Context: an optimization exercise on an open-source flow, tuned for small area. The choices shown serve that exercise and are no tape-out recipe. Function was checked by simulation only, so behaviour that the tests miss may differ from the original. Some runs may be left out. An edit can pass the tests and still lose a function that they never use. Power and IR drop assume default switching activity.

### design/flow/run.sh
#!/bin/bash
# synth_recipe.tcl (not shown) runs the flow's synth.tcl, then flattens the netlist and writes it again
# the make line also repeats each setting of config.mk as NAME=value (left out here)
make -C /OpenROAD-flow-scripts/flow DESIGN_CONFIG=/design/flow/config.mk WORK_HOME=/design/flow/orfs CLKGATE_MAP_FILE= SYNTH_SCRIPT=/design/flow/synth_recipe.tcl finish
### design/flow/config.mk
export PLATFORM = sky130hd
export DESIGN_NAME = processor_v3
export DESIGN_NICKNAME = processor_v3
export VERILOG_FILES = /design/flow/design.v
export SDC_FILE = /design/flow/constraint.sdc
export NUM_CORES = 8
export LEC_CHECK = 0
export CAP_MARGIN = 30
export CORE_MARGIN = 2
export CORE_UTILIZATION = 40
export SLEW_MARGIN = 35
### design/flow/constraint.sdc
create_clock -name core_clock -period 8.5 [get_ports {clk}]
set_input_delay 1.7000 -clock core_clock [delete_from_list [all_inputs] [get_ports {clk}]]
set_output_delay 1.7000 -clock core_clock [all_outputs]
set_load 0.01 [all_outputs]
### design/flow/design.v
`timescale 1ns / 1ps
module proc_pc(
    input clk,
    input nrst,
    input [31:0] new_pc,
    input pc_src,            
    output [31:0] pc
    );
    reg [31:0] r_pc;
    assign pc = r_pc;
    always@(posedge clk  ) begin
        if (nrst == 1) begin
            if (pc_src == 1) begin  
                r_pc <= new_pc;
            end
            else begin
                r_pc <= r_pc + 3'b100;
            end
        end
        else begin
            r_pc <= 0;
        end
    end
endmodule
`timescale 1ns / 1ps
module proc_rf(
    input clk,
    input nrst,
    input reg_write,
    input [4:0] rs1,
    input [4:0] rs2,
    input [4:0] rd,
    input [63:0] wdata,
    output [63:0] rdata1,
    output [63:0] rdata2
    );
    integer regs_i;
    reg [63:0] reg_arr [31:0];
    assign rdata1 = reg_arr[rs1];
    assign rdata2 = reg_arr[rs2];
    always@(posedge clk) begin
        if (nrst == 1) begin
            if (reg_write == 1 && rd != 0) begin
                reg_arr[rd] <= wdata;
            end
        end
        else begin
            for (regs_i = 0; regs_i < 32; regs_i = regs_i + 1) begin
                reg_arr[regs_i] <= 0;
            end
        end
    end
endmodule
`timescale 1ns / 1ps
module processor_v3
    #(  parameter DATA_DEP = 512,  
        parameter PROG_ADDR_WID = 30,    
        parameter DATA_ADDR_WID = 29
    ) 
    (
        input clk,
        input nrst,
        input [31:0] inst,
        input [63:0] rdata,
        output [31:0] pc,
        output [31:0] addr,
        output wr_en,
        output [63:0] wdata,
        output [7:0] wmask,
        output [63:0] ALUop1,
        output [63:0] ALUop2,
        output [63:0] ALUres,
        output [63:0] RFwrdata,
        output RFwren
    );
    reg RFi_wren;
    reg [4:0] RFi_rs1;
    reg [4:0] RFi_rs2;
    reg [4:0] RFi_rd;
    reg [63:0] RFi_wrdata;
    reg [63:0] wb_data;          
    wire [63:0] RFo_rs1data;
    wire [63:0] RFo_rs2data;
    reg [31:0] PCi_newpc;
    reg PCi_pcsrc;
    reg [31:0] mem_addr;
    reg mem_wren;
    reg [63:0] mem_wrdata;
    reg [7:0] mem_wrmask;
    reg [31:0] ID_inst;
    reg [63:0] ALU_op1;
    reg [63:0] ALU_op2;
    reg [63:0] ALU_res;
    reg [2:0] ALU_mode;
    reg IDf_RF_wren;             
    reg ALUf_RF_wren;
    reg MEMf_RF_wren;
    reg [4:0] IDf_RF_rd;         
    reg [4:0] ALUf_RF_rd;
    reg [4:0] MEMf_RF_rd;
    reg [7:0] IDf_RF_wrmask;     
    reg [7:0] ALUf_RF_wrmask;
    reg IDf_RF_u;                
    reg ALUf_RF_u;
    reg [63:0] IDf_mem_wrdata;   
    reg IDf_mem_wren;            
    reg [7:0] IDf_mem_wrmask;    
    reg IDf_RF_data_sel;         
    reg ALUf_RF_data_sel;       
    reg [31:0] IFf_pc;           
    assign addr = mem_addr;
    assign wr_en = mem_wren;
    assign wdata = mem_wrdata;
    assign wmask = mem_wrmask;
    assign ALUop1 = ALU_op1;
    assign ALUop2 = ALU_op2;
    assign ALUres = ALU_res;
    assign RFwrdata = RFi_wrdata;
    assign RFwren = RFi_wren;
    proc_rf RF(
        .clk(clk),
        .nrst(nrst),
        .reg_write(RFi_wren),
        .rs1(RFi_rs1),
        .rs2(RFi_rs2),
        .rd(RFi_rd),
        .wdata(RFi_wrdata),
        .rdata1(RFo_rs1data),
        .rdata2(RFo_rs2data)
    );
    proc_pc PC(
        .clk(clk),
        .nrst(nrst),
        .new_pc(PCi_newpc),
        .pc_src(PCi_pcsrc),
        .pc(pc)
    );
    always@(posedge clk) begin
        if (nrst == 1) begin
            if (ALUf_RF_data_sel) begin
                if (ALUf_RF_wrmask[7])
                    wb_data[63:56] = ALU_res[63:56];
                else
                    wb_data[63:56] = 0;
                if (ALUf_RF_wrmask[6])
                    wb_data[55:48] = ALU_res[55:48];
                else
                    wb_data[55:48] = 0;
                if (ALUf_RF_wrmask[5])
                    wb_data[47:40] = ALU_res[47:40];
                else
                    wb_data[47:40] = 0;
                if (ALUf_RF_wrmask[4])
                    wb_data[39:32] = ALU_res[39:32];
                else
                    wb_data[39:32] = 0;
                if (ALUf_RF_wrmask[3])
                    wb_data[31:24] = ALU_res[31:24];
                else
                    wb_data[31:24] = 0;
                if (ALUf_RF_wrmask[2])
                    wb_data[23:16] = ALU_res[23:16];
                else
                    wb_data[23:16] = 0;
                if (ALUf_RF_wrmask[1])
                    wb_data[15:8]  = ALU_res[15:8];
                else
                    wb_data[15:8] = 0;
                if (ALUf_RF_wrmask[0])
                    wb_data[7:0]   = ALU_res[7:0];
                else
                    wb_data[7:0] = 0;
            end
            else begin
                if (ALUf_RF_wrmask[7])
                    wb_data[63:56] = rdata[63:56];
                else
                    wb_data[63:56] = 0;
                if (ALUf_RF_wrmask[6])
                    wb_data[55:48] = rdata[55:48];
                else
                    wb_data[55:48] = 0;
                if (ALUf_RF_wrmask[5])
                    wb_data[47:40] = rdata[47:40];
                else
                    wb_data[47:40] = 0;
                if (ALUf_RF_wrmask[4])
                    wb_data[39:32] = rdata[39:32];
                else
                    wb_data[39:32] = 0;
                if (ALUf_RF_wrmask[3])
                    wb_data[31:24] = rdata[31:24];
                else
                    wb_data[31:24] = 0;
                if (ALUf_RF_wrmask[2])
                    wb_data[23:16] = rdata[23:16];
                else
                    wb_data[23:16] = 0;
                if (ALUf_RF_wrmask[1])
                    wb_data[15:8]  = rdata[15:8];
                else
                    wb_data[15:8] = 0;
                if (ALUf_RF_wrmask[0])
                    wb_data[7:0]   = rdata[7:0];
                else
                    wb_data[7:0] = 0;
            end
            if (!ALUf_RF_u) begin    
                if (ALUf_RF_wrmask == 8'h0F)
                    wb_data[63:32] = { 32{wb_data[31]} };
                else if (ALUf_RF_wrmask == 8'h03)
                    wb_data[63:16] = { 48{wb_data[15]} };
            end
            RFi_wrdata <= wb_data;
            RFi_wren <= ALUf_RF_wren;
            RFi_rd <= ALUf_RF_rd;
            if (ALU_mode == 0) begin  
                ALU_res = ALU_op1 + ALU_op2;
            end
            else if (ALU_mode == 1) begin  
                ALU_res = ALU_op1 - ALU_op2;
            end
            else if (ALU_mode == 2) begin  
                ALU_res = ALU_op1 & ALU_op2;
            end
            else if (ALU_mode == 3) begin  
                ALU_res = ALU_op1 | ALU_op2;
            end
            else if (ALU_mode == 4) begin  
                ALU_res = ALU_op1 ^ ALU_op2;
            end
            else if (ALU_mode == 5) begin  
                ALU_res = $signed(ALU_op1) < $signed(ALU_op2);
            end
            mem_addr = { ALU_res[31:3], 3'd0 };
            mem_wrdata = IDf_mem_wrdata;
            mem_wren = IDf_mem_wren;
            mem_wrmask = IDf_mem_wrmask;
            ALUf_RF_wren = IDf_RF_wren;
            ALUf_RF_data_sel = IDf_RF_data_sel;
            ALUf_RF_rd = IDf_RF_rd;
            ALUf_RF_wrmask = IDf_RF_wrmask;
            ALUf_RF_u = IDf_RF_u;
            if (ID_inst[6:0] == 7'b0000011) begin  
                ALU_op1 = RFo_rs1data;  
                ALU_op2 = { {52{ID_inst[31]}},ID_inst[31:20] };  
                ALU_mode = 0;  
                IDf_RF_wren = 1;  
                IDf_RF_data_sel = 0;  
                IDf_RF_rd = ID_inst[11:7];  
                IDf_mem_wren = 0;  
                IDf_mem_wrmask = 0;  
                PCi_pcsrc <= 0;  
                if (ID_inst[14:12] == 3'b011) begin  
                    IDf_RF_wrmask = 8'hFF;  
                    IDf_RF_u = 1;  
                end
                else if (ID_inst[14:12] == 3'b010) begin  
                    IDf_RF_wrmask = 8'h0F;  
                    IDf_RF_u = 0;  
                end
                else if (ID_inst[14:12] == 3'b110) begin  
                    IDf_RF_wrmask = 8'h0F;  
                    IDf_RF_u = 1;  
                end
                else if (ID_inst[14:12] == 3'b001) begin  
                    IDf_RF_wrmask = 8'h03;  
                    IDf_RF_u = 0;  
                end
                else if (ID_inst[14:12] == 3'b101) begin  
                    IDf_RF_wrmask = 8'h03;  
                    IDf_RF_u = 1;  
                end
            end
            else if (ID_inst[6:0] == 7'b0100011) begin  
                ALU_op1 = RFo_rs1data;  
                ALU_op2 = { {52{ID_inst[31]}}, {ID_inst[31:25],ID_inst[11:7]} };  
                IDf_mem_wrdata = RFo_rs2data;  
                ALU_mode = 0;  
                IDf_RF_wren = 0;  
                IDf_mem_wren = 1;  
                PCi_pcsrc <= 0;  
                if (ID_inst[14:12] == 3'b011) begin  
                    IDf_mem_wrmask = 8'hFF;  
                end
                else if (ID_inst[14:12] == 3'b010) begin  
                    IDf_mem_wrmask = 8'h0F;
                end
                else if (ID_inst[14:12] == 3'b001) begin  
                    IDf_mem_wrmask = 8'h03;
                end
            end
            else if (ID_inst[6:0] == 7'b0110011) begin  
                ALU_op1 = RFo_rs1data;
                ALU_op2 = RFo_rs2data;
                IDf_RF_wren = 1;  
                IDf_RF_data_sel = 1;  
                IDf_RF_rd = ID_inst[11:7];  
                IDf_RF_wrmask = 8'hFF;  
                IDf_RF_u = 1;  
                IDf_mem_wren = 0;  
                PCi_pcsrc <= 0;  
                if (ID_inst[14:12] == 3'b000 && ID_inst[31:25] == 7'b0) begin  
                    ALU_mode = 0;
                end
                else if (ID_inst[14:12] == 3'b000 && ID_inst[31:25] == 7'b0100000) begin  
                    ALU_mode = 1;
                end
                else if (ID_inst[14:12] == 3'b111) begin  
                    ALU_mode = 2;
                end
                else if (ID_inst[14:12] == 3'b110) begin  
                    ALU_mode = 3;
                end
                else if (ID_inst[14:12] == 3'b100) begin  
                    ALU_mode = 4;
                end
                else if (ID_inst[14:12] == 3'b010) begin  
                    ALU_mode = 5;
                end
            end
            else if (ID_inst[6:0] == 7'b0010011) begin  
                ALU_op1 = RFo_rs1data;
                ALU_op2 = { {52{ID_inst[31]}}, ID_inst[31:20]};
                ALU_mode = 0;
                IDf_RF_wren = 1;  
                IDf_RF_data_sel = 1;  
                IDf_RF_rd = ID_inst[11:7];  
                IDf_RF_wrmask = 8'hFF;  
                IDf_RF_u = 1;  
                IDf_mem_wren = 0;  
                PCi_pcsrc <= 0;  
            end
            else if (ID_inst[6:0] == 7'b1100011) begin  
                ALU_op1 = RFo_rs1data;
                ALU_op2 = RFo_rs2data;
                IDf_RF_wren = 0;  
                IDf_mem_wren = 0;  
                if ((ID_inst[14:12] == 3'b000 && RFo_rs1data == RFo_rs2data) 
                        || (ID_inst[14:12] == 3'b001 && RFo_rs1data != RFo_rs2data)) begin  
                    PCi_newpc <= IFf_pc + ({ {52{ID_inst[31]}}, ID_inst[31], ID_inst[7], ID_inst[30:25], ID_inst[11:8] } << 1);
                    PCi_pcsrc <= 1;
                end
            end
            else if (ID_inst[6:0] == 7'b1101111) begin  
                ALU_op1 = IFf_pc;
                ALU_op2 = 4;
                IDf_RF_wren = 1;  
                IDf_RF_data_sel = 1;  
                IDf_RF_rd = ID_inst[11:7];  
                IDf_RF_wrmask = 8'hFF;  
                IDf_RF_u = 1;  
                IDf_mem_wren = 0;  
                ALU_mode = 0;  
                PCi_newpc <= IFf_pc + { {13{ID_inst[31]}}, ID_inst[31], ID_inst[19:12], ID_inst[20], ID_inst[30:21], 1'b0 };
                PCi_pcsrc <= 1;
            end
            else if (ID_inst[6:0] == 7'b1100111) begin  
                ALU_op1 = IFf_pc;
                ALU_op2 = 4;
                IDf_RF_wren = 1;  
                IDf_RF_data_sel = 1;  
                IDf_RF_rd = ID_inst[11:7];  
                IDf_RF_wrmask = 8'hFF;  
                IDf_RF_u = 1;  
                IDf_mem_wren = 0;  
                ALU_mode = 0;  
                PCi_newpc <= RFo_rs1data + { {52{ID_inst[31]}},ID_inst[31:20] };
                PCi_pcsrc <= 1;
            end
            ID_inst = inst;
            IFf_pc = pc;
            RFi_rs1 <= ID_inst[19:15];  
            RFi_rs2 <= ID_inst[24:20];  
        end
        else begin
            RFi_wren <= 0;
            RFi_rs1 <= 0;
            RFi_rs2 <= 0;
            RFi_rd <= 0;
            RFi_wrdata <= 0;
            wb_data = 0;
            PCi_newpc <= 0;
            PCi_pcsrc <= 0;
            mem_addr = 0;
            mem_wren = 0;
            mem_wrdata = 0;
            mem_wrmask = 0;
            ID_inst = 0;
            ALU_op1 = 0;
            ALU_op2 = 0;
            ALU_res = 0;
            ALU_mode = 0;
            IDf_RF_wren = 0;
            ALUf_RF_wren = 0;
            MEMf_RF_wren = 0;
            IDf_RF_rd = 0;           
            ALUf_RF_rd = 0;
            MEMf_RF_rd = 0;
            IDf_RF_wrmask = 0;       
            ALUf_RF_wrmask = 0;
            IDf_RF_u = 0;            
            ALUf_RF_u = 0;
            IDf_mem_wrdata = 0;      
            IDf_mem_wren = 0;        
            IDf_mem_wrmask = 0;      
            IDf_RF_data_sel = 0;     
            ALUf_RF_data_sel = 0;
            IFf_pc = 0;              
        end
    end
endmodule
Fig. 1: run 1, met1 routing
Bar = 200 um. Supply wires on this layer in grey. Cells faint in the background.
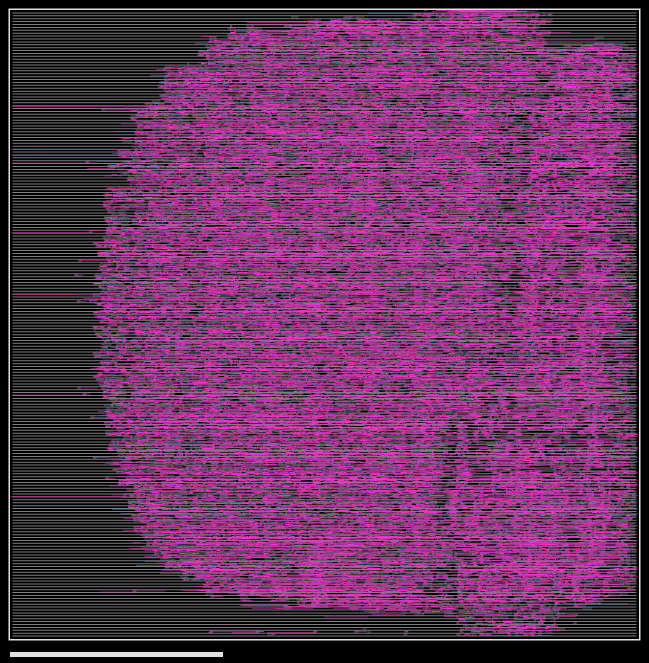
main direction: horizontal
nets with wire on the layer: 15176

Fig. 2: run 1, wires at chosen ports, followed through buffers
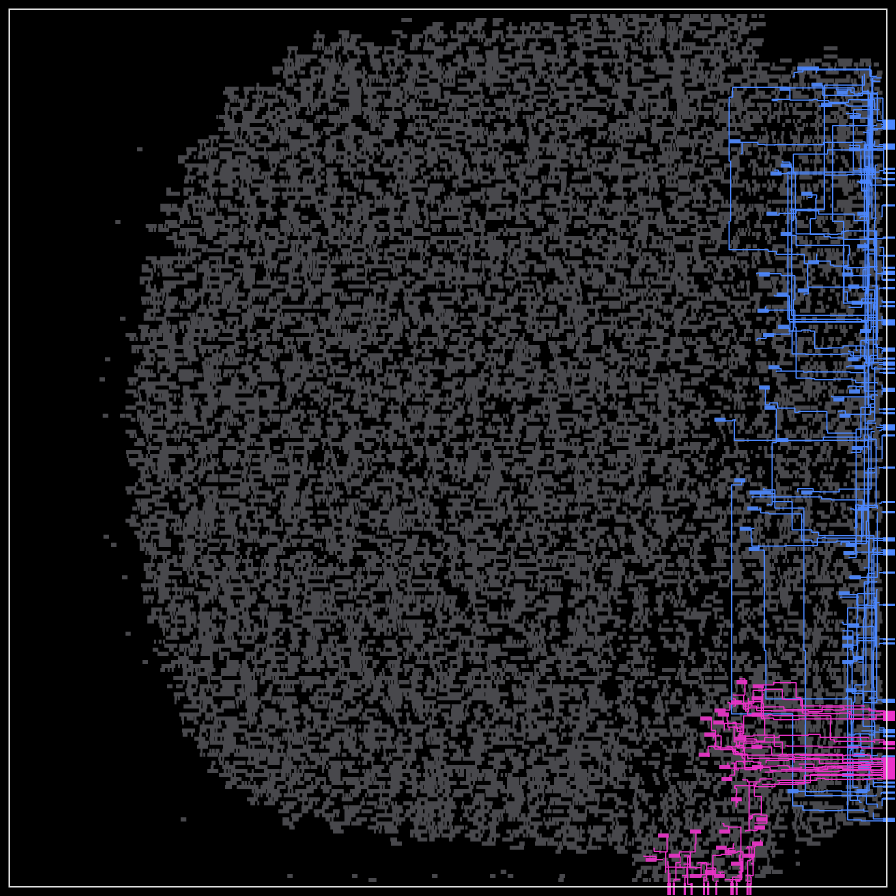
legend:
  magenta:
    port: pc
    bits: 32
    direction: output
    edge: 19 east, 13 south
    end_cells: 32
    buffers: 32
    wire: 3200 um
  blue:
    port: ALUres
    bits: 64
    direction: output
    edge: east
    end_cells: 64
    buffers: 64
    wire: 8750 um

Fig. 3: run 1, flops by top-level scope
Bar = 200 um.
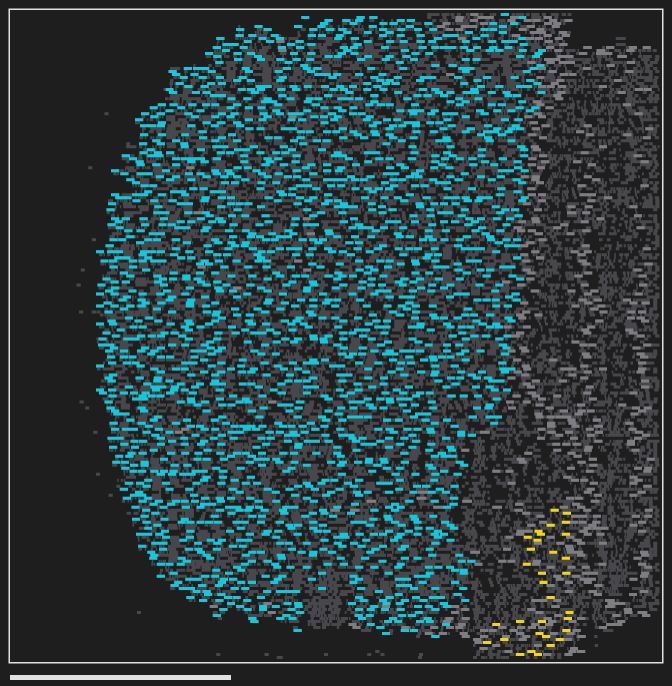
legend:
  cyan:
    scope: RF
    sequential_cells: 2048
  yellow:
    scope: PC
    sequential_cells: 32
    where: south-east

-- run 1: cells by family after synthesis --
group / after synthesis / synth area share (%)
AO/OA/AOI/OAI: 3776 / 15.9
other: 1 / 0.00273
AND/OR/NAND/NOR: 5912 / 17.3
flip-flops: 2600 / 37.9
multiplexers: 1450 / 20.0
buffers and inverters: 1727 / 5.26
XOR/XNOR: 193 / 1.23
adder cells (fa/ha/maj): 272 / 2.50
-- run 1: flip-flops by register name, indices dropped and copies added (netlist names), 5 cells and up --
| register | count |
|---|---|
| PCi_newpc | 32 |
| ALU_op2 | 64 |
| RFi_wrdata | 64 |
| mem_addr | 29 |
| RF.reg_arr | 2048 |
| IDf_RF_rd | 5 |
| IDf_mem_wrdata | 64 |
| ALU_op1 | 64 |
| IFf_pc | 32 |
| ALUf_RF_rd | 5 |
| PC.r_pc | 32 |
| ID_inst | 32 |
| ALU_res | 35 |
| mem_wrdata | 64 |
| RFi_rd | 5 |
-- run 1: worst min-delay path: cells and delay by family (launching register included) --
kind	cells	cell delay [ns]
simple gates	1	0.06
flops	1	0.30
buf+inv	1	0.05
-- run 1: through the flow --
stage	utilization [%]	cell area [um^2]
floorplan	-	137000
global placement	42.7	146000
detailed placement	42.9	147000
CTS	45.6	156000
global route	45.7	156000
finish	45.7	157000
-- run 1: cell type report --
| type | instances | area, um^2 | share of cell area [%] |
|---|---|---|---|
| Multi-Input combinational cell | 11600 | 79300 | 50.7 |
| Clock inverter | 111 | 962 | 0.615 |
| Antenna cell | 75 | 188 | 0.120 |
| Sequential cell | 2600 | 52100 | 33.3 |
| Timing Repair Buffer | 897 | 8940 | 5.71 |
| Inverter | 234 | 911 | 0.582 |
| Clock buffer | 406 | 8410 | 5.37 |
| Tap cell | 4557 | 5700 | 3.64 |
-- run 1: synthesized netlist by cell type, types with 76 or more instances --
master / instances / area [um^2]
o21ai_0: 309 / 1550
a22oi_1: 76 / 571
xnor2_1: 119 / 1040
buf_2: 111 / 556
buf_1: 77 / 289
clkbuf_1: 1169 / 4390
ha_1: 267 / 3340
nor3_1: 89 / 445
nand3_1: 105 / 526
buf_4: 110 / 826
nor2_1: 570 / 2140
mux2i_1: 355 / 3550
and2_1: 232 / 1450
inv_1: 226 / 848
mux4_2: 1030 / 23200
a21oi_1: 2507 / 12500
a211oi_1: 101 / 758
dfxtp_1: 2600 / 52000
nand2_1: 4643 / 17400
-- run 1: power groups by stage --
stage	clock network [mW]	logic (mW)	registers, mW
floorplan	0	1.33	12.5
CTS	12.9	2.26	12.3
global placement	0	2.24	12.6
finish	13.0	2.39	12.3
global route	13.4	2.40	12.3
detailed placement	0	2.25	12.6
-- run 1: final timing paths --
path | start | end | slack (ns) | depth (start not counted)
worst max-delay path | ID_inst[16] | PCi_newpc[1] | 1.44 | 17
worst max register to register | ID_inst[16] | PCi_newpc[1] | 1.44 | 17
worst min register to register | IDf_RF_u | ALUf_RF_u | 0.43 | 2
worst min-delay path | IDf_RF_u | ALUf_RF_u | 0.43 | 2
-- run 1: layer usage --
metal / up-vias / global-route usage (%) / wire length, um
met3: 2940 / 14.1 / 107000
met1: 64700 / 47.8 / 246000
met5: - / 0.315 / 337
li1: 55200 / - / -
met2: 10900 / 55.7 / 287000
met4: 48 / 31.2 / 67100
==> flow_metrics.tcl, run 1 <==
set metrics [dict create \
    grt_pass1_wl_mm 973 \
    post-dp-hpwl_mm 443 \
    ioPinCount 492 \
    status "timing/DRC/antenna clean" \
    cap_violations 0 \
    hold_ws_ns 0.432 \
    synthCells 15900 \
    clock_sinks 2600 \
    slew_viol_final 0 \
    relSlewSlack_pct 25.1 \
    antenna_found_initial 59 \
    finalSetupViolCount 0 \
    cts-resized-gates 0 \
    synth-edff-count 0 \
    clock_latency_ns 0.92 \
    critPathMaxFanout 57 \
    yosysSeqAreaShare_pct 37.9 \
    htree_levels 5 \
    grt.overflow.total 0 \
    final_nets 16000 \
    route.detailed.drc 0 \
    cts-buffers-inserted 293 \
    power.switching_mw 7.44 \
    clk_path_buf_depth 4 \
    p_total_mw 27.7 \
    place_congestion 1.01 \
    setup_tns_ns 0 \
    synth_cell_types 87 \
    pwr-share-seq_pct 44.6 \
    fillers 32800 \
    combPwrFrac_pct 8.6 \
]
Fig. 4: run 1, PDN straps and rails
Bar = 200 um. Pins as bars on the die edge. Tap cells in grey.
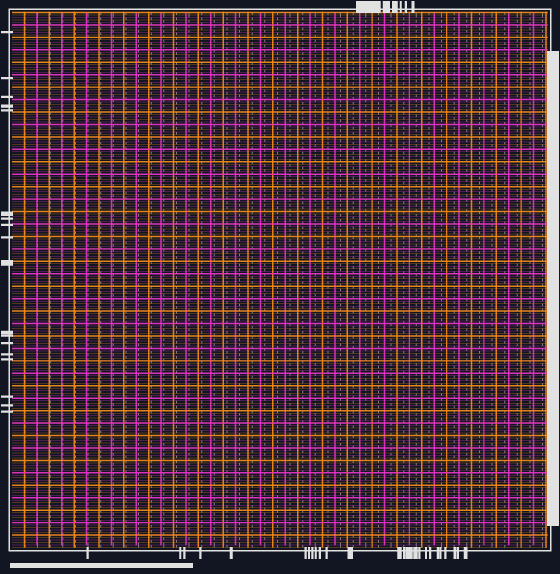

## Run 2: files that changed since run 1, shown whole
==> design/flow/design.v <==
module proc_pc(
    input nrst,
    input [31:0] pc,
    input [31:0] new_pc,
    input pc_src,            
    output [31:0] d
    );
    wire [31:0] inc;
    wire [32:2] c;
    assign c[2] = 1'b1;
    assign inc[1:0] = pc[1:0];
    genvar i;
    generate
        for (i = 2; i < 32; i = i + 1) begin : g_inc
            if (i == 2) begin : g_first
                g_inv n(.a(pc[i]), .y(inc[i]));
                assign c[i+1] = pc[i];
            end else begin : g_rest
                g_ha h(.a(pc[i]), .b(c[i]), .s(inc[i]), .co(c[i+1]));
            end
        end
    endgenerate
    wire e_new = nrst & pc_src;
    wire e_inc = nrst & !pc_src;
    generate
        for (i = 0; i < 32; i = i + 1) begin : g_d
            g_a22o m(.a(e_new), .b(new_pc[i]), .c(e_inc), .d(inc[i]), .y(d[i]));
        end
    endgenerate
endmodule
module g_inv(input a, output y);
    assign y = !a;
endmodule
module g_nand2(input a, input b, output y);
    assign y = !(a & b);
endmodule
module g_and2(input a, input b, output y);
    assign y = a & b;
endmodule
module g_xor2(input a, input b, output y);
    assign y = a ^ b;
endmodule
module g_xnor2(input a, input b, output y);
    assign y = !(a ^ b);
endmodule
module g_nand3(input a, input b, input c, output y);
    assign y = !(a & b & c);
endmodule
module g_nand4(input a, input b, input c, input d, output y);
    assign y = !(a & b & c & d);
endmodule
module g_nor2(input a, input b, output y);
    assign y = !(a | b);
endmodule
module g_or3(input a, input b, input c, output y);
    assign y = a | b | c;
endmodule
module g_a21o(input a, input b, input c, output y);
    assign y = (a & b) | c;
endmodule
module g_a22o(input a, input b, input c, input d, output y);
    assign y = (a & b) | (c & d);
endmodule
module g_a221o(input a, input b, input c, input d, input e, output y);
    assign y = (a & b) | (c & d) | e;
endmodule
module g_a222oi(input a, input b, input c, input d, input e, input f, output y);
    assign y = !((a & b) | (c & d) | (e & f));
endmodule
module g_ha(input a, input b, output s, output co);
    assign s = a ^ b;
    assign co = a & b;
endmodule
module rf_rdbit(input [30:0] d, input [30:0] s, output y);
    wire [10:0] t;
    wire [2:0] u;
    genvar k;
    generate
        for (k = 0; k < 10; k = k + 1) begin : g_t
            g_a222oi a(.a(s[3*k]), .b(d[3*k]), .c(s[3*k+1]), .d(d[3*k+1]),
                       .e(s[3*k+2]), .f(d[3*k+2]), .y(t[k]));
        end
    endgenerate
    g_nand2 n0(.a(s[30]), .b(d[30]), .y(t[10]));
    g_nand4 n1(.a(t[0]), .b(t[1]), .c(t[2]), .d(t[3]), .y(u[0]));
    g_nand4 n2(.a(t[4]), .b(t[5]), .c(t[6]), .d(t[7]), .y(u[1]));
    g_nand3 n3(.a(t[8]), .b(t[9]), .c(t[10]), .y(u[2]));
    g_or3 o(.a(u[0]), .b(u[1]), .c(u[2]), .y(y));
endmodule
module proc_rf(
    input [31*64-1:0] d,
    input [30:0] sel,
    output [63:0] rdata
    );
    genvar j, k;
    generate
        for (j = 0; j < 64; j = j + 1) begin : g_bit
            wire [30:0] col;
            for (k = 0; k < 31; k = k + 1) begin : g_col
                assign col[k] = d[64*k+j];
            end
            rf_rdbit b(.d(col), .s(sel), .y(rdata[j]));
        end
    endgenerate
endmodule
module add_chain8(input [7:0] p, input [7:0] g, input ci, output [7:0] c);
    assign c[0] = ci;
    genvar k;
    generate
        for (k = 0; k < 7; k = k + 1) begin : g_c
            g_a21o a(.a(p[k]), .b(c[k]), .c(g[k]), .y(c[k+1]));
        end
    endgenerate
endmodule
module add_gp8(input [7:0] p, input [7:0] g, output gg, output pp);
    wire [7:0] c;
    assign c[0] = g[0];
    genvar k;
    generate
        for (k = 1; k < 8; k = k + 1) begin : g_c
            g_a21o a(.a(p[k]), .b(c[k-1]), .c(g[k]), .y(c[k]));
        end
    endgenerate
    assign gg = c[7];
    wire n0, n1;
    g_nand4 a0(.a(p[0]), .b(p[1]), .c(p[2]), .d(p[3]), .y(n0));
    g_nand4 a1(.a(p[4]), .b(p[5]), .c(p[6]), .d(p[7]), .y(n1));
    g_nor2 a2(.a(n0), .b(n1), .y(pp));
endmodule
module add_carry #(parameter N = 8) (input [8*N-1:0] p, input [8*N-1:0] g, input ci, output [8*N-1:0] c);
    wire [N:0] gc;
    assign gc[0] = ci;
    genvar j;
    generate
        for (j = 0; j < N; j = j + 1) begin : g_grp
            add_chain8 ch(.p(p[8*j +: 8]), .g(g[8*j +: 8]), .ci(gc[j]), .c(c[8*j +: 8]));
            if (j < N - 1) begin : g_la
                wire gg, pp;
                add_gp8 gp(.p(p[8*j +: 8]), .g(g[8*j +: 8]), .gg(gg), .pp(pp));
                g_a21o la(.a(pp), .b(gc[j]), .c(gg), .y(gc[j+1]));
            end
        end
    endgenerate
endmodule
module processor_v3
    #(  parameter DATA_DEP = 512,
        parameter PROG_ADDR_WID = 30,
        parameter DATA_ADDR_WID = 29
    )
    (
        input clk,
        input nrst,
        input [31:0] inst,
        input [63:0] rdata,
        output [31:0] pc,
        output [31:0] addr,
        output wr_en,
        output [63:0] wdata,
        output [7:0] wmask,
        output [63:0] ALUop1,
        output [63:0] ALUop2,
        output [63:0] ALUres,
        output [63:0] RFwrdata,
        output RFwren
    );
    reg RFi_wren;
    reg [4:0] RFi_rd;
    reg [63:0] RFi_wrdata;
    wire [63:0] RFo_rs1data;
    wire [63:0] RFo_rs2data;
    reg [31:0] PCi_newpc;
    reg PCi_pcsrc;
    reg mem_wren;
    reg [63:0] mem_wrdata;
    reg [2:0] mem_wrmask;        
    reg [31:0] ID_inst;
    reg ID_valid;                
    reg [31:0] IFf_pc;
    reg [63:0] ALU_op1;
    reg [63:0] ALU_op2;
    reg [63:0] ALU_res;
    reg [2:0] ALU_mode;
    reg IDf_RF_wren, ALUf_RF_wren;
    reg [4:0] IDf_RF_rd, ALUf_RF_rd;
    reg [2:0] IDf_RF_wrmask, ALUf_RF_wrmask;    
    reg IDf_RF_u, ALUf_RF_u;
    reg IDf_RF_data_sel, ALUf_RF_data_sel;
    reg [63:0] IDf_mem_wrdata;
    reg IDf_mem_wren;
    reg [2:0] IDf_mem_wrmask;
    assign addr = {ALU_res[31:3], 3'd0};
    assign wr_en = mem_wren;
    assign wdata = mem_wrdata;
    assign wmask = {{4{mem_wrmask[2]}}, {2{mem_wrmask[1]}}, {2{mem_wrmask[0]}}};
    assign ALUop1 = ALU_op1;
    assign ALUop2 = ALU_op2;
    assign ALUres = ALU_res;
    assign RFwrdata = RFi_wrdata;
    assign RFwren = RFi_wren;
    genvar gi, gj;
    wire [31*64-1:0] rf_q;
    wire [63:0] rf_wd = RFi_wrdata & {64{nrst}};
    generate
        for (gi = 1; gi < 32; gi = gi + 1) begin : g_row
            wire we = !nrst | (RFi_wren & (RFi_rd == gi));
            wire nwe = !we;
            wire [63:0] d;
            reg [63:0] q;
            for (gj = 0; gj < 64; gj = gj + 1) begin : g_b
                g_a22o h(.a(we), .b(rf_wd[gj]), .c(nwe), .d(q[gj]), .y(d[gj]));
            end
            always @(posedge clk)
                q <= d;
            assign rf_q[64*(gi-1) +: 64] = q;
        end
    endgenerate
    wire [30:0] sel1, sel2;
    generate
        for (gi = 1; gi < 32; gi = gi + 1) begin : g_sel
            assign sel1[gi-1] = ID_inst[19:15] == gi;
            assign sel2[gi-1] = ID_inst[24:20] == gi;
        end
    endgenerate
    proc_rf RP1(.d(rf_q), .sel(sel1), .rdata(RFo_rs1data));
    proc_rf RP2(.d(rf_q), .sel(sel2), .rdata(RFo_rs2data));
    wire [6:0] opc = {ID_inst[6:1], ID_inst[0] & ID_valid};
    wire [2:0] f3 = ID_inst[14:12];
    wire [6:0] f7 = ID_inst[31:25];
    wire is_ld   = opc == 7'b0000011;
    wire is_st   = opc == 7'b0100011;
    wire is_ar   = opc == 7'b0110011;
    wire is_ai   = opc == 7'b0010011;
    wire is_br   = opc == 7'b1100011;
    wire is_jal  = opc == 7'b1101111;
    wire is_jalr = opc == 7'b1100111;
    wire is_j    = is_jal | is_jalr;
    wire wr_rf   = is_ld | is_ar | is_ai | is_j;
    wire use_rs1 = is_ld | is_st | is_ar | is_ai | is_br;
    wire rs_eq;
    pipe_eq EQ(.a(RFo_rs1data), .b(RFo_rs2data), .y(rs_eq));
    wire taken = is_br & ((f3 == 3'b000 & rs_eq) | (f3 == 3'b001 & !rs_eq));
    wire redirect = taken | is_j;
    wire t_rs = is_jalr;
    wire t_pc = !is_jalr;
    wire [31:0] tgt_base;
    generate
        for (gi = 0; gi < 32; gi = gi + 1) begin : g_tb
            g_a22o m(.a(t_rs), .b(RFo_rs1data[gi]), .c(t_pc), .d(IFf_pc[gi]), .y(tgt_base[gi]));
        end
    endgenerate
    wire [31:0] tgt_off = is_jalr ? {{20{ID_inst[31]}}, ID_inst[31:20]} :
                          is_jal  ? {{12{ID_inst[31]}}, ID_inst[19:12], ID_inst[20], ID_inst[30:21], 1'b0} :
                                    {{20{ID_inst[31]}}, ID_inst[7], ID_inst[30:25], ID_inst[11:8], 1'b0};
    wire [31:0] tgt;
    pipe_add32 TGT(.a(tgt_base), .b(tgt_off), .y(tgt));
    wire np_en = redirect;
    wire np_hold = !redirect;
    wire [31:0] newpc_d;
    generate
        for (gi = 0; gi < 32; gi = gi + 1) begin : g_np
            g_a22o m(.a(np_en), .b(tgt[gi]), .c(np_hold), .d(PCi_newpc[gi]), .y(newpc_d[gi]));
        end
    endgenerate
    wire [31:0] pc_d;
    proc_pc PC(.nrst(nrst), .pc(pc), .new_pc(PCi_newpc), .pc_src(PCi_pcsrc), .d(pc_d));
    reg [31:0] r_pc;
    assign pc = r_pc;
    wire o1_rs = nrst & use_rs1;
    wire o1_pc = nrst & is_j;
    wire o1_h  = nrst & !(use_rs1 | is_j);
    wire [63:0] op1_d;
    generate
        for (gi = 0; gi < 32; gi = gi + 1) begin : g_o1l
            wire n;
            g_a222oi m(.a(o1_rs), .b(RFo_rs1data[gi]), .c(o1_pc), .d(IFf_pc[gi]), .e(o1_h), .f(ALU_op1[gi]), .y(n));
            g_inv i(.a(n), .y(op1_d[gi]));
        end
        for (gi = 32; gi < 64; gi = gi + 1) begin : g_o1h
            g_a22o m(.a(o1_rs), .b(RFo_rs1data[gi]), .c(o1_h), .d(ALU_op1[gi]), .y(op1_d[gi]));
        end
    endgenerate
    wire use_rs2 = is_ar | is_br;
    wire use_imm = is_ld | is_ai | is_st;
    wire o2_rs = nrst & use_rs2;
    wire o2_h  = nrst & !(use_rs2 | use_imm | is_j);
    wire o2_sx = nrst & use_imm & ID_inst[31];
    wire [63:0] op2_d;
    wire [11:0] imm12 = is_st ? {ID_inst[31:25], ID_inst[11:7]} : ID_inst[31:20];
    wire [11:0] op2_lo = use_imm ? imm12 : is_j ? 12'd4 : use_rs2 ? RFo_rs2data[11:0] : ALU_op2[11:0];
    assign op2_d[11:0] = nrst ? op2_lo : 12'd0;
    generate
        for (gi = 12; gi < 64; gi = gi + 1) begin : g_o2h
            g_a221o m(.a(o2_rs), .b(RFo_rs2data[gi]), .c(o2_h), .d(ALU_op2[gi]), .e(o2_sx), .y(op2_d[gi]));
        end
    endgenerate
    wire sd_en = nrst & is_st;
    wire sd_h = nrst & !is_st;
    wire [63:0] sdata_d;
    generate
        for (gi = 0; gi < 64; gi = gi + 1) begin : g_sd
            g_a22o m(.a(sd_en), .b(RFo_rs2data[gi]), .c(sd_h), .d(IDf_mem_wrdata[gi]), .y(sdata_d[gi]));
        end
    endgenerate
    wire [63:0] alu_n;           
    pipe_alu ALU(.mode(ALU_mode), .a(ALU_op1), .b(ALU_op2), .yn(alu_n));
    wire [63:0] wb_data;
    pipe_wb WB(.nrst(nrst), .sel(ALUf_RF_data_sel), .res(ALU_res), .rdata(rdata),
               .mask(ALUf_RF_wrmask), .u(ALUf_RF_u), .y(wb_data));
    always @(posedge clk) begin
        r_pc <= pc_d;
        PCi_newpc <= newpc_d;
        ALU_op1 <= op1_d;
        ALU_op2 <= op2_d;
        IDf_mem_wrdata <= sdata_d;
        RFi_wrdata <= wb_data;
        ALU_res <= ~alu_n & {64{nrst}};
        mem_wrdata <= IDf_mem_wrdata & {64{nrst}};
    end
    always @(posedge clk) begin
        if (!nrst) begin
            RFi_wren <= 0;
            PCi_pcsrc <= 0;
            mem_wren <= 0;
            mem_wrmask <= 0;
            ALU_mode <= 0;
            IDf_RF_wren <= 0;
            ALUf_RF_wren <= 0;
            IDf_RF_wrmask <= 0;
            ALUf_RF_wrmask <= 0;
            IDf_mem_wren <= 0;
            IDf_mem_wrmask <= 0;
            ID_valid <= 0;
        end else begin
            RFi_wren <= ALUf_RF_wren;
            mem_wren <= IDf_mem_wren;
            mem_wrmask <= IDf_mem_wrmask;
            ALUf_RF_wren <= IDf_RF_wren;
            ALUf_RF_wrmask <= IDf_RF_wrmask;
            if (is_ld | is_st | is_ai | is_j)
                ALU_mode <= 3'd0;
            else if (is_ar) begin
                if (f3 == 3'b000 && f7 == 7'b0000000) ALU_mode <= 3'd0;
                else if (f3 == 3'b000 && f7 == 7'b0100000) ALU_mode <= 3'd1;
                else if (f3 == 3'b111) ALU_mode <= 3'd2;
                else if (f3 == 3'b110) ALU_mode <= 3'd3;
                else if (f3 == 3'b100) ALU_mode <= 3'd4;
                else if (f3 == 3'b010) ALU_mode <= 3'd5;
            end
            if (wr_rf)
                IDf_RF_wren <= 1'b1;
            else if (is_st | is_br)
                IDf_RF_wren <= 1'b0;
            if (is_ld) begin
                case (f3)
                    3'b011: IDf_RF_wrmask <= 3'b111;
                    3'b010, 3'b110: IDf_RF_wrmask <= 3'b011;
                    3'b001, 3'b101: IDf_RF_wrmask <= 3'b001;
                    default: ;
                endcase
            end else if (is_ar | is_ai | is_j)
                IDf_RF_wrmask <= 3'b111;
            if (is_st)
                IDf_mem_wren <= 1'b1;
            else if (is_ld | is_ar | is_ai | is_br | is_j)
                IDf_mem_wren <= 1'b0;
            if (is_ld)
                IDf_mem_wrmask <= 3'b000;
            else if (is_st) begin
                case (f3)
                    3'b011: IDf_mem_wrmask <= 3'b111;
                    3'b010: IDf_mem_wrmask <= 3'b011;
                    3'b001: IDf_mem_wrmask <= 3'b001;
                    default: ;
                endcase
            end
            if (redirect)
                PCi_pcsrc <= 1'b1;
            else if (is_ld | is_st | is_ar | is_ai)
                PCi_pcsrc <= 1'b0;
            ID_valid <= 1'b1;
        end
    end
    always @(posedge clk) begin
        ID_inst <= inst;
        IFf_pc <= pc;
        RFi_rd <= ALUf_RF_rd;
        ALUf_RF_rd <= IDf_RF_rd;
        ALUf_RF_u <= IDf_RF_u;
        ALUf_RF_data_sel <= IDf_RF_data_sel;
        if (wr_rf)
            IDf_RF_rd <= ID_inst[11:7];
        if (is_ld)
            IDf_RF_data_sel <= 1'b0;
        else if (is_ar | is_ai | is_j)
            IDf_RF_data_sel <= 1'b1;
        if (is_ld) begin
            case (f3)
                3'b011, 3'b110, 3'b101: IDf_RF_u <= 1'b1;
                3'b010, 3'b001: IDf_RF_u <= 1'b0;
                default: ;
            endcase
        end else if (is_ar | is_ai | is_j)
            IDf_RF_u <= 1'b1;
    end
endmodule
module pipe_alu(input [2:0] mode, input [63:0] a, input [63:0] b, output [63:0] yn);
    wire sub = mode == 3'd1 || mode == 3'd5;
    wire k_sum = mode == 3'd0 || mode == 3'd1;
    wire k_g = mode == 3'd2 || mode == 3'd3;      
    wire k_p = mode == 3'd3 || mode == 3'd4;      
    wire k_slt = mode == 3'd5;
    wire [63:0] bx, p, g, c, s;
    genvar i;
    generate
        for (i = 0; i < 64; i = i + 1) begin : g_bit
            g_xor2 x0(.a(b[i]), .b(sub), .y(bx[i]));
            g_xor2 x1(.a(a[i]), .b(bx[i]), .y(p[i]));
            g_and2 a0(.a(a[i]), .b(bx[i]), .y(g[i]));
            g_xor2 x2(.a(p[i]), .b(c[i]), .y(s[i]));
        end
    endgenerate
    add_carry #(.N(8)) CY(.p(p), .g(g), .ci(sub), .c(c));
    wire slt = (a[63] ^ b[63]) ? a[63] : s[63];
    assign yn[0] = !((k_sum & s[0]) | (k_g & g[0]) | (k_p & p[0]) | (k_slt & slt));
    generate
        for (i = 1; i < 64; i = i + 1) begin : g_out
            g_a222oi m(.a(k_sum), .b(s[i]), .c(k_g), .d(g[i]), .e(k_p), .f(p[i]), .y(yn[i]));
        end
    endgenerate
endmodule
module pipe_wb(input nrst, input sel, input [63:0] res, input [63:0] rdata, input [2:0] mask, input u,
               output [63:0] y);
    wire [2:0] ms = {3{nrst & sel}} & mask;
    wire [2:0] mr = {3{nrst & !sel}} & mask;
    wire src15 = sel ? res[15] : rdata[15];
    wire src31 = sel ? res[31] : rdata[31];
    wire sx = nrst & !u;
    wire e1 = sx & !mask[1] & mask[0] & src15;
    wire e2 = sx & !mask[2] & (mask[1] ? src31 : mask[0] & src15);
    genvar i;
    generate
        for (i = 0; i < 16; i = i + 1) begin : g_r0
            g_a22o m(.a(ms[0]), .b(res[i]), .c(mr[0]), .d(rdata[i]), .y(y[i]));
        end
        for (i = 16; i < 32; i = i + 1) begin : g_r1
            g_a221o m(.a(ms[1]), .b(res[i]), .c(mr[1]), .d(rdata[i]), .e(e1), .y(y[i]));
        end
        for (i = 32; i < 64; i = i + 1) begin : g_r2
            g_a221o m(.a(ms[2]), .b(res[i]), .c(mr[2]), .d(rdata[i]), .e(e2), .y(y[i]));
        end
    endgenerate
endmodule
module pipe_eq(input [63:0] a, input [63:0] b, output y);
    assign y = a == b;
endmodule
module pipe_add32(input [31:0] a, input [31:0] b, output [31:0] y);
    wire [31:0] p, g, c;
    genvar i;
    generate
        for (i = 0; i < 32; i = i + 1) begin : g_bit
            g_xor2 x1(.a(a[i]), .b(b[i]), .y(p[i]));
            g_and2 a0(.a(a[i]), .b(b[i]), .y(g[i]));
            g_xor2 x2(.a(p[i]), .b(c[i]), .y(y[i]));
        end
    endgenerate
    add_carry #(.N(4)) CY(.p(p), .g(g), .ci(1'b0), .c(c));
endmodule
==> design/flow/config.mk <==
export PLATFORM = sky130hd
export DESIGN_NAME = processor_v3
export DESIGN_NICKNAME = processor_v3
export VERILOG_FILES = /design/flow/design.v
export SDC_FILE = /design/flow/constraint.sdc
export NUM_CORES = 8
export LEC_CHECK = 0
export CAP_MARGIN = 20
export CORE_MARGIN = 2
export CORE_UTILIZATION = 40
export CTS_CLUSTER_DIAMETER = 80
export CTS_CLUSTER_SIZE = 20
export SLEW_MARGIN = 20
export SYNTH_HIERARCHICAL = 1
Fig. 5: run 2, PDN straps and rails
Bar = 100 um. Pins as bars on the die edge. Tap cells in grey.
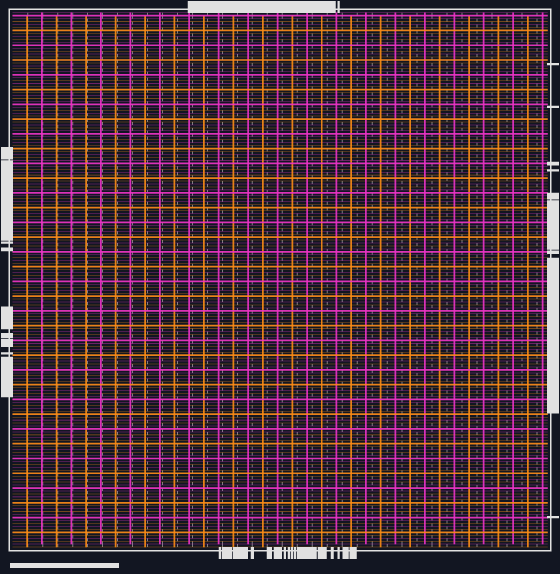
legend:
  magenta:
    net: VDD
  orange:
    net: VSS
met1 rails: 182
met5 straps: 36
tap cells: 3202
met4 straps: 36

==> flow_metrics.tcl, run 2 <==
set metrics [dict create \
    grt_usage_pct 41.5 \
    antenna_found_initial 46 \
    cts-buffers-inserted 154 \
    final_nets 9264 \
    holdPathEnd "RFi_rd[1]" \
    clock_latency_ns 0.91 \
    htree_levels 4 \
    die_h_um 498 \
    setup_tns_ns 0 \
    cts_setup_buffers 0 \
    post-dp-hpwl_mm 339 \
    synthCells 8218 \
    largest_reg_flops 1984 \
    cp.arrival_ns 8.54 \
    grt.overflow.total 0 \
    regMostFlops "g_row.q" \
    clk_path_buf_depth 3 \
    route.detailed.drc 0 \
    status "timing/DRC/antenna clean" \
    cap_violations 0 \
    r2r_cells 16 \
    cts_tree "done" \
    p_total_mw 21.5 \
    die_x_um 498 \
    cts-resized-gates 0 \
    place_congestion 0.992 \
    vdd_drop_max_uv 209 \
    relSlewSlack_pct 6.89 \
    hold-path-cell-count 0 \
    timing.rr.end "PCi_newpc[6]" \
    via_per_inst 8.07 \
    cp.required_ns 9.25 \
    ioPinCount 492 \
    clock_sinks 2537 \
    crit_start "ID_inst[22]" \
    worstPathCellList "nand2b_1 -> nor3_4 -> buf_4 -> a222oi_1 -> nand4_1 -> or3_1 -> xor2_1 -> nor4_2 -> nand4_1 -> nor4_2 -> xnor2_1 -> nor4_1 -> o21ai_4 -> inv_1 -> buf_4 -> a22o_1" \
    finalSetupViolCount 0 \
    vias 100000 \
    hold_start "ALUf_RF_rd[1]" \
    critPathMaxStageDelay_ns 1.23 \
    r2r_slack_ns 0.71 \
    hold_viol 0 \
    critPathMaxFanout 16 \
    fillers 22000 \
    grt_pass1_wl_mm 741 \
    layout_commonest_cell "dfxtp_1" \
    dieArea_um2 248000 \
    min_period_ns 7.79 \
    reg2reg_from "ID_inst[22]" \
    slew_viol_final 0 \
]
Fig. 6: run 2, track usage over the die
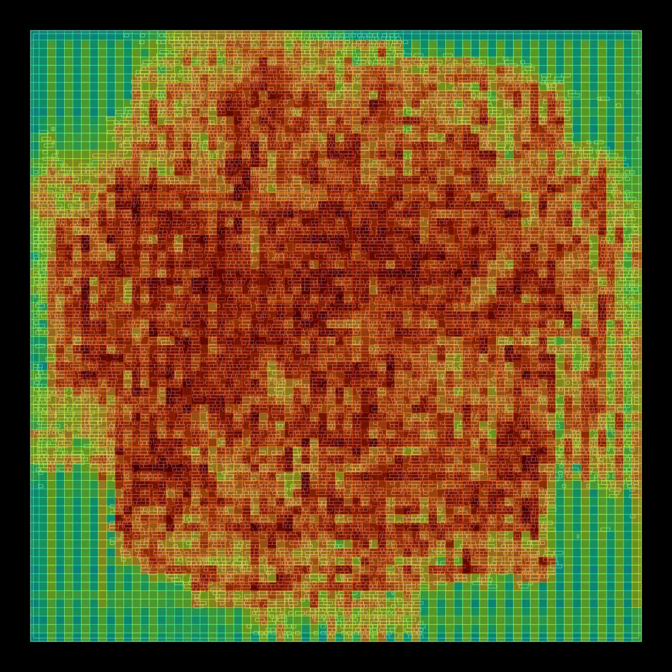
fin util: 47.3%
GR Util met3: 18.7%
WL/cell: 43.9 um

==> run 2: report_power, final <==
group / internal (mW) / leakage [nW] / switching (mW)
clock network: 3.63 / 2.22 / 4.42
logic: 0.219 / 22.2 / 1.17
registers: 12.0 / 20.5 / 0.0812
total: 15.8 / 44.9 / 5.67
==> run 2: cell type report <==
type                    instances  area [um^2]  area share, %
inverters                      75          324          0.282
clock buffers                 171         4090           3.57
repair buffers                860         8170           7.11
flip-flops and latches       2537        50800           44.3
well taps                    3202         4010           3.49
diodes                         40          100         0.0872
multi-input cells            5509        46800           40.8
clock inverters                33          464          0.404
==> run 2: worst max-delay path by stage <==
| stage | cells after the start | slack, ns | endpoint |
|---|---|---|---|
| 6_report | 16 | 0.71 | PCi_newpc[6] |
| 5_1_grt | 28 | 0.71 | ALU_res[0] |
| 4_1_cts | 16 | 1.25 | PCi_newpc[23] |
| 3_5_place_dp | 16 | 1.33 | PCi_newpc[9] |
| 3_3_place_gp | 28 | 1.32 | ALU_res[0] |
| 2_1_floorplan | 5 | 0.28 | ALU_op1[0] |
==> run 2: per-layer routing <==
metal / vias to the layer above / part of all wire [%] / global-route usage, %
li1: 38200 / - / -
met1: 48700 / 35 / 50.1
met4: 48 / 9.9 / 33.2
met3: 2814 / 17 / 18.7
met2: 10500 / 38 / 56.0
met5: - / 0.28 / 3.99
==> run 2: through the flow <==
stage	utilization, %	cell area (um^2)	hold slack (ns)
2_1_floorplan	-	97500	0.310
3_3_place_gp	45.3	110000	0.312
3_5_place_dp	45.3	110000	0.312
4_1_cts	47.2	115000	0.316
5_1_grt	47.3	115000	0.337
6_report	47.3	115000	0.332
Fig. 7: run 2, met1 routing
Bar = 100 um. Supply wires on this layer in grey. Cells faint in the background.
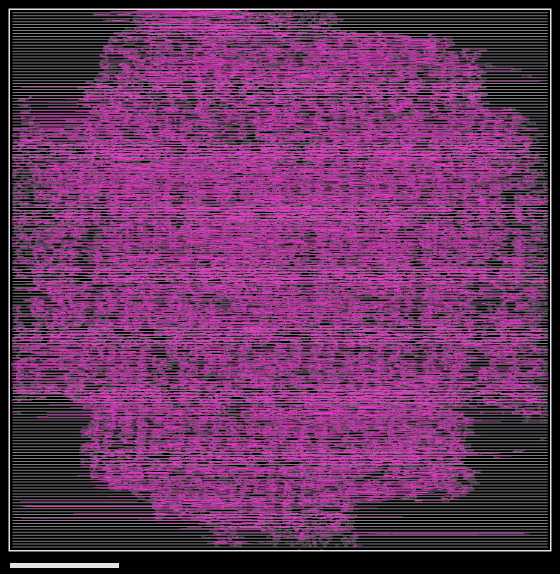

==> run 2 -> run 3 <==
==> design/flow/flow/run.sh (new file) <==
#!/bin/bash
# Layout: the standard flow (standard synthesis, floorplan, power grid,
# placement, CTS, routing), with three changes to how the layout is made:
#  - the port buffers are the platform's smallest buffer, buf_1, instead of
#    the one buffer_ports picks by default (clkdlybuf4s50_1);
#  - clock tree synthesis clusters the flip-flops into larger groups per
#    leaf buffer and inserts no dummy loads.
# Every tool's output goes to the ORFS logs under orfs/logs/; make's own
# output goes to make_standard.log in this folder.
set -euo pipefail
export BUFFER_PORTS_ARGS="-buffer_cell sky130_fd_sc_hd__buf_1"
export CTS_ARGS="-sink_clustering_enable -repair_clock_nets -dont_use_dummy_load -sink_clustering_size 24 -sink_clustering_max_diameter 90"
bash standard.sh > make_standard.log 2>&1
==> design/flow/standard.sh (new file) <==
#!/bin/bash
# synth_recipe.tcl (not shown) runs the flow's synth.tcl, then flattens the netlist and writes it again
# the make line also repeats each setting of config.mk as NAME=value (left out here)
make -C /OpenROAD-flow-scripts/flow DESIGN_CONFIG=/design/flow/config.mk WORK_HOME=/design/flow/orfs CLKGATE_MAP_FILE= SYNTH_SCRIPT=/design/flow/synth_recipe.tcl "${@:-finish}"
removed: design/flow/run.sh
Fig. 8: run 3, met1 routing
Bar = 100 um. Supply wires on this layer in grey. Cells faint in the background.
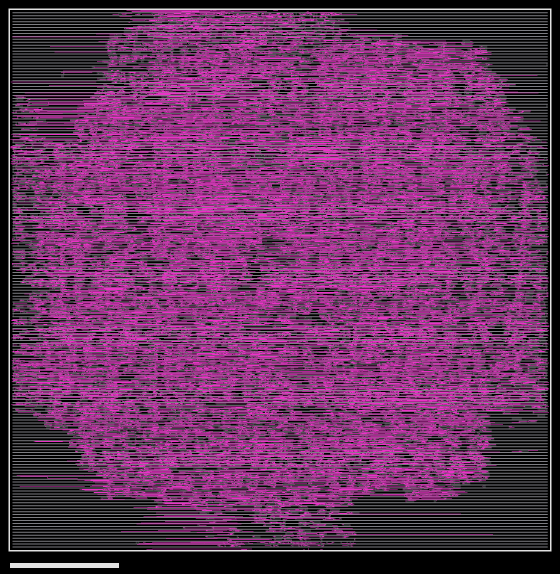
share of all routed wire: 35%
nets with wire on the layer: 8822
longest straight run: 127 um
main direction: horizontal

==> flow_metrics.tcl, run 3 <==
set metrics [dict create \
    via_per_inst 8.04 \
    intPower_mw 14.9 \
    grt.overflow.total 0 \
    cp.arrival_ns 8.44 \
    p_sw_share_pct 26.1 \
    cts_tree "done" \
    grt_pass1_wl_mm 737 \
    largest_reg_flops 1984 \
    finalSetupViolCount 0 \
    layout_commonest_cell "dfxtp_1" \
    antenna_found_initial 48 \
    pwr-share-seq_pct 59.6 \
    vdd_drop_max_uv 215 \
    path_depth 18 \
    status "timing/DRC/antenna clean" \
    die_x_um 498 \
    vias 98800 \
    cts-buffers-inserted 132 \
    cts-resized-gates 0 \
    min_period_ns 7.77 \
    htree_levels 4 \
    clk_path_buf_depth 3 \
    combPwrFrac_pct 6.6 \
    clock_sinks 2537 \
    synthCells 8218 \
    die_h_um 498 \
    clockPowerShare_pct 33.8 \
    slew_viol_final 0 \
    place_congestion 0.975 \
    hold-path-cell-count 0 \
    clock_latency_ns 0.89 \
    routedWlPerCell_um 44.2 \
    multiInputGateArea_um2 46800 \
    route.detailed.drc 0 \
    regMostFlops "g_row.q" \
    regArea_um2 50800 \
    fillers 22300 \
    hold_viol 0 \
    critPathMaxFanout 22 \
    cp.required_ns 9.17 \
]
Fig. 9: run 3, wires at chosen ports, followed through buffers
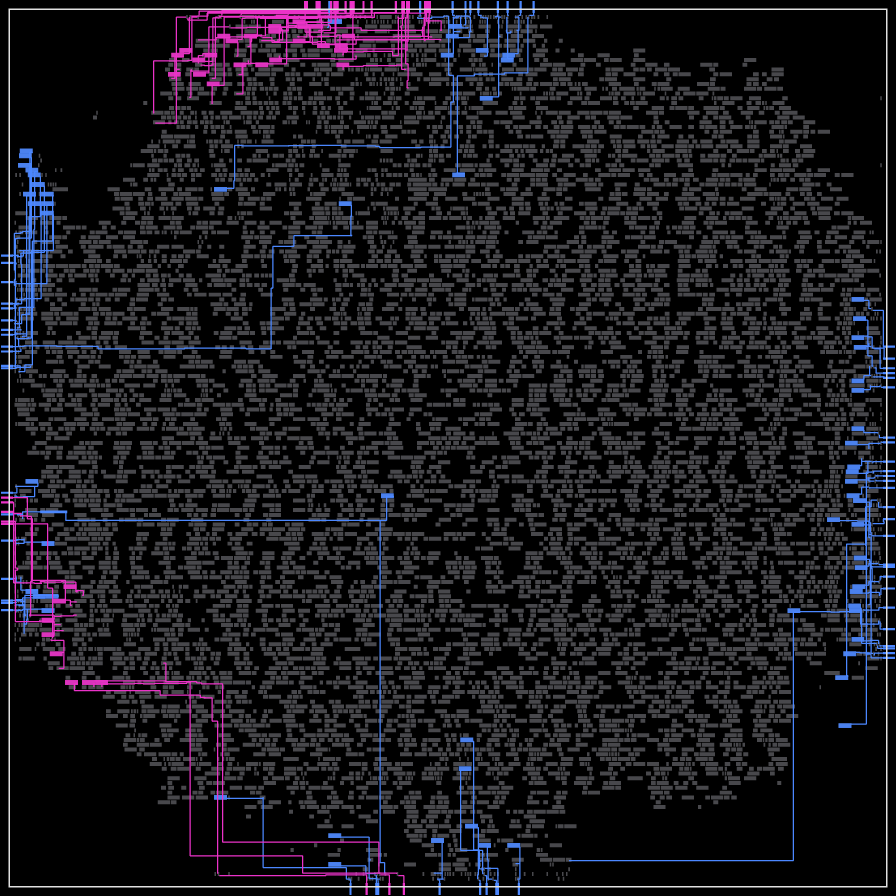
legend:
  magenta:
    port: pc
    bits: 32
    direction: output
    edge: 24 north, 5 west, 3 south
    end_cells: 32
    buffers: 32
    wire: 3760 um
  blue:
    port: ALUres
    bits: 64
    direction: output
    edge: 26 east, 19 west, 10 north, 9 south
    end_cells: 64
    buffers: 64
    wire: 4390 um

-- run 3: path summary, 6_finish.rpt --
path,from,endpoint,slack (ns)
worst max-delay path,ID_inst[17],PCi_newpc[30],0.73
worst min-delay path,ALUf_RF_rd[2],RFi_rd[2],0.33
worst max register to register,ID_inst[17],PCi_newpc[30],0.73
worst min register to register,ALUf_RF_rd[2],RFi_rd[2],0.33
-- run 3: power by group through the flow --
stage / Combinational [mW] / Clock [mW] / Sequential (mW)
after global placement: 1.20 / 0 / 12.3
after detailed placement: 1.21 / 0 / 12.3
after global routing: 1.26 / 7.17 / 12.1
after CTS: 1.21 / 6.78 / 12.0
after floorplan: 0.442 / 0 / 12.3
final: 1.34 / 6.82 / 12.0
-- run 3: layout make-up --
type / count / area share (%)
sequential: 2537 / 46.1
multi-input combinational: 5509 / 42.4
timing repair buffer: 814 / 4.50
tap: 3202 / 3.63
clock buffer: 132 / 2.99
inverter: 75 / 0.304
antenna: 29 / 0.0658
-- run 3: metrics by stage --
step                utilization (%)  area [um^2]  hold slack [ns]  cells  power, mW
finish                         45.4       110000            0.332  12300       20.2
floorplan                         -        97500            0.310   8222       12.7
CTS                            45.4       110000            0.334  12300       20.0
detailed placement             44.0       107000            0.314  12100       13.5
global placement               44.0       107000            0.312  12100       13.5
global route                   45.4       110000            0.340  12300       20.5
-- run 3: routing by layer --
| layer | up-vias | share of wire [%] | track usage [%] |
|---|---|---|---|
| met5 | - | 0.11 | 0.984 |
| met2 | 9995 | 39 | 56.9 |
| met1 | 48400 | 35 | 51.4 |
| met4 | 38 | 9.2 | 30.8 |
| li1 | 38000 | - | - |
| met3 | 2432 | 16 | 16.8 |
-- run 3: worst reg2reg max path, delay by kind of cell, from the launching register on --
kind / cells / cell delay, ns
AOI/OAI and AO/OA: 3 / 0.68
buffers and inverters: 5 / 1.87
xor gates and xnor gates: 2 / 0.57
DFF: 1 / 0.51
and+or+nand+nor: 8 / 3.95
Fig. 10: run 3, track usage over the die
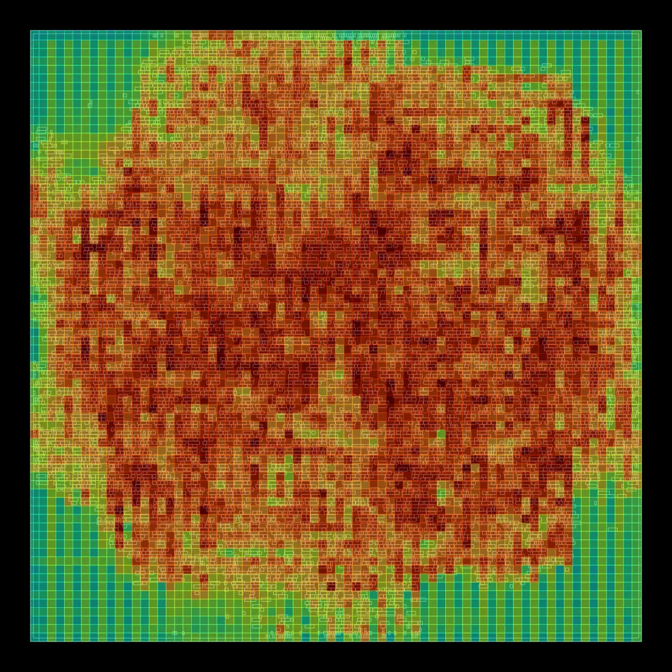

==> run 3 -> run 4 <==
--- a/design/flow/design.v
+++ b/design/flow/design.v
@@ -200,9 +200,10 @@
     genvar gi, gj;
     wire [31*64-1:0] rf_q;
-    wire [63:0] rf_wd = RFi_wrdata & {64{nrst}};
+    wire [63:0] rf_wd = RFi_wrdata;
     generate
         for (gi = 1; gi < 32; gi = gi + 1) begin : g_row
-            wire we = !nrst | (RFi_wren & (RFi_rd == gi));
-            wire nwe = !we;
+            wire hit = RFi_wren & (RFi_rd == gi);
+            wire we = nrst & hit;
+            wire nwe = nrst & !hit;
             wire [63:0] d;
             reg [63:0] q;
==> design/flow/flow/run.sh (replaced) <==
#!/bin/bash
# Layout: the standard flow (standard synthesis, floorplan, power grid,
# placement, CTS, routing), with three changes to how the layout is made:
#  - the port buffers are the platform's smallest buffer, buf_1, instead of
#    the one buffer_ports picks by default (clkdlybuf4s50_1);
#  - clock tree synthesis clusters the flip-flops into larger groups per
#    leaf buffer (clkbuf_8 only) and inserts no dummy loads.
# Every tool's output goes to the ORFS logs under orfs/logs/; make's own
# output goes to make_standard.log in this folder.
set -euo pipefail
export BUFFER_PORTS_ARGS="-buffer_cell sky130_fd_sc_hd__buf_1"
export CTS_ARGS="-sink_clustering_enable -repair_clock_nets -dont_use_dummy_load -sink_clustering_size 14 -sink_clustering_max_diameter 60 -buf_list sky130_fd_sc_hd__clkbuf_8"
bash standard.sh > make_standard.log 2>&1
--- a/design/flow/config.mk
+++ b/design/flow/config.mk
@@ -9,6 +9,5 @@
 export CORE_MARGIN = 2
 export CORE_UTILIZATION = 40
-export CTS_CLUSTER_DIAMETER = 80
-export CTS_CLUSTER_SIZE = 20
+export PLACE_DENSITY = 0.7
 export SLEW_MARGIN = 20
 export SYNTH_HIERARCHICAL = 1
Fig. 11: run 4, track usage over the die
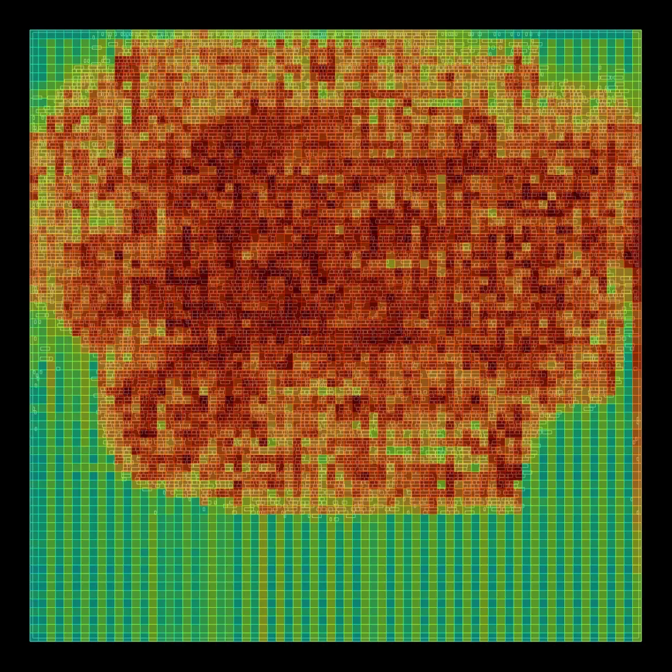
global-route usage over all layers: 38.8%
busiest grt layer: met2

==> flow_metrics.tcl, run 4 <==
set metrics [dict create \
    status "timing/DRC/antenna clean" \
    dp.cells 12100 \
    routedWlPerCell_um 41.5 \
    place_congestion 0.984 \
    drive_above_1_share_pct 7.75 \
    antenna_left 0 \
    clk_path_buf_depth 3 \
    dr.pass1.iters 21 \
    regMostFlops "g_row.q" \
    htree_levels 4 \
    fin_cells 12300 \
    critPathMaxFanout 32 \
    layout_commonest_cell "dfxtp_1" \
    die_x_um 497 \
    grt.overflow.total 0 \
    synthCells 8185 \
    placementRows 181 \
    cap_violations 0 \
    pre_cts_ws_ns 1.34 \
    finalSetupViolCount 0 \
    cts-root-buf "clkbuf_8" \
    largest_reg_flops 1984 \
    cts_hold_buf 0 \
    core_um2 243000 \
    reg2reg_from "ID_inst[15]" \
    grt_pass1_wl_mm 705 \
    cp.required_ns 9.44 \
    ioPinCount 492 \
    clock_latency_ns 1.07 \
    vdd_drop_max_uv 143 \
    cts-buffers-inserted 203 \
    clock_sinks 2537 \
    hold_start "r_pc[17]" \
    tightest_slew_ns 1.42 \
    antenna_found_initial 37 \
    min_period_ns 7.55 \
    crit_start "ID_inst[15]" \
    postSynthAreaPerCell_um2 11.9 \
    vias 101000 \
    route.detailed.drc 0 \
    drt_first_iter_violations 28500 \
    via_per_inst 8.22 \
    cts_tree "done" \
    die_h_um 497 \
    synth_warnings 7 \
    setup_tns_ns 0 \
    cp.arrival_ns 8.49 \
    slew_viol_final 0 \
    hold_viol 0 \
    cts-resized-gates 0 \
    fmax_ghz 0.132 \
    routed_wirelength_mm 512 \
    r2r_slack_ns 0.95 \
    period_share_pct 88.9 \
]
Fig. 12: run 4, metal 4
Bar = 100 um. Supply wires on this layer in grey.
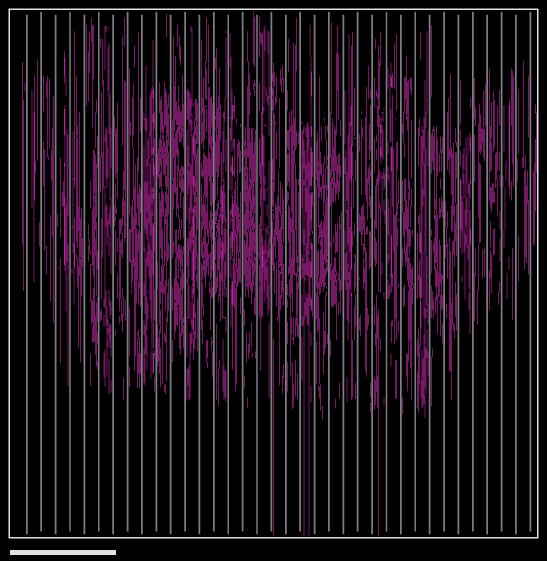
nets with wire on the layer: 617
share of all routed wire: 10%
wire length on this layer: 51.2 mm
longest straight run: 261 um

[run 4: final timing paths]
check,to,cells after the start
worst max-delay path,PCi_newpc[19],16
worst max register to register,PCi_newpc[19],16
worst min-delay path,IFf_pc[17],0
worst min register to register,IFf_pc[17],0
[run 4: through the flow]
stage          cell area, um^2  total power, mW  hold slack, ns  utilization, %
2_1_floorplan            97300             12.5           0.310               -
3_3_place_gp            106000             13.0           0.312            43.9
3_5_place_dp            106000             13.0           0.313            43.9
4_1_cts                 109000             18.8           0.334            45.0
5_1_grt                 109000             19.3           0.337            45.1
6_report                109000             19.0           0.330            45.1
[run 4: routing by layer]
layer / track usage [%] / part of all wire (%) / vias up
met5: 2.47 / 0.26 / -
met1: 46.5 / 34 / 48700
li1: - / - / 38000
met2: 51.1 / 37 / 11500
met4: 29.3 / 10 / 49
met3: 21.0 / 19 / 3244
[run 4: layout make-up]
type | count | area, um^2
repair buffers | 809 | 4680
flip-flops and latches | 2537 | 50900
inverters | 42 | 163
clock buffers | 203 | 2790
fillers | 22100 | 133000
diodes | 44 | 110
well taps | 3202 | 4010
multi-input cells | 5510 | 46800
[run 4: power by group]
part	switching, mW	internal [mW]	total, mW
sequential	0.0550	11.9	12.0
clock	4.04	2.12	6.16
combinational	0.751	0.122	0.873
total	4.85	14.2	19.0
[run 4: critical path, cell delays in order (launching register included)]
cell      delay, ns
dfxtp_1        0.48
or3b_1         0.55
nor2_4         0.99
buf_4          0.67
a222oi_1       0.27
nand4_1        0.16
or3_1          0.44
xor2_1         0.37
nor4_1         0.96
nand4_1        0.65
nor4_2         0.37
buf_4          0.20
xnor2_1        0.08
nor4_1         0.25
o21ai_2        0.11
inv_2          0.54
a22o_1         0.26
Fig. 13: run 4, PDN straps and rails
Bar = 100 um. Pins as bars on the die edge. Tap cells in grey.
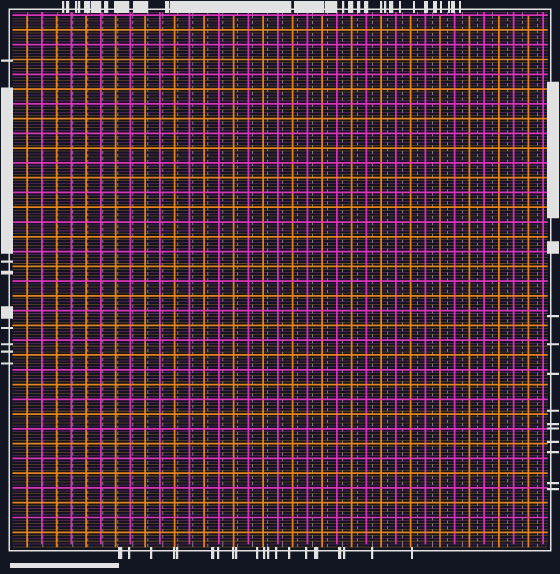

==> run 4 -> run 5 <==
--- a/design/flow/design.v
+++ b/design/flow/design.v
@@ -53,4 +53,7 @@
     assign y = !(a | b);
 endmodule
+module g_nor4(input a, input b, input c, input d, output y);
+    assign y = !(a | b | c | d);
+endmodule
 module g_or3(input a, input b, input c, output y);
     assign y = a | b | c;
@@ -453,5 +456,24 @@
 endmodule
 module pipe_eq(input [63:0] a, input [63:0] b, output y);
-    assign y = a == b;
+    wire [63:0] d;
+    wire [31:0] e2;
+    wire [7:0] n8;
+    wire [1:0] e32;
+    genvar i;
+    generate
+        for (i = 0; i < 64; i = i + 1) begin : g_d
+            g_xor2 x(.a(a[i]), .b(b[i]), .y(d[i]));
+        end
+        for (i = 0; i < 32; i = i + 1) begin : g_e2
+            g_nor2 n(.a(d[2*i]), .b(d[2*i+1]), .y(e2[i]));
+        end
+        for (i = 0; i < 8; i = i + 1) begin : g_n8
+            g_nand4 n(.a(e2[4*i]), .b(e2[4*i+1]), .c(e2[4*i+2]), .d(e2[4*i+3]), .y(n8[i]));
+        end
+        for (i = 0; i < 2; i = i + 1) begin : g_e32
+            g_nor4 n(.a(n8[4*i]), .b(n8[4*i+1]), .c(n8[4*i+2]), .d(n8[4*i+3]), .y(e32[i]));
+        end
+    endgenerate
+    g_and2 o(.a(e32[0]), .b(e32[1]), .y(y));
 endmodule
 module pipe_add32(input [31:0] a, input [31:0] b, output [31:0] y);
--- a/design/flow/config.mk
+++ b/design/flow/config.mk
@@ -9,5 +9,4 @@
 export CORE_MARGIN = 2
 export CORE_UTILIZATION = 40
-export PLACE_DENSITY = 0.7
 export SLEW_MARGIN = 20
 export SYNTH_HIERARCHICAL = 1
Fig. 14: run 5, PDN straps and rails
Bar = 100 um. Pins as bars on the die edge. Tap cells in grey.
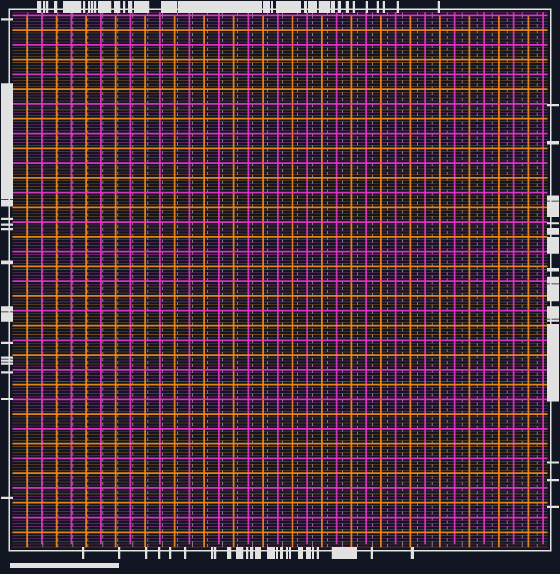
legend:
  orange:
    net: VSS
  magenta:
    net: VDD
rows: 181
signal pins: 492
met4 straps: 36

==> flow_metrics.tcl, run 5 <==
set metrics [dict create \
    status "timing/DRC/antenna clean" \
    hold_viol 0 \
    timing.rr.end "PCi_newpc[10]" \
    r2r_slack_ns 1.13 \
    crit_top_cell "buf_4" \
    finalSetupViolCount 0 \
    min_period_ns 7.37 \
    fillers 22300 \
    via_per_inst 8.08 \
    critPathMaxStageDelay_ns 0.86 \
    routedWlPerCell_um 43.1 \
    drt_first_iter_violations 24800 \
    setup_tns_ns 0 \
    ioPinCount 492 \
    core_um2 243000 \
    die_h_um 497 \
    die_x_um 497 \
    antenna_found_initial 36 \
    cpLargestDelayFamily "simple AND/OR/NAND/NOR gates" \
    clock_latency_ns 1.13 \
    postSynthAreaPerCell_um2 11.9 \
    regMostFlops "g_row.q" \
    grt.overflow.total 0 \
    slew_viol_final 0 \
    grt_pass1_wl_mm 725 \
    antenna_left 0 \
    synthCells 8207 \
    critPathMaxFanout 34 \
    vdd_drop_max_uv 137 \
    path_buf_inv 6 \
    cts-resized-gates 0 \
]
Fig. 15: run 5, wires at chosen ports, followed through buffers
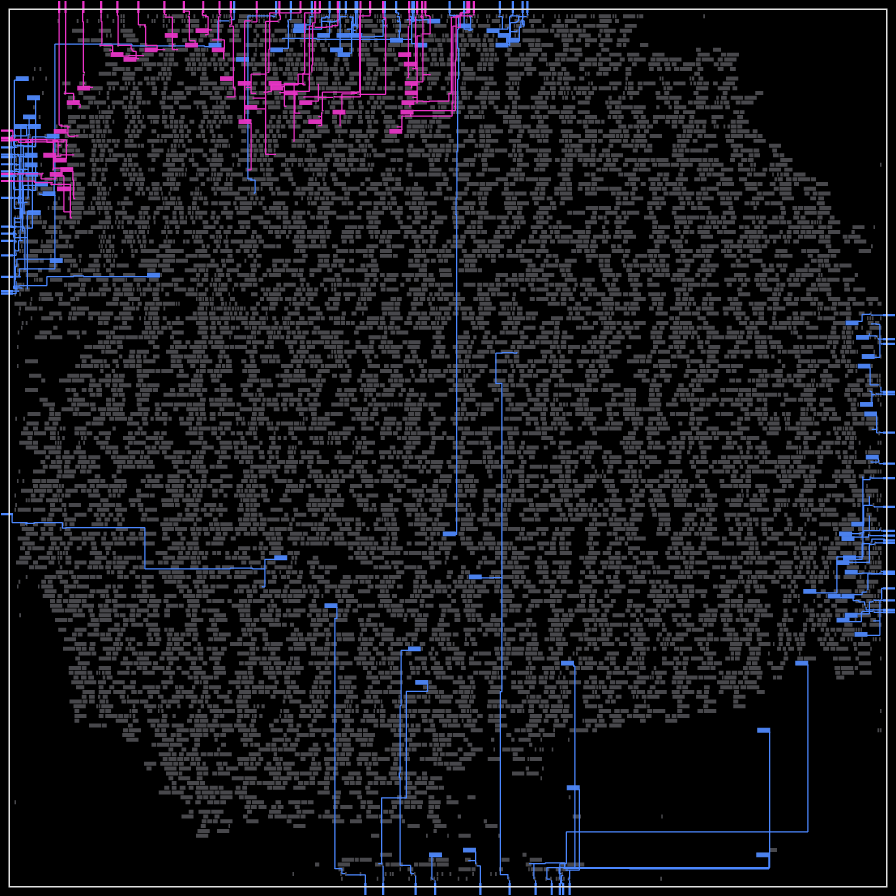
legend:
  blue:
    port: ALUres
    bits: 64
    direction: output
    edge: 19 north, 19 east, 15 west, 11 south
    end_cells: 64
    buffers: 64
    wire: 4630 um
  magenta:
    port: pc
    bits: 32
    direction: output
    edge: 27 north, 5 west
    end_cells: 32
    buffers: 32
    wire: 2130 um

## run 5: cell types whose count changed in the layout (fill, tap and decap cells not counted), moves of 3 or more
cell      before   now
dfxtp_1     2526  2513
dfxtp_2        5    18
buf_4        287   275
diode_2       44    31
buf_12        31    34
nand4_1      283   287
nor2_1       109   141
clkbuf_8     203   213
nor4_1        16     2
## run 5: worst register-to-register path, stage by stage (launching register included)
cell and delay (ns):
dfxtp_1 0.49, nand2_1 0.48, nor2_4 0.87, buf_4 0.92
buf_4 0.50, a222oi_1 0.19, nand3_1 0.10, or3_1 0.22
xor2_1 0.15, nor2_1 0.40, nand4_1 0.56, nor4_4 0.37
buf_4 0.32, and2_1 0.25, xnor2_1 0.13, nor4_1 0.07
o21ai_2 0.14, buf_4 0.42, inv_1 0.08, buf_4 0.26
a22o_1 0.30
## run 5: cell type report
| cell class | instances | area share (%) |
|---|---|---|
| inverters | 42 | 0.151 |
| well taps | 3202 | 3.66 |
| flip-flops and latches | 2537 | 46.4 |
| clock buffers | 213 | 2.68 |
| repair buffers | 800 | 4.24 |
| diodes | 31 | 0.0708 |
| multi-input cells | 5532 | 42.8 |
## run 5: how the worst max path moves through the flow
stage | startpoint | slack, ns | end | cells after the start
final | ID_inst[23] | 1.13 | PCi_newpc[10] | 20
after global placement | ALU_mode[0] | 1.49 | ALU_res[0] | 29
after floorplan | nrst | 0.31 | ALU_op1[0] | 5
after global routing | ALU_mode[0] | 1.14 | ALU_res[0] | 29
after detailed placement | ALU_mode[0] | 1.54 | ALU_res[0] | 29
after CTS | ALU_mode[0] | 1.44 | ALU_res[0] | 29
## run 5: power by group
part	internal (mW)	switching, mW
clock	2.22	4.15
combinational	0.124	0.796
sequential	11.9	0.0574
## run 5: through the flow
step                setup WS (ns)  instances  hold slack, ns  cell area, um^2  utilization, %
floorplan                   0.308       8211           0.310            97400               -
global placement             1.49      12100           0.314           106000            43.8
detailed placement           1.54      12100           0.312           107000            43.9
CTS                          1.44      12300           0.314           109000            45.1
global route                 1.14      12300           0.315           109000            45.1
finish                       1.13      12400           0.308           110000            45.2
## run 5: metal layers
metal	wire length [um]	up-vias	GRT usage, %
li1	-	38100	-
met1	186000	48500	49.2
met2	204000	10400	54.9
met3	93600	2899	19.9
met4	48400	35	29.1
met5	480	-	0.868
Fig. 16: run 5, met1 routing
Bar = 100 um. Supply wires on this layer in grey. Cells faint in the background.
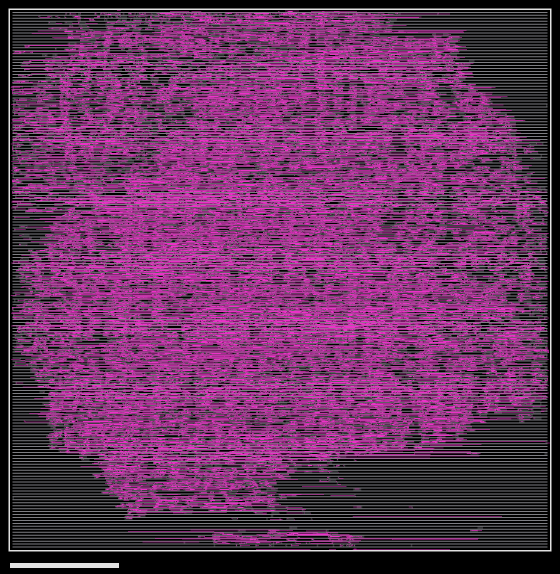

==> run 5 -> run 6 <==
--- a/design/flow/config.mk
+++ b/design/flow/config.mk
@@ -9,4 +9,5 @@
 export CORE_MARGIN = 2
 export CORE_UTILIZATION = 40
+export PLACE_DENSITY = 0.7
 export SLEW_MARGIN = 20
 export SYNTH_HIERARCHICAL = 1
Fig. 17: run 6, met1 routing
Bar = 100 um. Supply wires on this layer in grey. Cells faint in the background.
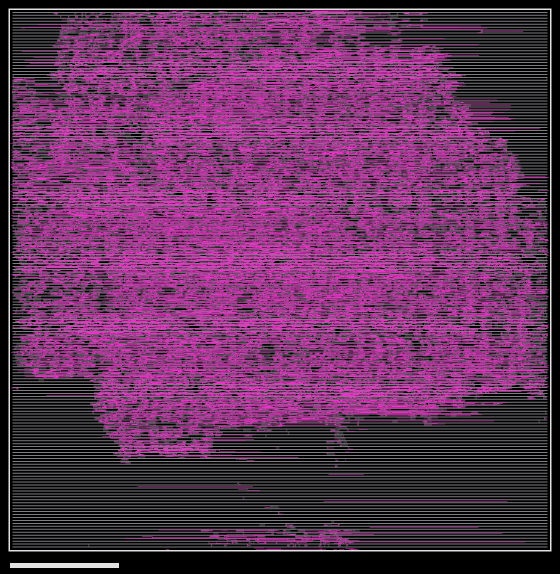
wire length on this layer: 169 mm
nets with wire on the layer: 8906
share of all routed wire: 33%

==> flow_metrics.tcl, run 6 <==
set metrics [dict create \
    pre_cts_ws_ns 1.12 \
    critPathMaxFanout 34 \
    die_x_um 497 \
    cts-resized-gates 0 \
    status "timing/DRC/antenna clean" \
    hold_ws_ns 0.323 \
    min_period_ns 8.09 \
    crit_top_cell "buf_4" \
    fin_cells 12400 \
    placed_area_um2 107000 \
    utilization_pct 45.3 \
    ioPinCount 492 \
    grt.overflow.total 0 \
    clock_latency_ns 1.15 \
    via_per_inst 8.18 \
    drt_first_iter_violations 27700 \
    setup_tns_ns 0 \
    hold_viol 0 \
    antenna_found_initial 44 \
    slew_viol_final 0 \
    timing.final.ws_setup_ns 0.405 \
    dp.cells 12100 \
    grt_pass1_wl_mm 706 \
    regMostFlops "g_row.q" \
    die_h_um 497 \
    vdd_drop_max_uv 141 \
    postSynthAreaPerCell_um2 11.9 \
    final_area_um2 110000 \
    fillers 22000 \
    cpLargestDelayFamily "simple AND/OR/NAND/NOR gates" \
]
Fig. 18: run 6, track usage over the die
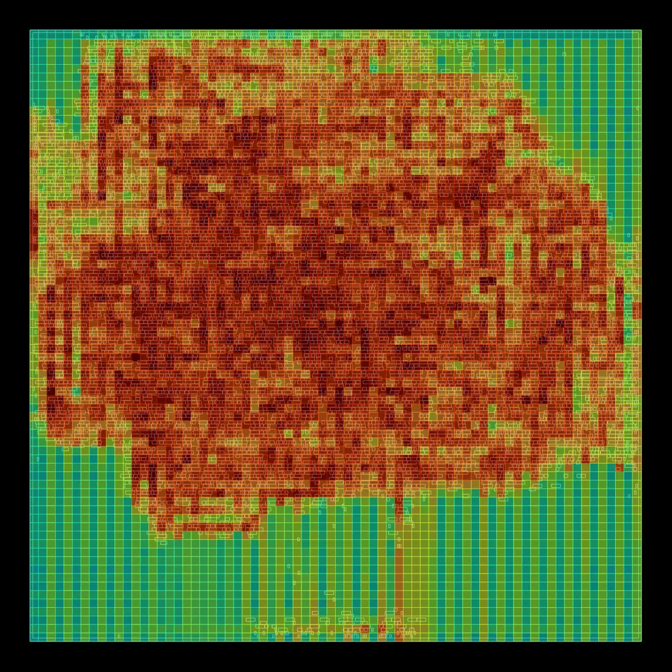
global-route usage over all layers: 38.8%
WL/cell: 41.3 um
met1 Usage GRT: 45.5%

-- run 6: layout make-up --
type	count	share of cell area [%]
multi-input cells	5532	42.7
well taps	3202	3.65
inverters	42	0.150
diodes	48	0.109
repair buffers	810	4.43
clock buffers	212	2.66
flip-flops and latches	2537	46.3
-- run 6: worst reg2reg max path, cell delays in order, from the launching register on --
cell and delay [ns]:
dfxtp_1 0.48, nand2_1 0.51, nor2_4 0.71, buf_4 0.61, buf_4 0.68, a222oi_1 0.26
nand3_1 0.10, or3_1 0.35, xor2_1 0.20, nor2_1 0.52, nand4_1 0.57, nor4_4 1.22
and2_1 0.29, xnor2_1 0.13, nor4_1 0.09, o21ai_2 0.17, buf_4 0.41, inv_1 0.08
buf_4 0.27, a22o_1 0.29
-- run 6: metal layers --
metal / wire (um) / vias up / track usage [%]
li1: - / 38100 / -
met1: 169000 / 48400 / 45.5
met2: 196000 / 11400 / 52.2
met3: 96200 / 3429 / 21.5
met4: 49100 / 45 / 28.9
met5: 1260 / - / 2.12
-- run 6: worst paths after layout --
kind	from	to	slack [ns]	cells after the start
setup / recovery	ID_inst[23]	PCi_newpc[19]	0.41	19
hold / removal	ALUf_RF_rd[0]	RFi_rd[0]	0.32	0
setup reg to reg	ID_inst[23]	PCi_newpc[19]	0.41	19
hold reg to reg	ALUf_RF_rd[0]	RFi_rd[0]	0.32	0
-- run 6: power by group --
part	switching, mW	leakage [nW]	total (mW)	internal, mW
Clock	4.07	1.52	6.28	2.21
Sequential	0.0571	20.5	12.0	11.9
Combinational	0.771	20.4	0.896	0.126
Total	4.90	42.4	19.2	14.3
Fig. 19: run 6, metal 4
Bar = 100 um. Supply wires on this layer in grey.
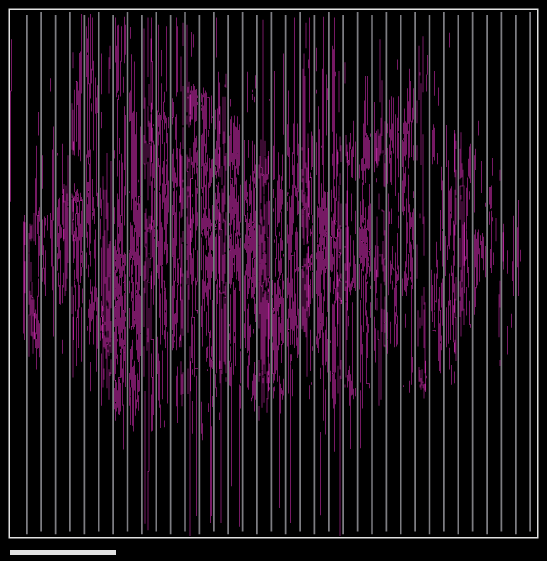

==> run 6 -> run 7 <==
==> design/flow/run.sh (new file) <==
#!/bin/bash
# synth_recipe.tcl (not shown) runs the flow's synth.tcl, then flattens the netlist and writes it again
# the make line also repeats each setting of config.mk as NAME=value (left out here)
make -C /OpenROAD-flow-scripts/flow DESIGN_CONFIG=/design/flow/config.mk WORK_HOME=/design/flow/orfs CLKGATE_MAP_FILE= SYNTH_SCRIPT=/design/flow/synth_recipe.tcl finish
--- a/design/flow/config.mk
+++ b/design/flow/config.mk
@@ -9,5 +9,6 @@
 export CORE_MARGIN = 2
 export CORE_UTILIZATION = 40
-export PLACE_DENSITY = 0.7
+export CTS_CLUSTER_DIAMETER = 80
+export CTS_CLUSTER_SIZE = 20
 export SLEW_MARGIN = 20
 export SYNTH_HIERARCHICAL = 1
removed: design/flow/flow/run.sh
removed: design/flow/standard.sh
Fig. 20: run 7, metal 4
Bar = 100 um. Supply wires on this layer in grey.
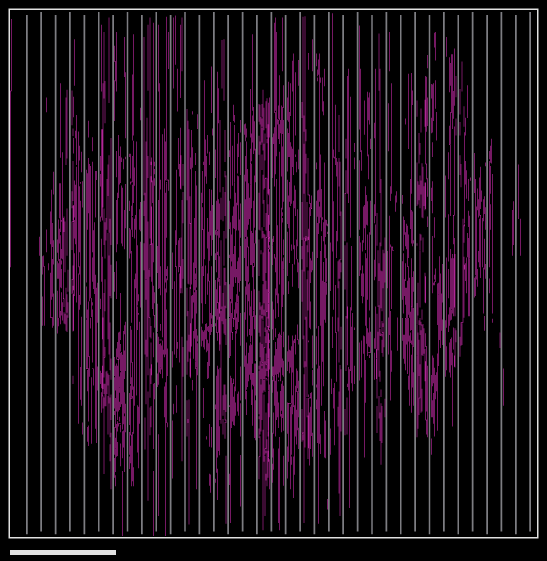
nets with wire on the layer: 550
share of all routed wire: 9.3%

==> flow_metrics.tcl, run 7 <==
set metrics [dict create \
    p_sw_share_pct 25.3 \
    hp-class "reg2reg" \
    reg2reg_from "ID_inst[24]" \
    grt_pass1_wl_mm 728 \
    die_x_um 497 \
    p_per_area_nw_per_um2 183 \
    regMostFlops "g_row.q" \
    placed_area_um2 110000 \
    utilization_pct 47.2 \
    skew_ns 0.0487 \
    fillers 21800 \
    clockPowerShare_pct 38.2 \
    grt.overflow.total 0 \
    final_area_um2 114000 \
    hold-path-cell-count 0 \
    postSynthAreaPerCell_um2 11.9 \
    ioPinCount 492 \
    antenna_found_initial 36 \
    cpLargestDelayFamily "simple AND/OR/NAND/NOR gates" \
    timing.rr.end "PCi_newpc[0]" \
    synthCells 8207 \
    status "timing/DRC/antenna clean" \
    drt_first_iter_violations 24300 \
    timing.final.ws_setup_ns 1.33 \
    critPathLaunchType "register" \
    vdd_drop_max_uv 189 \
    hold_viol 0 \
    cts-resized-gates 0 \
    grt_usage_pct 40.3 \
    power.switching_mw 5.30 \
    vias 100000 \
    setup_tns_ns 0 \
    critPathMaxFanout 32 \
    pwr-share-seq_pct 57.3 \
    holdPathEnd "RFi_rd[2]" \
    combPwrFrac_pct 4.5 \
    intPower_mw 15.6 \
    die_h_um 497 \
    clock_latency_ns 0.88 \
    routedWlPerCell_um 42.6 \
    min_period_ns 7.17 \
    via_per_inst 8.06 \
    syn_to_final_growth_pct 17.5 \
    r2r_cells 18 \
    tightest_slew_ns 1.29 \
    hold_start "ALUf_RF_rd[2]" \
    pre_cts_ws_ns 1.55 \
]
Fig. 21: run 7, wires at chosen ports, followed through buffers
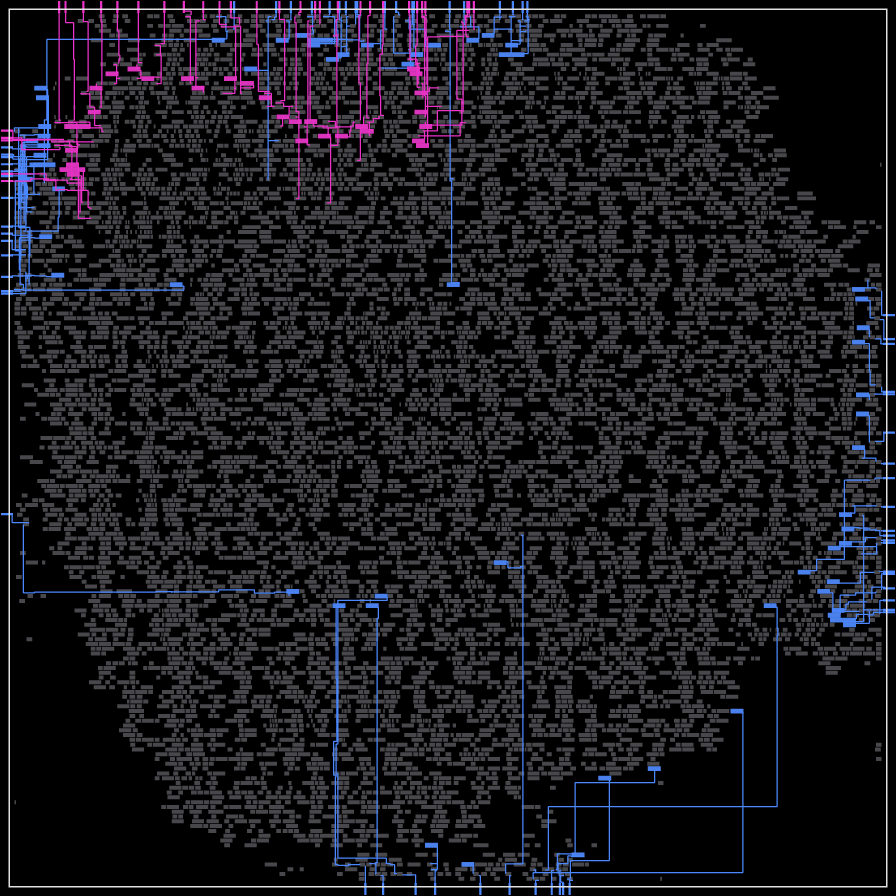
legend:
  blue:
    port: ALUres
    bits: 64
    direction: output
    edge: 19 north, 19 east, 15 west, 11 south
    end_cells: 64
    buffers: 64
    wire: 4590 um
  magenta:
    port: pc
    bits: 32
    direction: output
    edge: 27 north, 5 west
    end_cells: 32
    buffers: 32
    wire: 2520 um

run 7: metrics by stage:
step / cells / hold WS (ns)
after floorplan: 8211 / 0.310
after global placement: 12200 / 0.314
after detailed placement: 12200 / 0.312
after CTS: 12400 / 0.332
after global routing: 12400 / 0.339
final: 12400 / 0.335
run 7: how the worst max path moves through the flow:
stage / from / to / cells after the start
final: ID_inst[24] / PCi_newpc[0] / 18
after global routing: ALU_mode[0] / ALU_res[0] / 29
after CTS: ALU_mode[0] / ALU_res[0] / 29
after detailed placement: ALU_mode[0] / ALU_res[0] / 29
after global placement: ALU_mode[0] / ALU_res[0] / 29
after floorplan: nrst / ALU_op1[0] / 5
run 7: area by class of cell:
class	instances	area (um^2)	area share, %
Clock inverter	36	499	0.436
Antenna cell	44	110	0.0963
Multi-Input combinational cell	5532	46900	41.0
Tap cell	3202	4010	3.50
Clock buffer	170	4030	3.52
Timing Repair Buffer	851	7850	6.86
Inverter	42	163	0.142
Sequential cell	2537	50900	44.5
run 7: power groups by stage:
stage               logic, mW  registers, mW  clock network, mW
floorplan               0.298           12.2                  0
global placement        0.848           12.3                  0
detailed placement      0.855           12.3                  0
CTS                     0.858           12.0               7.93
global route            0.898           12.0               8.35
finish                  0.948           12.0               8.00
run 7: layer usage:
| layer | global-route usage [%] | wire length, um | up-vias | share of wire [%] |
|---|---|---|---|---|
| li1 | - | - | 38200 | - |
| met1 | 48.9 | 185000 | 48600 | 35 |
| met2 | 55.5 | 207000 | 10400 | 39 |
| met3 | 18.0 | 87500 | 2908 | 17 |
| met4 | 29.9 | 49200 | 27 | 9.3 |
| met5 | 1.97 | 614 | - | 0.12 |
Fig. 22: run 7, track usage over the die
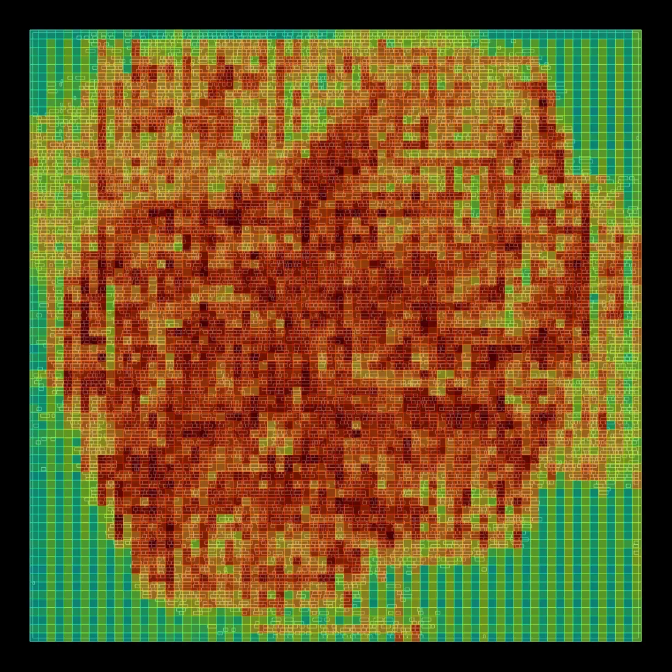

==> run 7 -> run 8 <==
--- a/design/flow/design.v
+++ b/design/flow/design.v
@@ -91,4 +91,20 @@
     g_or3 o(.a(u[0]), .b(u[1]), .c(u[2]), .y(y));
 endmodule
+module rf_dec(input [4:0] a, output [30:0] sel);
+    wire [3:0] hn;
+    wire [7:0] ln;
+    genvar h, l, k;
+    generate
+        for (h = 0; h < 4; h = h + 1) begin : g_h
+            assign hn[h] = a[4:3] != h;
+        end
+        for (l = 0; l < 8; l = l + 1) begin : g_l
+            assign ln[l] = a[2:0] != l;
+        end
+        for (k = 1; k < 32; k = k + 1) begin : g_k
+            g_nor2 n(.a(hn[k/8]), .b(ln[k%8]), .y(sel[k-1]));
+        end
+    endgenerate
+endmodule
 module proc_rf(
     input [31*64-1:0] d,
@@ -204,9 +220,19 @@
     wire [31*64-1:0] rf_q;
     wire [63:0] rf_wd = RFi_wrdata;
+    wire [3:0] wr_hn;
+    wire [7:0] wr_ln;
+    generate
+        for (gi = 0; gi < 4; gi = gi + 1) begin : g_wh
+            assign wr_hn[gi] = !(nrst & RFi_wren & (RFi_rd[4:3] == gi));
+        end
+        for (gi = 0; gi < 8; gi = gi + 1) begin : g_wl
+            assign wr_ln[gi] = RFi_rd[2:0] != gi;
+        end
+    endgenerate
     generate
         for (gi = 1; gi < 32; gi = gi + 1) begin : g_row
-            wire hit = RFi_wren & (RFi_rd == gi);
-            wire we = nrst & hit;
-            wire nwe = nrst & !hit;
+            wire we, nwe;
+            g_nor2 w(.a(wr_hn[gi/8]), .b(wr_ln[gi%8]), .y(we));
+            g_nor2 nw(.a(we), .b(!nrst), .y(nwe));
             wire [63:0] d;
             reg [63:0] q;
@@ -220,10 +246,6 @@
     endgenerate
     wire [30:0] sel1, sel2;
-    generate
-        for (gi = 1; gi < 32; gi = gi + 1) begin : g_sel
-            assign sel1[gi-1] = ID_inst[19:15] == gi;
-            assign sel2[gi-1] = ID_inst[24:20] == gi;
-        end
-    endgenerate
+    rf_dec D1(.a(ID_inst[19:15]), .sel(sel1));
+    rf_dec D2(.a(ID_inst[24:20]), .sel(sel2));
     proc_rf RP1(.d(rf_q), .sel(sel1), .rdata(RFo_rs1data));
     proc_rf RP2(.d(rf_q), .sel(sel2), .rdata(RFo_rs2data));
==> design/flow/flow/run.sh (new file) <==
#!/bin/bash
# Layout: the standard flow (standard synthesis, floorplan, power grid,
# placement, CTS, routing), with three changes to how the layout is made:
#  - the port buffers are the platform's smallest buffer, buf_1, instead of
#    the one buffer_ports picks by default (clkdlybuf4s50_1);
#  - clock tree synthesis clusters the flip-flops into larger groups per
#    leaf buffer (clkbuf_8 only) and inserts no dummy loads.
# Every tool's output goes to the ORFS logs under orfs/logs/; make's own
# output goes to make_standard.log in this folder.
set -euo pipefail
export BUFFER_PORTS_ARGS="-buffer_cell sky130_fd_sc_hd__buf_1"
export CTS_ARGS="-sink_clustering_enable -repair_clock_nets -dont_use_dummy_load -sink_clustering_size 14 -sink_clustering_max_diameter 60 -buf_list sky130_fd_sc_hd__clkbuf_8"
bash standard.sh > make_standard.log 2>&1
==> design/flow/standard.sh (new file) <==
#!/bin/bash
# synth_recipe.tcl (not shown) runs the flow's synth.tcl, then flattens the netlist and writes it again
# the make line also repeats each setting of config.mk as NAME=value (left out here)
make -C /OpenROAD-flow-scripts/flow DESIGN_CONFIG=/design/flow/config.mk WORK_HOME=/design/flow/orfs CLKGATE_MAP_FILE= SYNTH_SCRIPT=/design/flow/synth_recipe.tcl "${@:-finish}"
--- a/design/flow/config.mk
+++ b/design/flow/config.mk
@@ -9,6 +9,4 @@
 export CORE_MARGIN = 2
 export CORE_UTILIZATION = 40
-export CTS_CLUSTER_DIAMETER = 80
-export CTS_CLUSTER_SIZE = 20
 export SLEW_MARGIN = 20
 export SYNTH_HIERARCHICAL = 1
removed: design/flow/run.sh
Fig. 23: run 8, track usage over the die
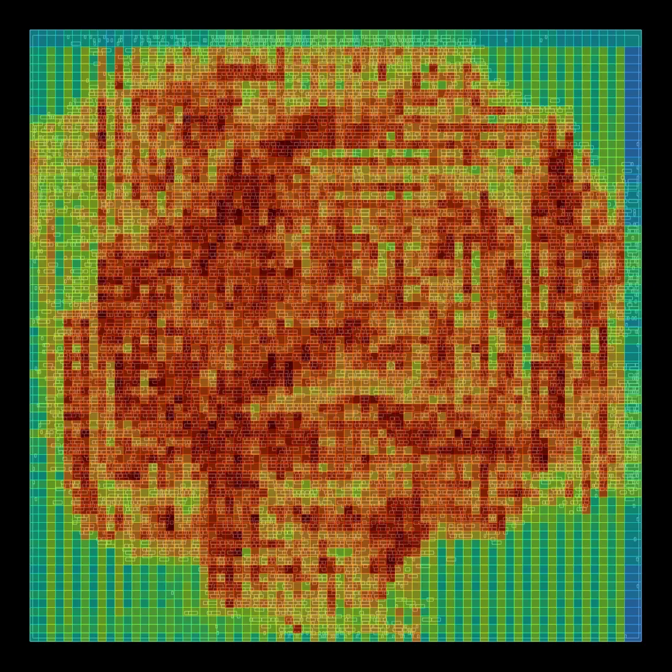
met1 Usage GRT: 47.7%
M2 GR Usage: 54.3%
fin util: 45.4%
WL/cell: 41.0 um
GR Util met3: 16.6%

==> flow_metrics.tcl, run 8 <==
set metrics [dict create \
    min_period_ns 7.40 \
    drive_above_1_share_pct 7.83 \
    syn_to_final_growth_pct 12.8 \
    hp-class "reg2reg" \
    setup_tns_ns 0 \
    status "timing/DRC/antenna clean" \
    tightest_slew_ns 1.32 \
    hold_viol 0 \
    die_h_um 497 \
    p_per_area_nw_per_um2 175 \
    grt.overflow.total 0 \
    regMostFlops "g_row.q" \
    critPathMaxFanout 26 \
    grt_pass1_vias 92200 \
    grt_usage_pct 38.7 \
    drt_first_iter_violations 23100 \
    cts-resized-gates 0 \
    antenna_found_initial 38 \
    clock_sinks 2537 \
    vdd_drop_max_uv 152 \
    postSynthAreaPerCell_um2 11.9 \
    skew_ns 0.164 \
    ioPinCount 492 \
    grt_pass1_wl_mm 693 \
    period_share_pct 87.1 \
    via_per_inst 7.87 \
    cp-end-kind "register" \
    vias 97000 \
    fillers 22100 \
    cts_tree "done" \
    critPathLaunchType "register" \
    clock_latency_ns 1.11 \
    layout_commonest_cell "dfxtp_1" \
]
Fig. 24: run 8, met1 routing
Bar = 100 um. Supply wires on this layer in grey. Cells faint in the background.
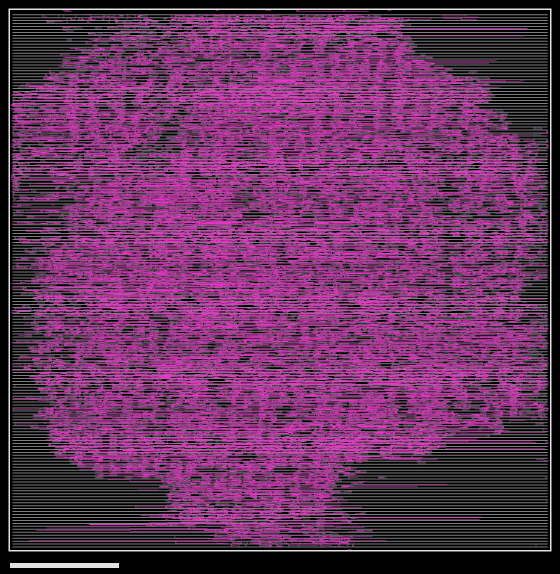
main direction: horizontal
share of all routed wire: 36%

==> run 8: changes by cell type in the layout (fill, tap and decap cells not counted), sizes merged, moves of 6 or more <==
| cell | delta |
|---|---|
| a31o | -7 |
| a41o | +8 |
| buf | +449 |
| clkbuf | +45 |
| clkdlybuf4s50 | -487 |
| clkinv | -13 |
| diode | -20 |
| inv | -17 |
| nand2 | -10 |
| nand3b | +6 |
| nor2 | +7 |
| nor3 | -9 |
| or3b | +6 |
==> run 8: per-stage QoR <==
stage | setup WS [ns] | hold slack (ns) | utilization [%] | cells | area (um^2)
2_1_floorplan | 0.800 | 0.310 | - | 8170 | 97100
3_3_place_gp | 1.27 | 0.315 | 44.0 | 12100 | 106000
3_5_place_dp | 1.33 | 0.314 | 44.1 | 12100 | 106000
4_1_cts | 1.26 | 0.325 | 45.3 | 12300 | 109000
5_1_grt | 0.779 | 0.337 | 45.4 | 12300 | 109000
6_report | 1.10 | 0.331 | 45.4 | 12300 | 109000
==> run 8: routing by layer <==
| metal | track usage [%] | vias up | part of all wire (%) |
|---|---|---|---|
| met5 | 0.309 | - | 0.080 |
| li1 | - | 38000 | - |
| met3 | 16.6 | 2449 | 16 |
| met1 | 47.7 | 47100 | 36 |
| met4 | 26.2 | 38 | 8.1 |
| met2 | 54.3 | 9436 | 40 |
==> run 8: path summary, 6_finish.rpt <==
kind,start,endpoint,slack (ns),cells after the start
worst max-delay path,ID_inst[19],PCi_newpc[31],1.10,26
worst max register to register,ID_inst[19],PCi_newpc[31],1.10,26
worst min-delay path,ALUf_RF_rd[4],RFi_rd[4],0.33,0
worst min register to register,ALUf_RF_rd[4],RFi_rd[4],0.33,0
==> run 8: area by class of cell <==
| class | count | area, um^2 | share of cell area (%) |
|---|---|---|---|
| Antenna cell | 24 | 60.1 | 0.0549 |
| Inverter | 42 | 165 | 0.151 |
| Multi-Input combinational cell | 5507 | 46600 | 42.6 |
| Tap cell | 3185 | 3990 | 3.64 |
| Sequential cell | 2537 | 50900 | 46.5 |
| Timing Repair Buffer | 814 | 4820 | 4.41 |
| Clock buffer | 214 | 2950 | 2.69 |
==> run 8: worst max-delay path, stage by stage (launching register included) <==
cell,delay [ns]
dfxtp_1,0.48
nand2b_1,0.73
nor2_4,0.41
buf_4,0.40
a222oi_1,0.43
nand4_1,0.43
or3_1,0.66
a22o_1,0.28
xor2_1,0.19
a21o_1,0.22
a21o_1,0.16
a21o_1,0.16
a21o_1,0.15
a21o_1,0.16
a21o_1,0.15
a21o_1,0.14
a21o_1,0.21
a21o_1,0.24
a21o_1,0.20
a21o_1,0.18
a21o_1,0.18
a21o_1,0.18
a21o_1,0.18
a21o_1,0.18
a21o_1,0.16
xor2_1,0.15
a22o_1,0.21
==> run 8: where the power goes <==
part	switching, mW	internal, mW
clock	4.12	2.23
combinational	0.728	0.126
sequential	0.0546	11.9
Fig. 25: run 8, PDN straps and rails
Bar = 100 um. Pins as bars on the die edge. Tap cells in grey.
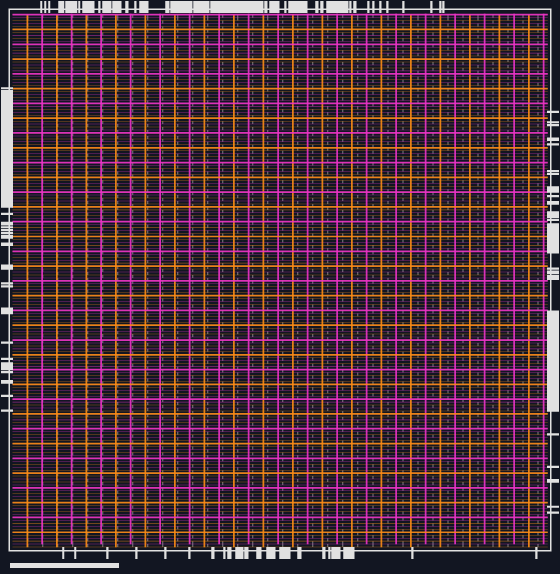

==> run 8 -> run 9 <==
--- a/design/flow/config.mk
+++ b/design/flow/config.mk
@@ -9,4 +9,5 @@
 export CORE_MARGIN = 2
 export CORE_UTILIZATION = 40
+export PLACE_DENSITY = 0.7
 export SLEW_MARGIN = 20
 export SYNTH_HIERARCHICAL = 1
Fig. 26: run 9, PDN straps and rails
Bar = 100 um. Pins as bars on the die edge. Tap cells in grey.
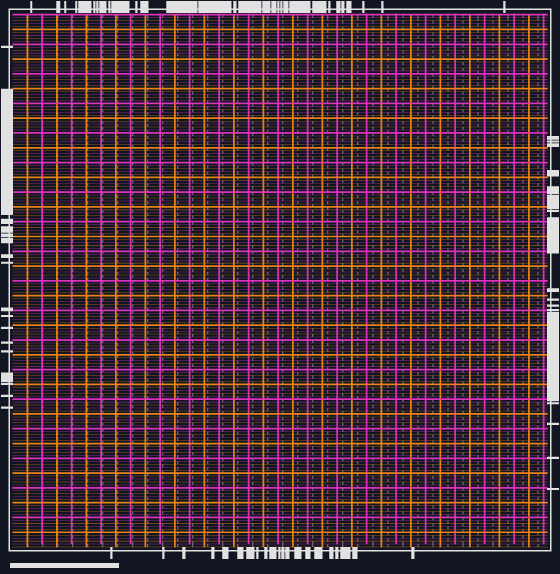
legend:
  magenta:
    net: VDD
  orange:
    net: VSS
tap cells: 3185
met4 straps: 36

==> flow_metrics.tcl, run 9 <==
set metrics [dict create \
    status "timing/DRC/antenna clean" \
    clock_sinks 2537 \
    grt_pass1_vias 93500 \
    min_period_ns 7.71 \
    vdd_drop_max_uv 138 \
    crit_top_cell "a21o_1" \
    cts-resized-gates 0 \
    drt_first_iter_violations 25900 \
    regMostFlops "g_row.q" \
    vias 99300 \
    utilization_pct 45.3 \
    antenna_found_initial 36 \
    syn_to_final_growth_pct 12.5 \
    dp.cells 12100 \
    ioPinCount 492 \
    critPathMaxStageDelay_ns 0.65 \
    postSynthAreaPerCell_um2 11.9 \
    hold_ws_ns 0.259 \
    placed_area_um2 106000 \
    critPathLaunchType "register" \
    cpMaxStageDelayCell "nor2b_4" \
    fillers 22100 \
    hold_viol 0 \
    layout_commonest_cell "dfxtp_1" \
    r2r_cells 28 \
    cts_tree "done" \
    dr.pass1.iters 22 \
    timing.final.ws_setup_ns 0.791 \
    grt_pass1_wl_mm 676 \
    grt_usage_pct 37.3 \
    tightest_slew_ns 1.33 \
    routedWlPerCell_um 39.9 \
    regArea_um2 50900 \
    layout_common_cells "2519 x dfxtp_1, 2193 x a22o_1, 1375 x a222oi_1" \
    die_h_um 497 \
    dieArea_um2 247000 \
    hold-path-cell-count 0 \
    cp-end-kind "register" \
    pre_cts_ws_ns 1.22 \
    clock_latency_ns 1.12 \
    p_total_mw 19.1 \
    cts-root-buf "clkbuf_8" \
    final_area_um2 109000 \
    fin_cells 12300 \
    critPathMaxFanout 18 \
]
Fig. 27: run 9, met1 routing
Bar = 100 um. Supply wires on this layer in grey. Cells faint in the background.
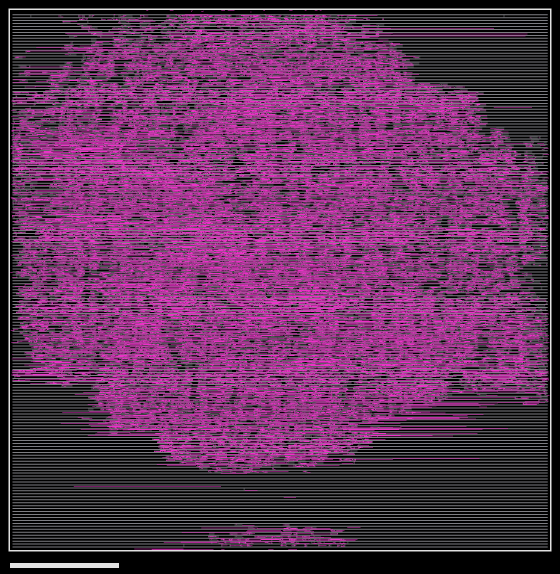
nets with wire on the layer: 8879
wire length on this layer: 166 mm
main direction: horizontal
longest straight run: 173 um

-- run 9: final timing paths --
check	from	to	slack (ns)
setup / recovery	ALU_mode[0]	ALU_res[0]	0.79
hold / removal	ALUf_RF_rd[0]	RFi_rd[0]	0.26
setup reg to reg	ALU_mode[0]	ALU_res[0]	0.79
hold reg to reg	ALUf_RF_rd[0]	RFi_rd[0]	0.26
-- run 9: routing by layer --
metal | routed length, um | share of wire, % | up-vias | track usage [%]
met3 | 90700 | 18 | 3004 | 18.7
li1 | - | - | 37900 | -
met2 | 189000 | 38 | 10600 | 51.2
met1 | 166000 | 34 | 47600 | 44.9
met4 | 44400 | 9.0 | 57 | 25.4
met5 | 1220 | 0.25 | - | 2.49
-- run 9: area by class of cell --
| class | instances | area share (%) |
|---|---|---|
| Antenna cell | 23 | 0.0527 |
| Clock buffer | 211 | 2.66 |
| Inverter | 42 | 0.149 |
| Multi-Input combinational cell | 5507 | 42.7 |
| Sequential cell | 2537 | 46.6 |
| Tap cell | 3185 | 3.65 |
| Timing Repair Buffer | 797 | 4.26 |
-- run 9: critical path, delay by kind of cell (launching register included) --
family                 cells  cell delay (ns)
flip-flops                 1             0.51
AO/OA/AOI/OAI             21             4.84
buffers and inverters      1             0.46
XOR/XNOR                   3             0.84
AND/OR/NAND/NOR            3             0.85
-- run 9: report_power, final --
part / switching [mW] / internal [mW]
registers: 0.0567 / 11.9
logic: 0.736 / 0.121
clock network: 4.04 / 2.20
total: 4.83 / 14.2

==> gallery <==
Track usage over the die.
picture 1
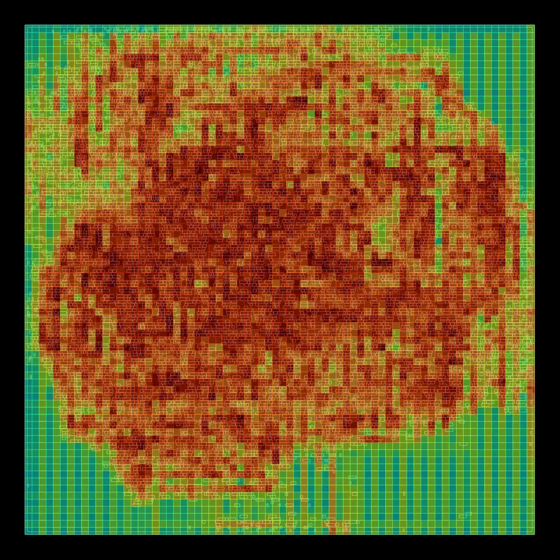
picture 2
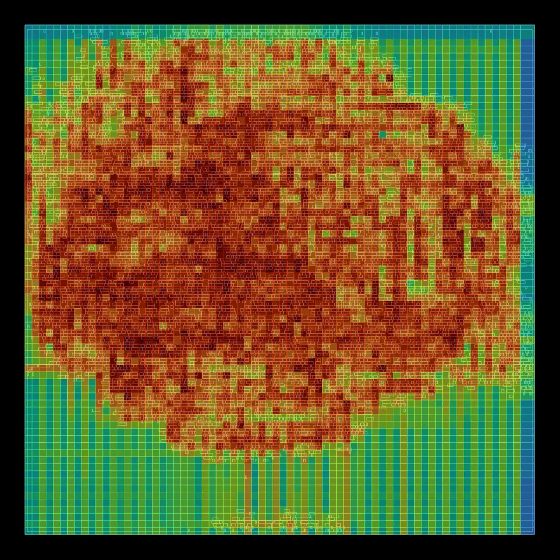
picture 3
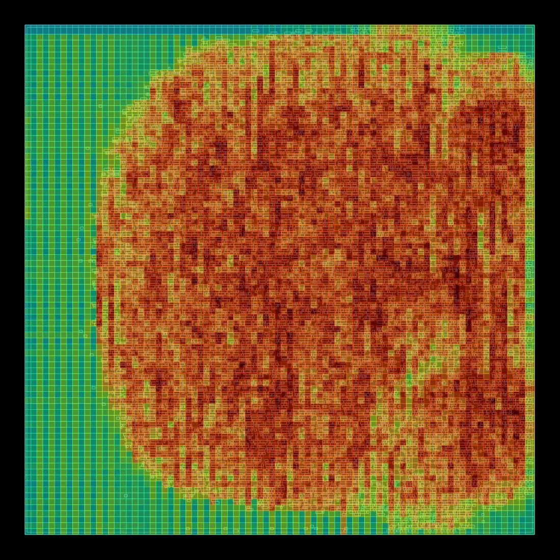
Run 1 is picture 3.
Run 9 is picture 2.
Run 5 is picture 1.
- least wire per cell: picture 3

## separate check: timing with driven ports
Ports are ideal in the flow. The routed layouts listed here were re-timed in OpenROAD.
Step 1, drivers: a clkbuf_16 drives clk and a buf_2 each remaining input, both assumed.
Step 2 adds t to the input delays and takes it off the output delays; t is the mean of the earliest and latest rising clock arrival at the registers after step 1. Input paths then give back, and output paths get back, about the clock's delay inside the block.
Three values: ideal ports, drivers, drivers and shift; two values: the first two.
run	shift t [ns]	setup WS [ns]	hold slack, ns	worst setup path after step 2
run 1	1.011	1.443 / 1.443 / 1.443	0.432 / 0.432 / 0.432	register to register
run 2	0.982	0.706 / 0.706 / 0.706	0.332 / 0.332 / 0.332	register to register
run 3	0.948	0.732 / 0.732 / 0.732	0.332 / 0.332 / 0.332	register to register
run 4	1.109	0.946 / 0.946 / 0.946	0.330 / 0.330 / 0.330	register to register
run 5	1.136	1.126 / 1.126 / 1.126	0.308 / 0.308 / 0.308	register to register
run 6	1.156	0.405 / 0.405 / 0.405	0.323 / 0.323 / 0.323	register to register
run 7	0.964	1.325 / 1.325 / 1.325	0.335 / 0.335 / 0.335	register to register
run 8	1.129	1.095 / 1.095 / 1.095	0.331 / 0.331 / 0.331	register to register
run 9	1.119	0.791 / 0.791 / 0.791	0.259 / 0.259 / 0.259	register to register
After both steps every run listed still meets setup and hold.
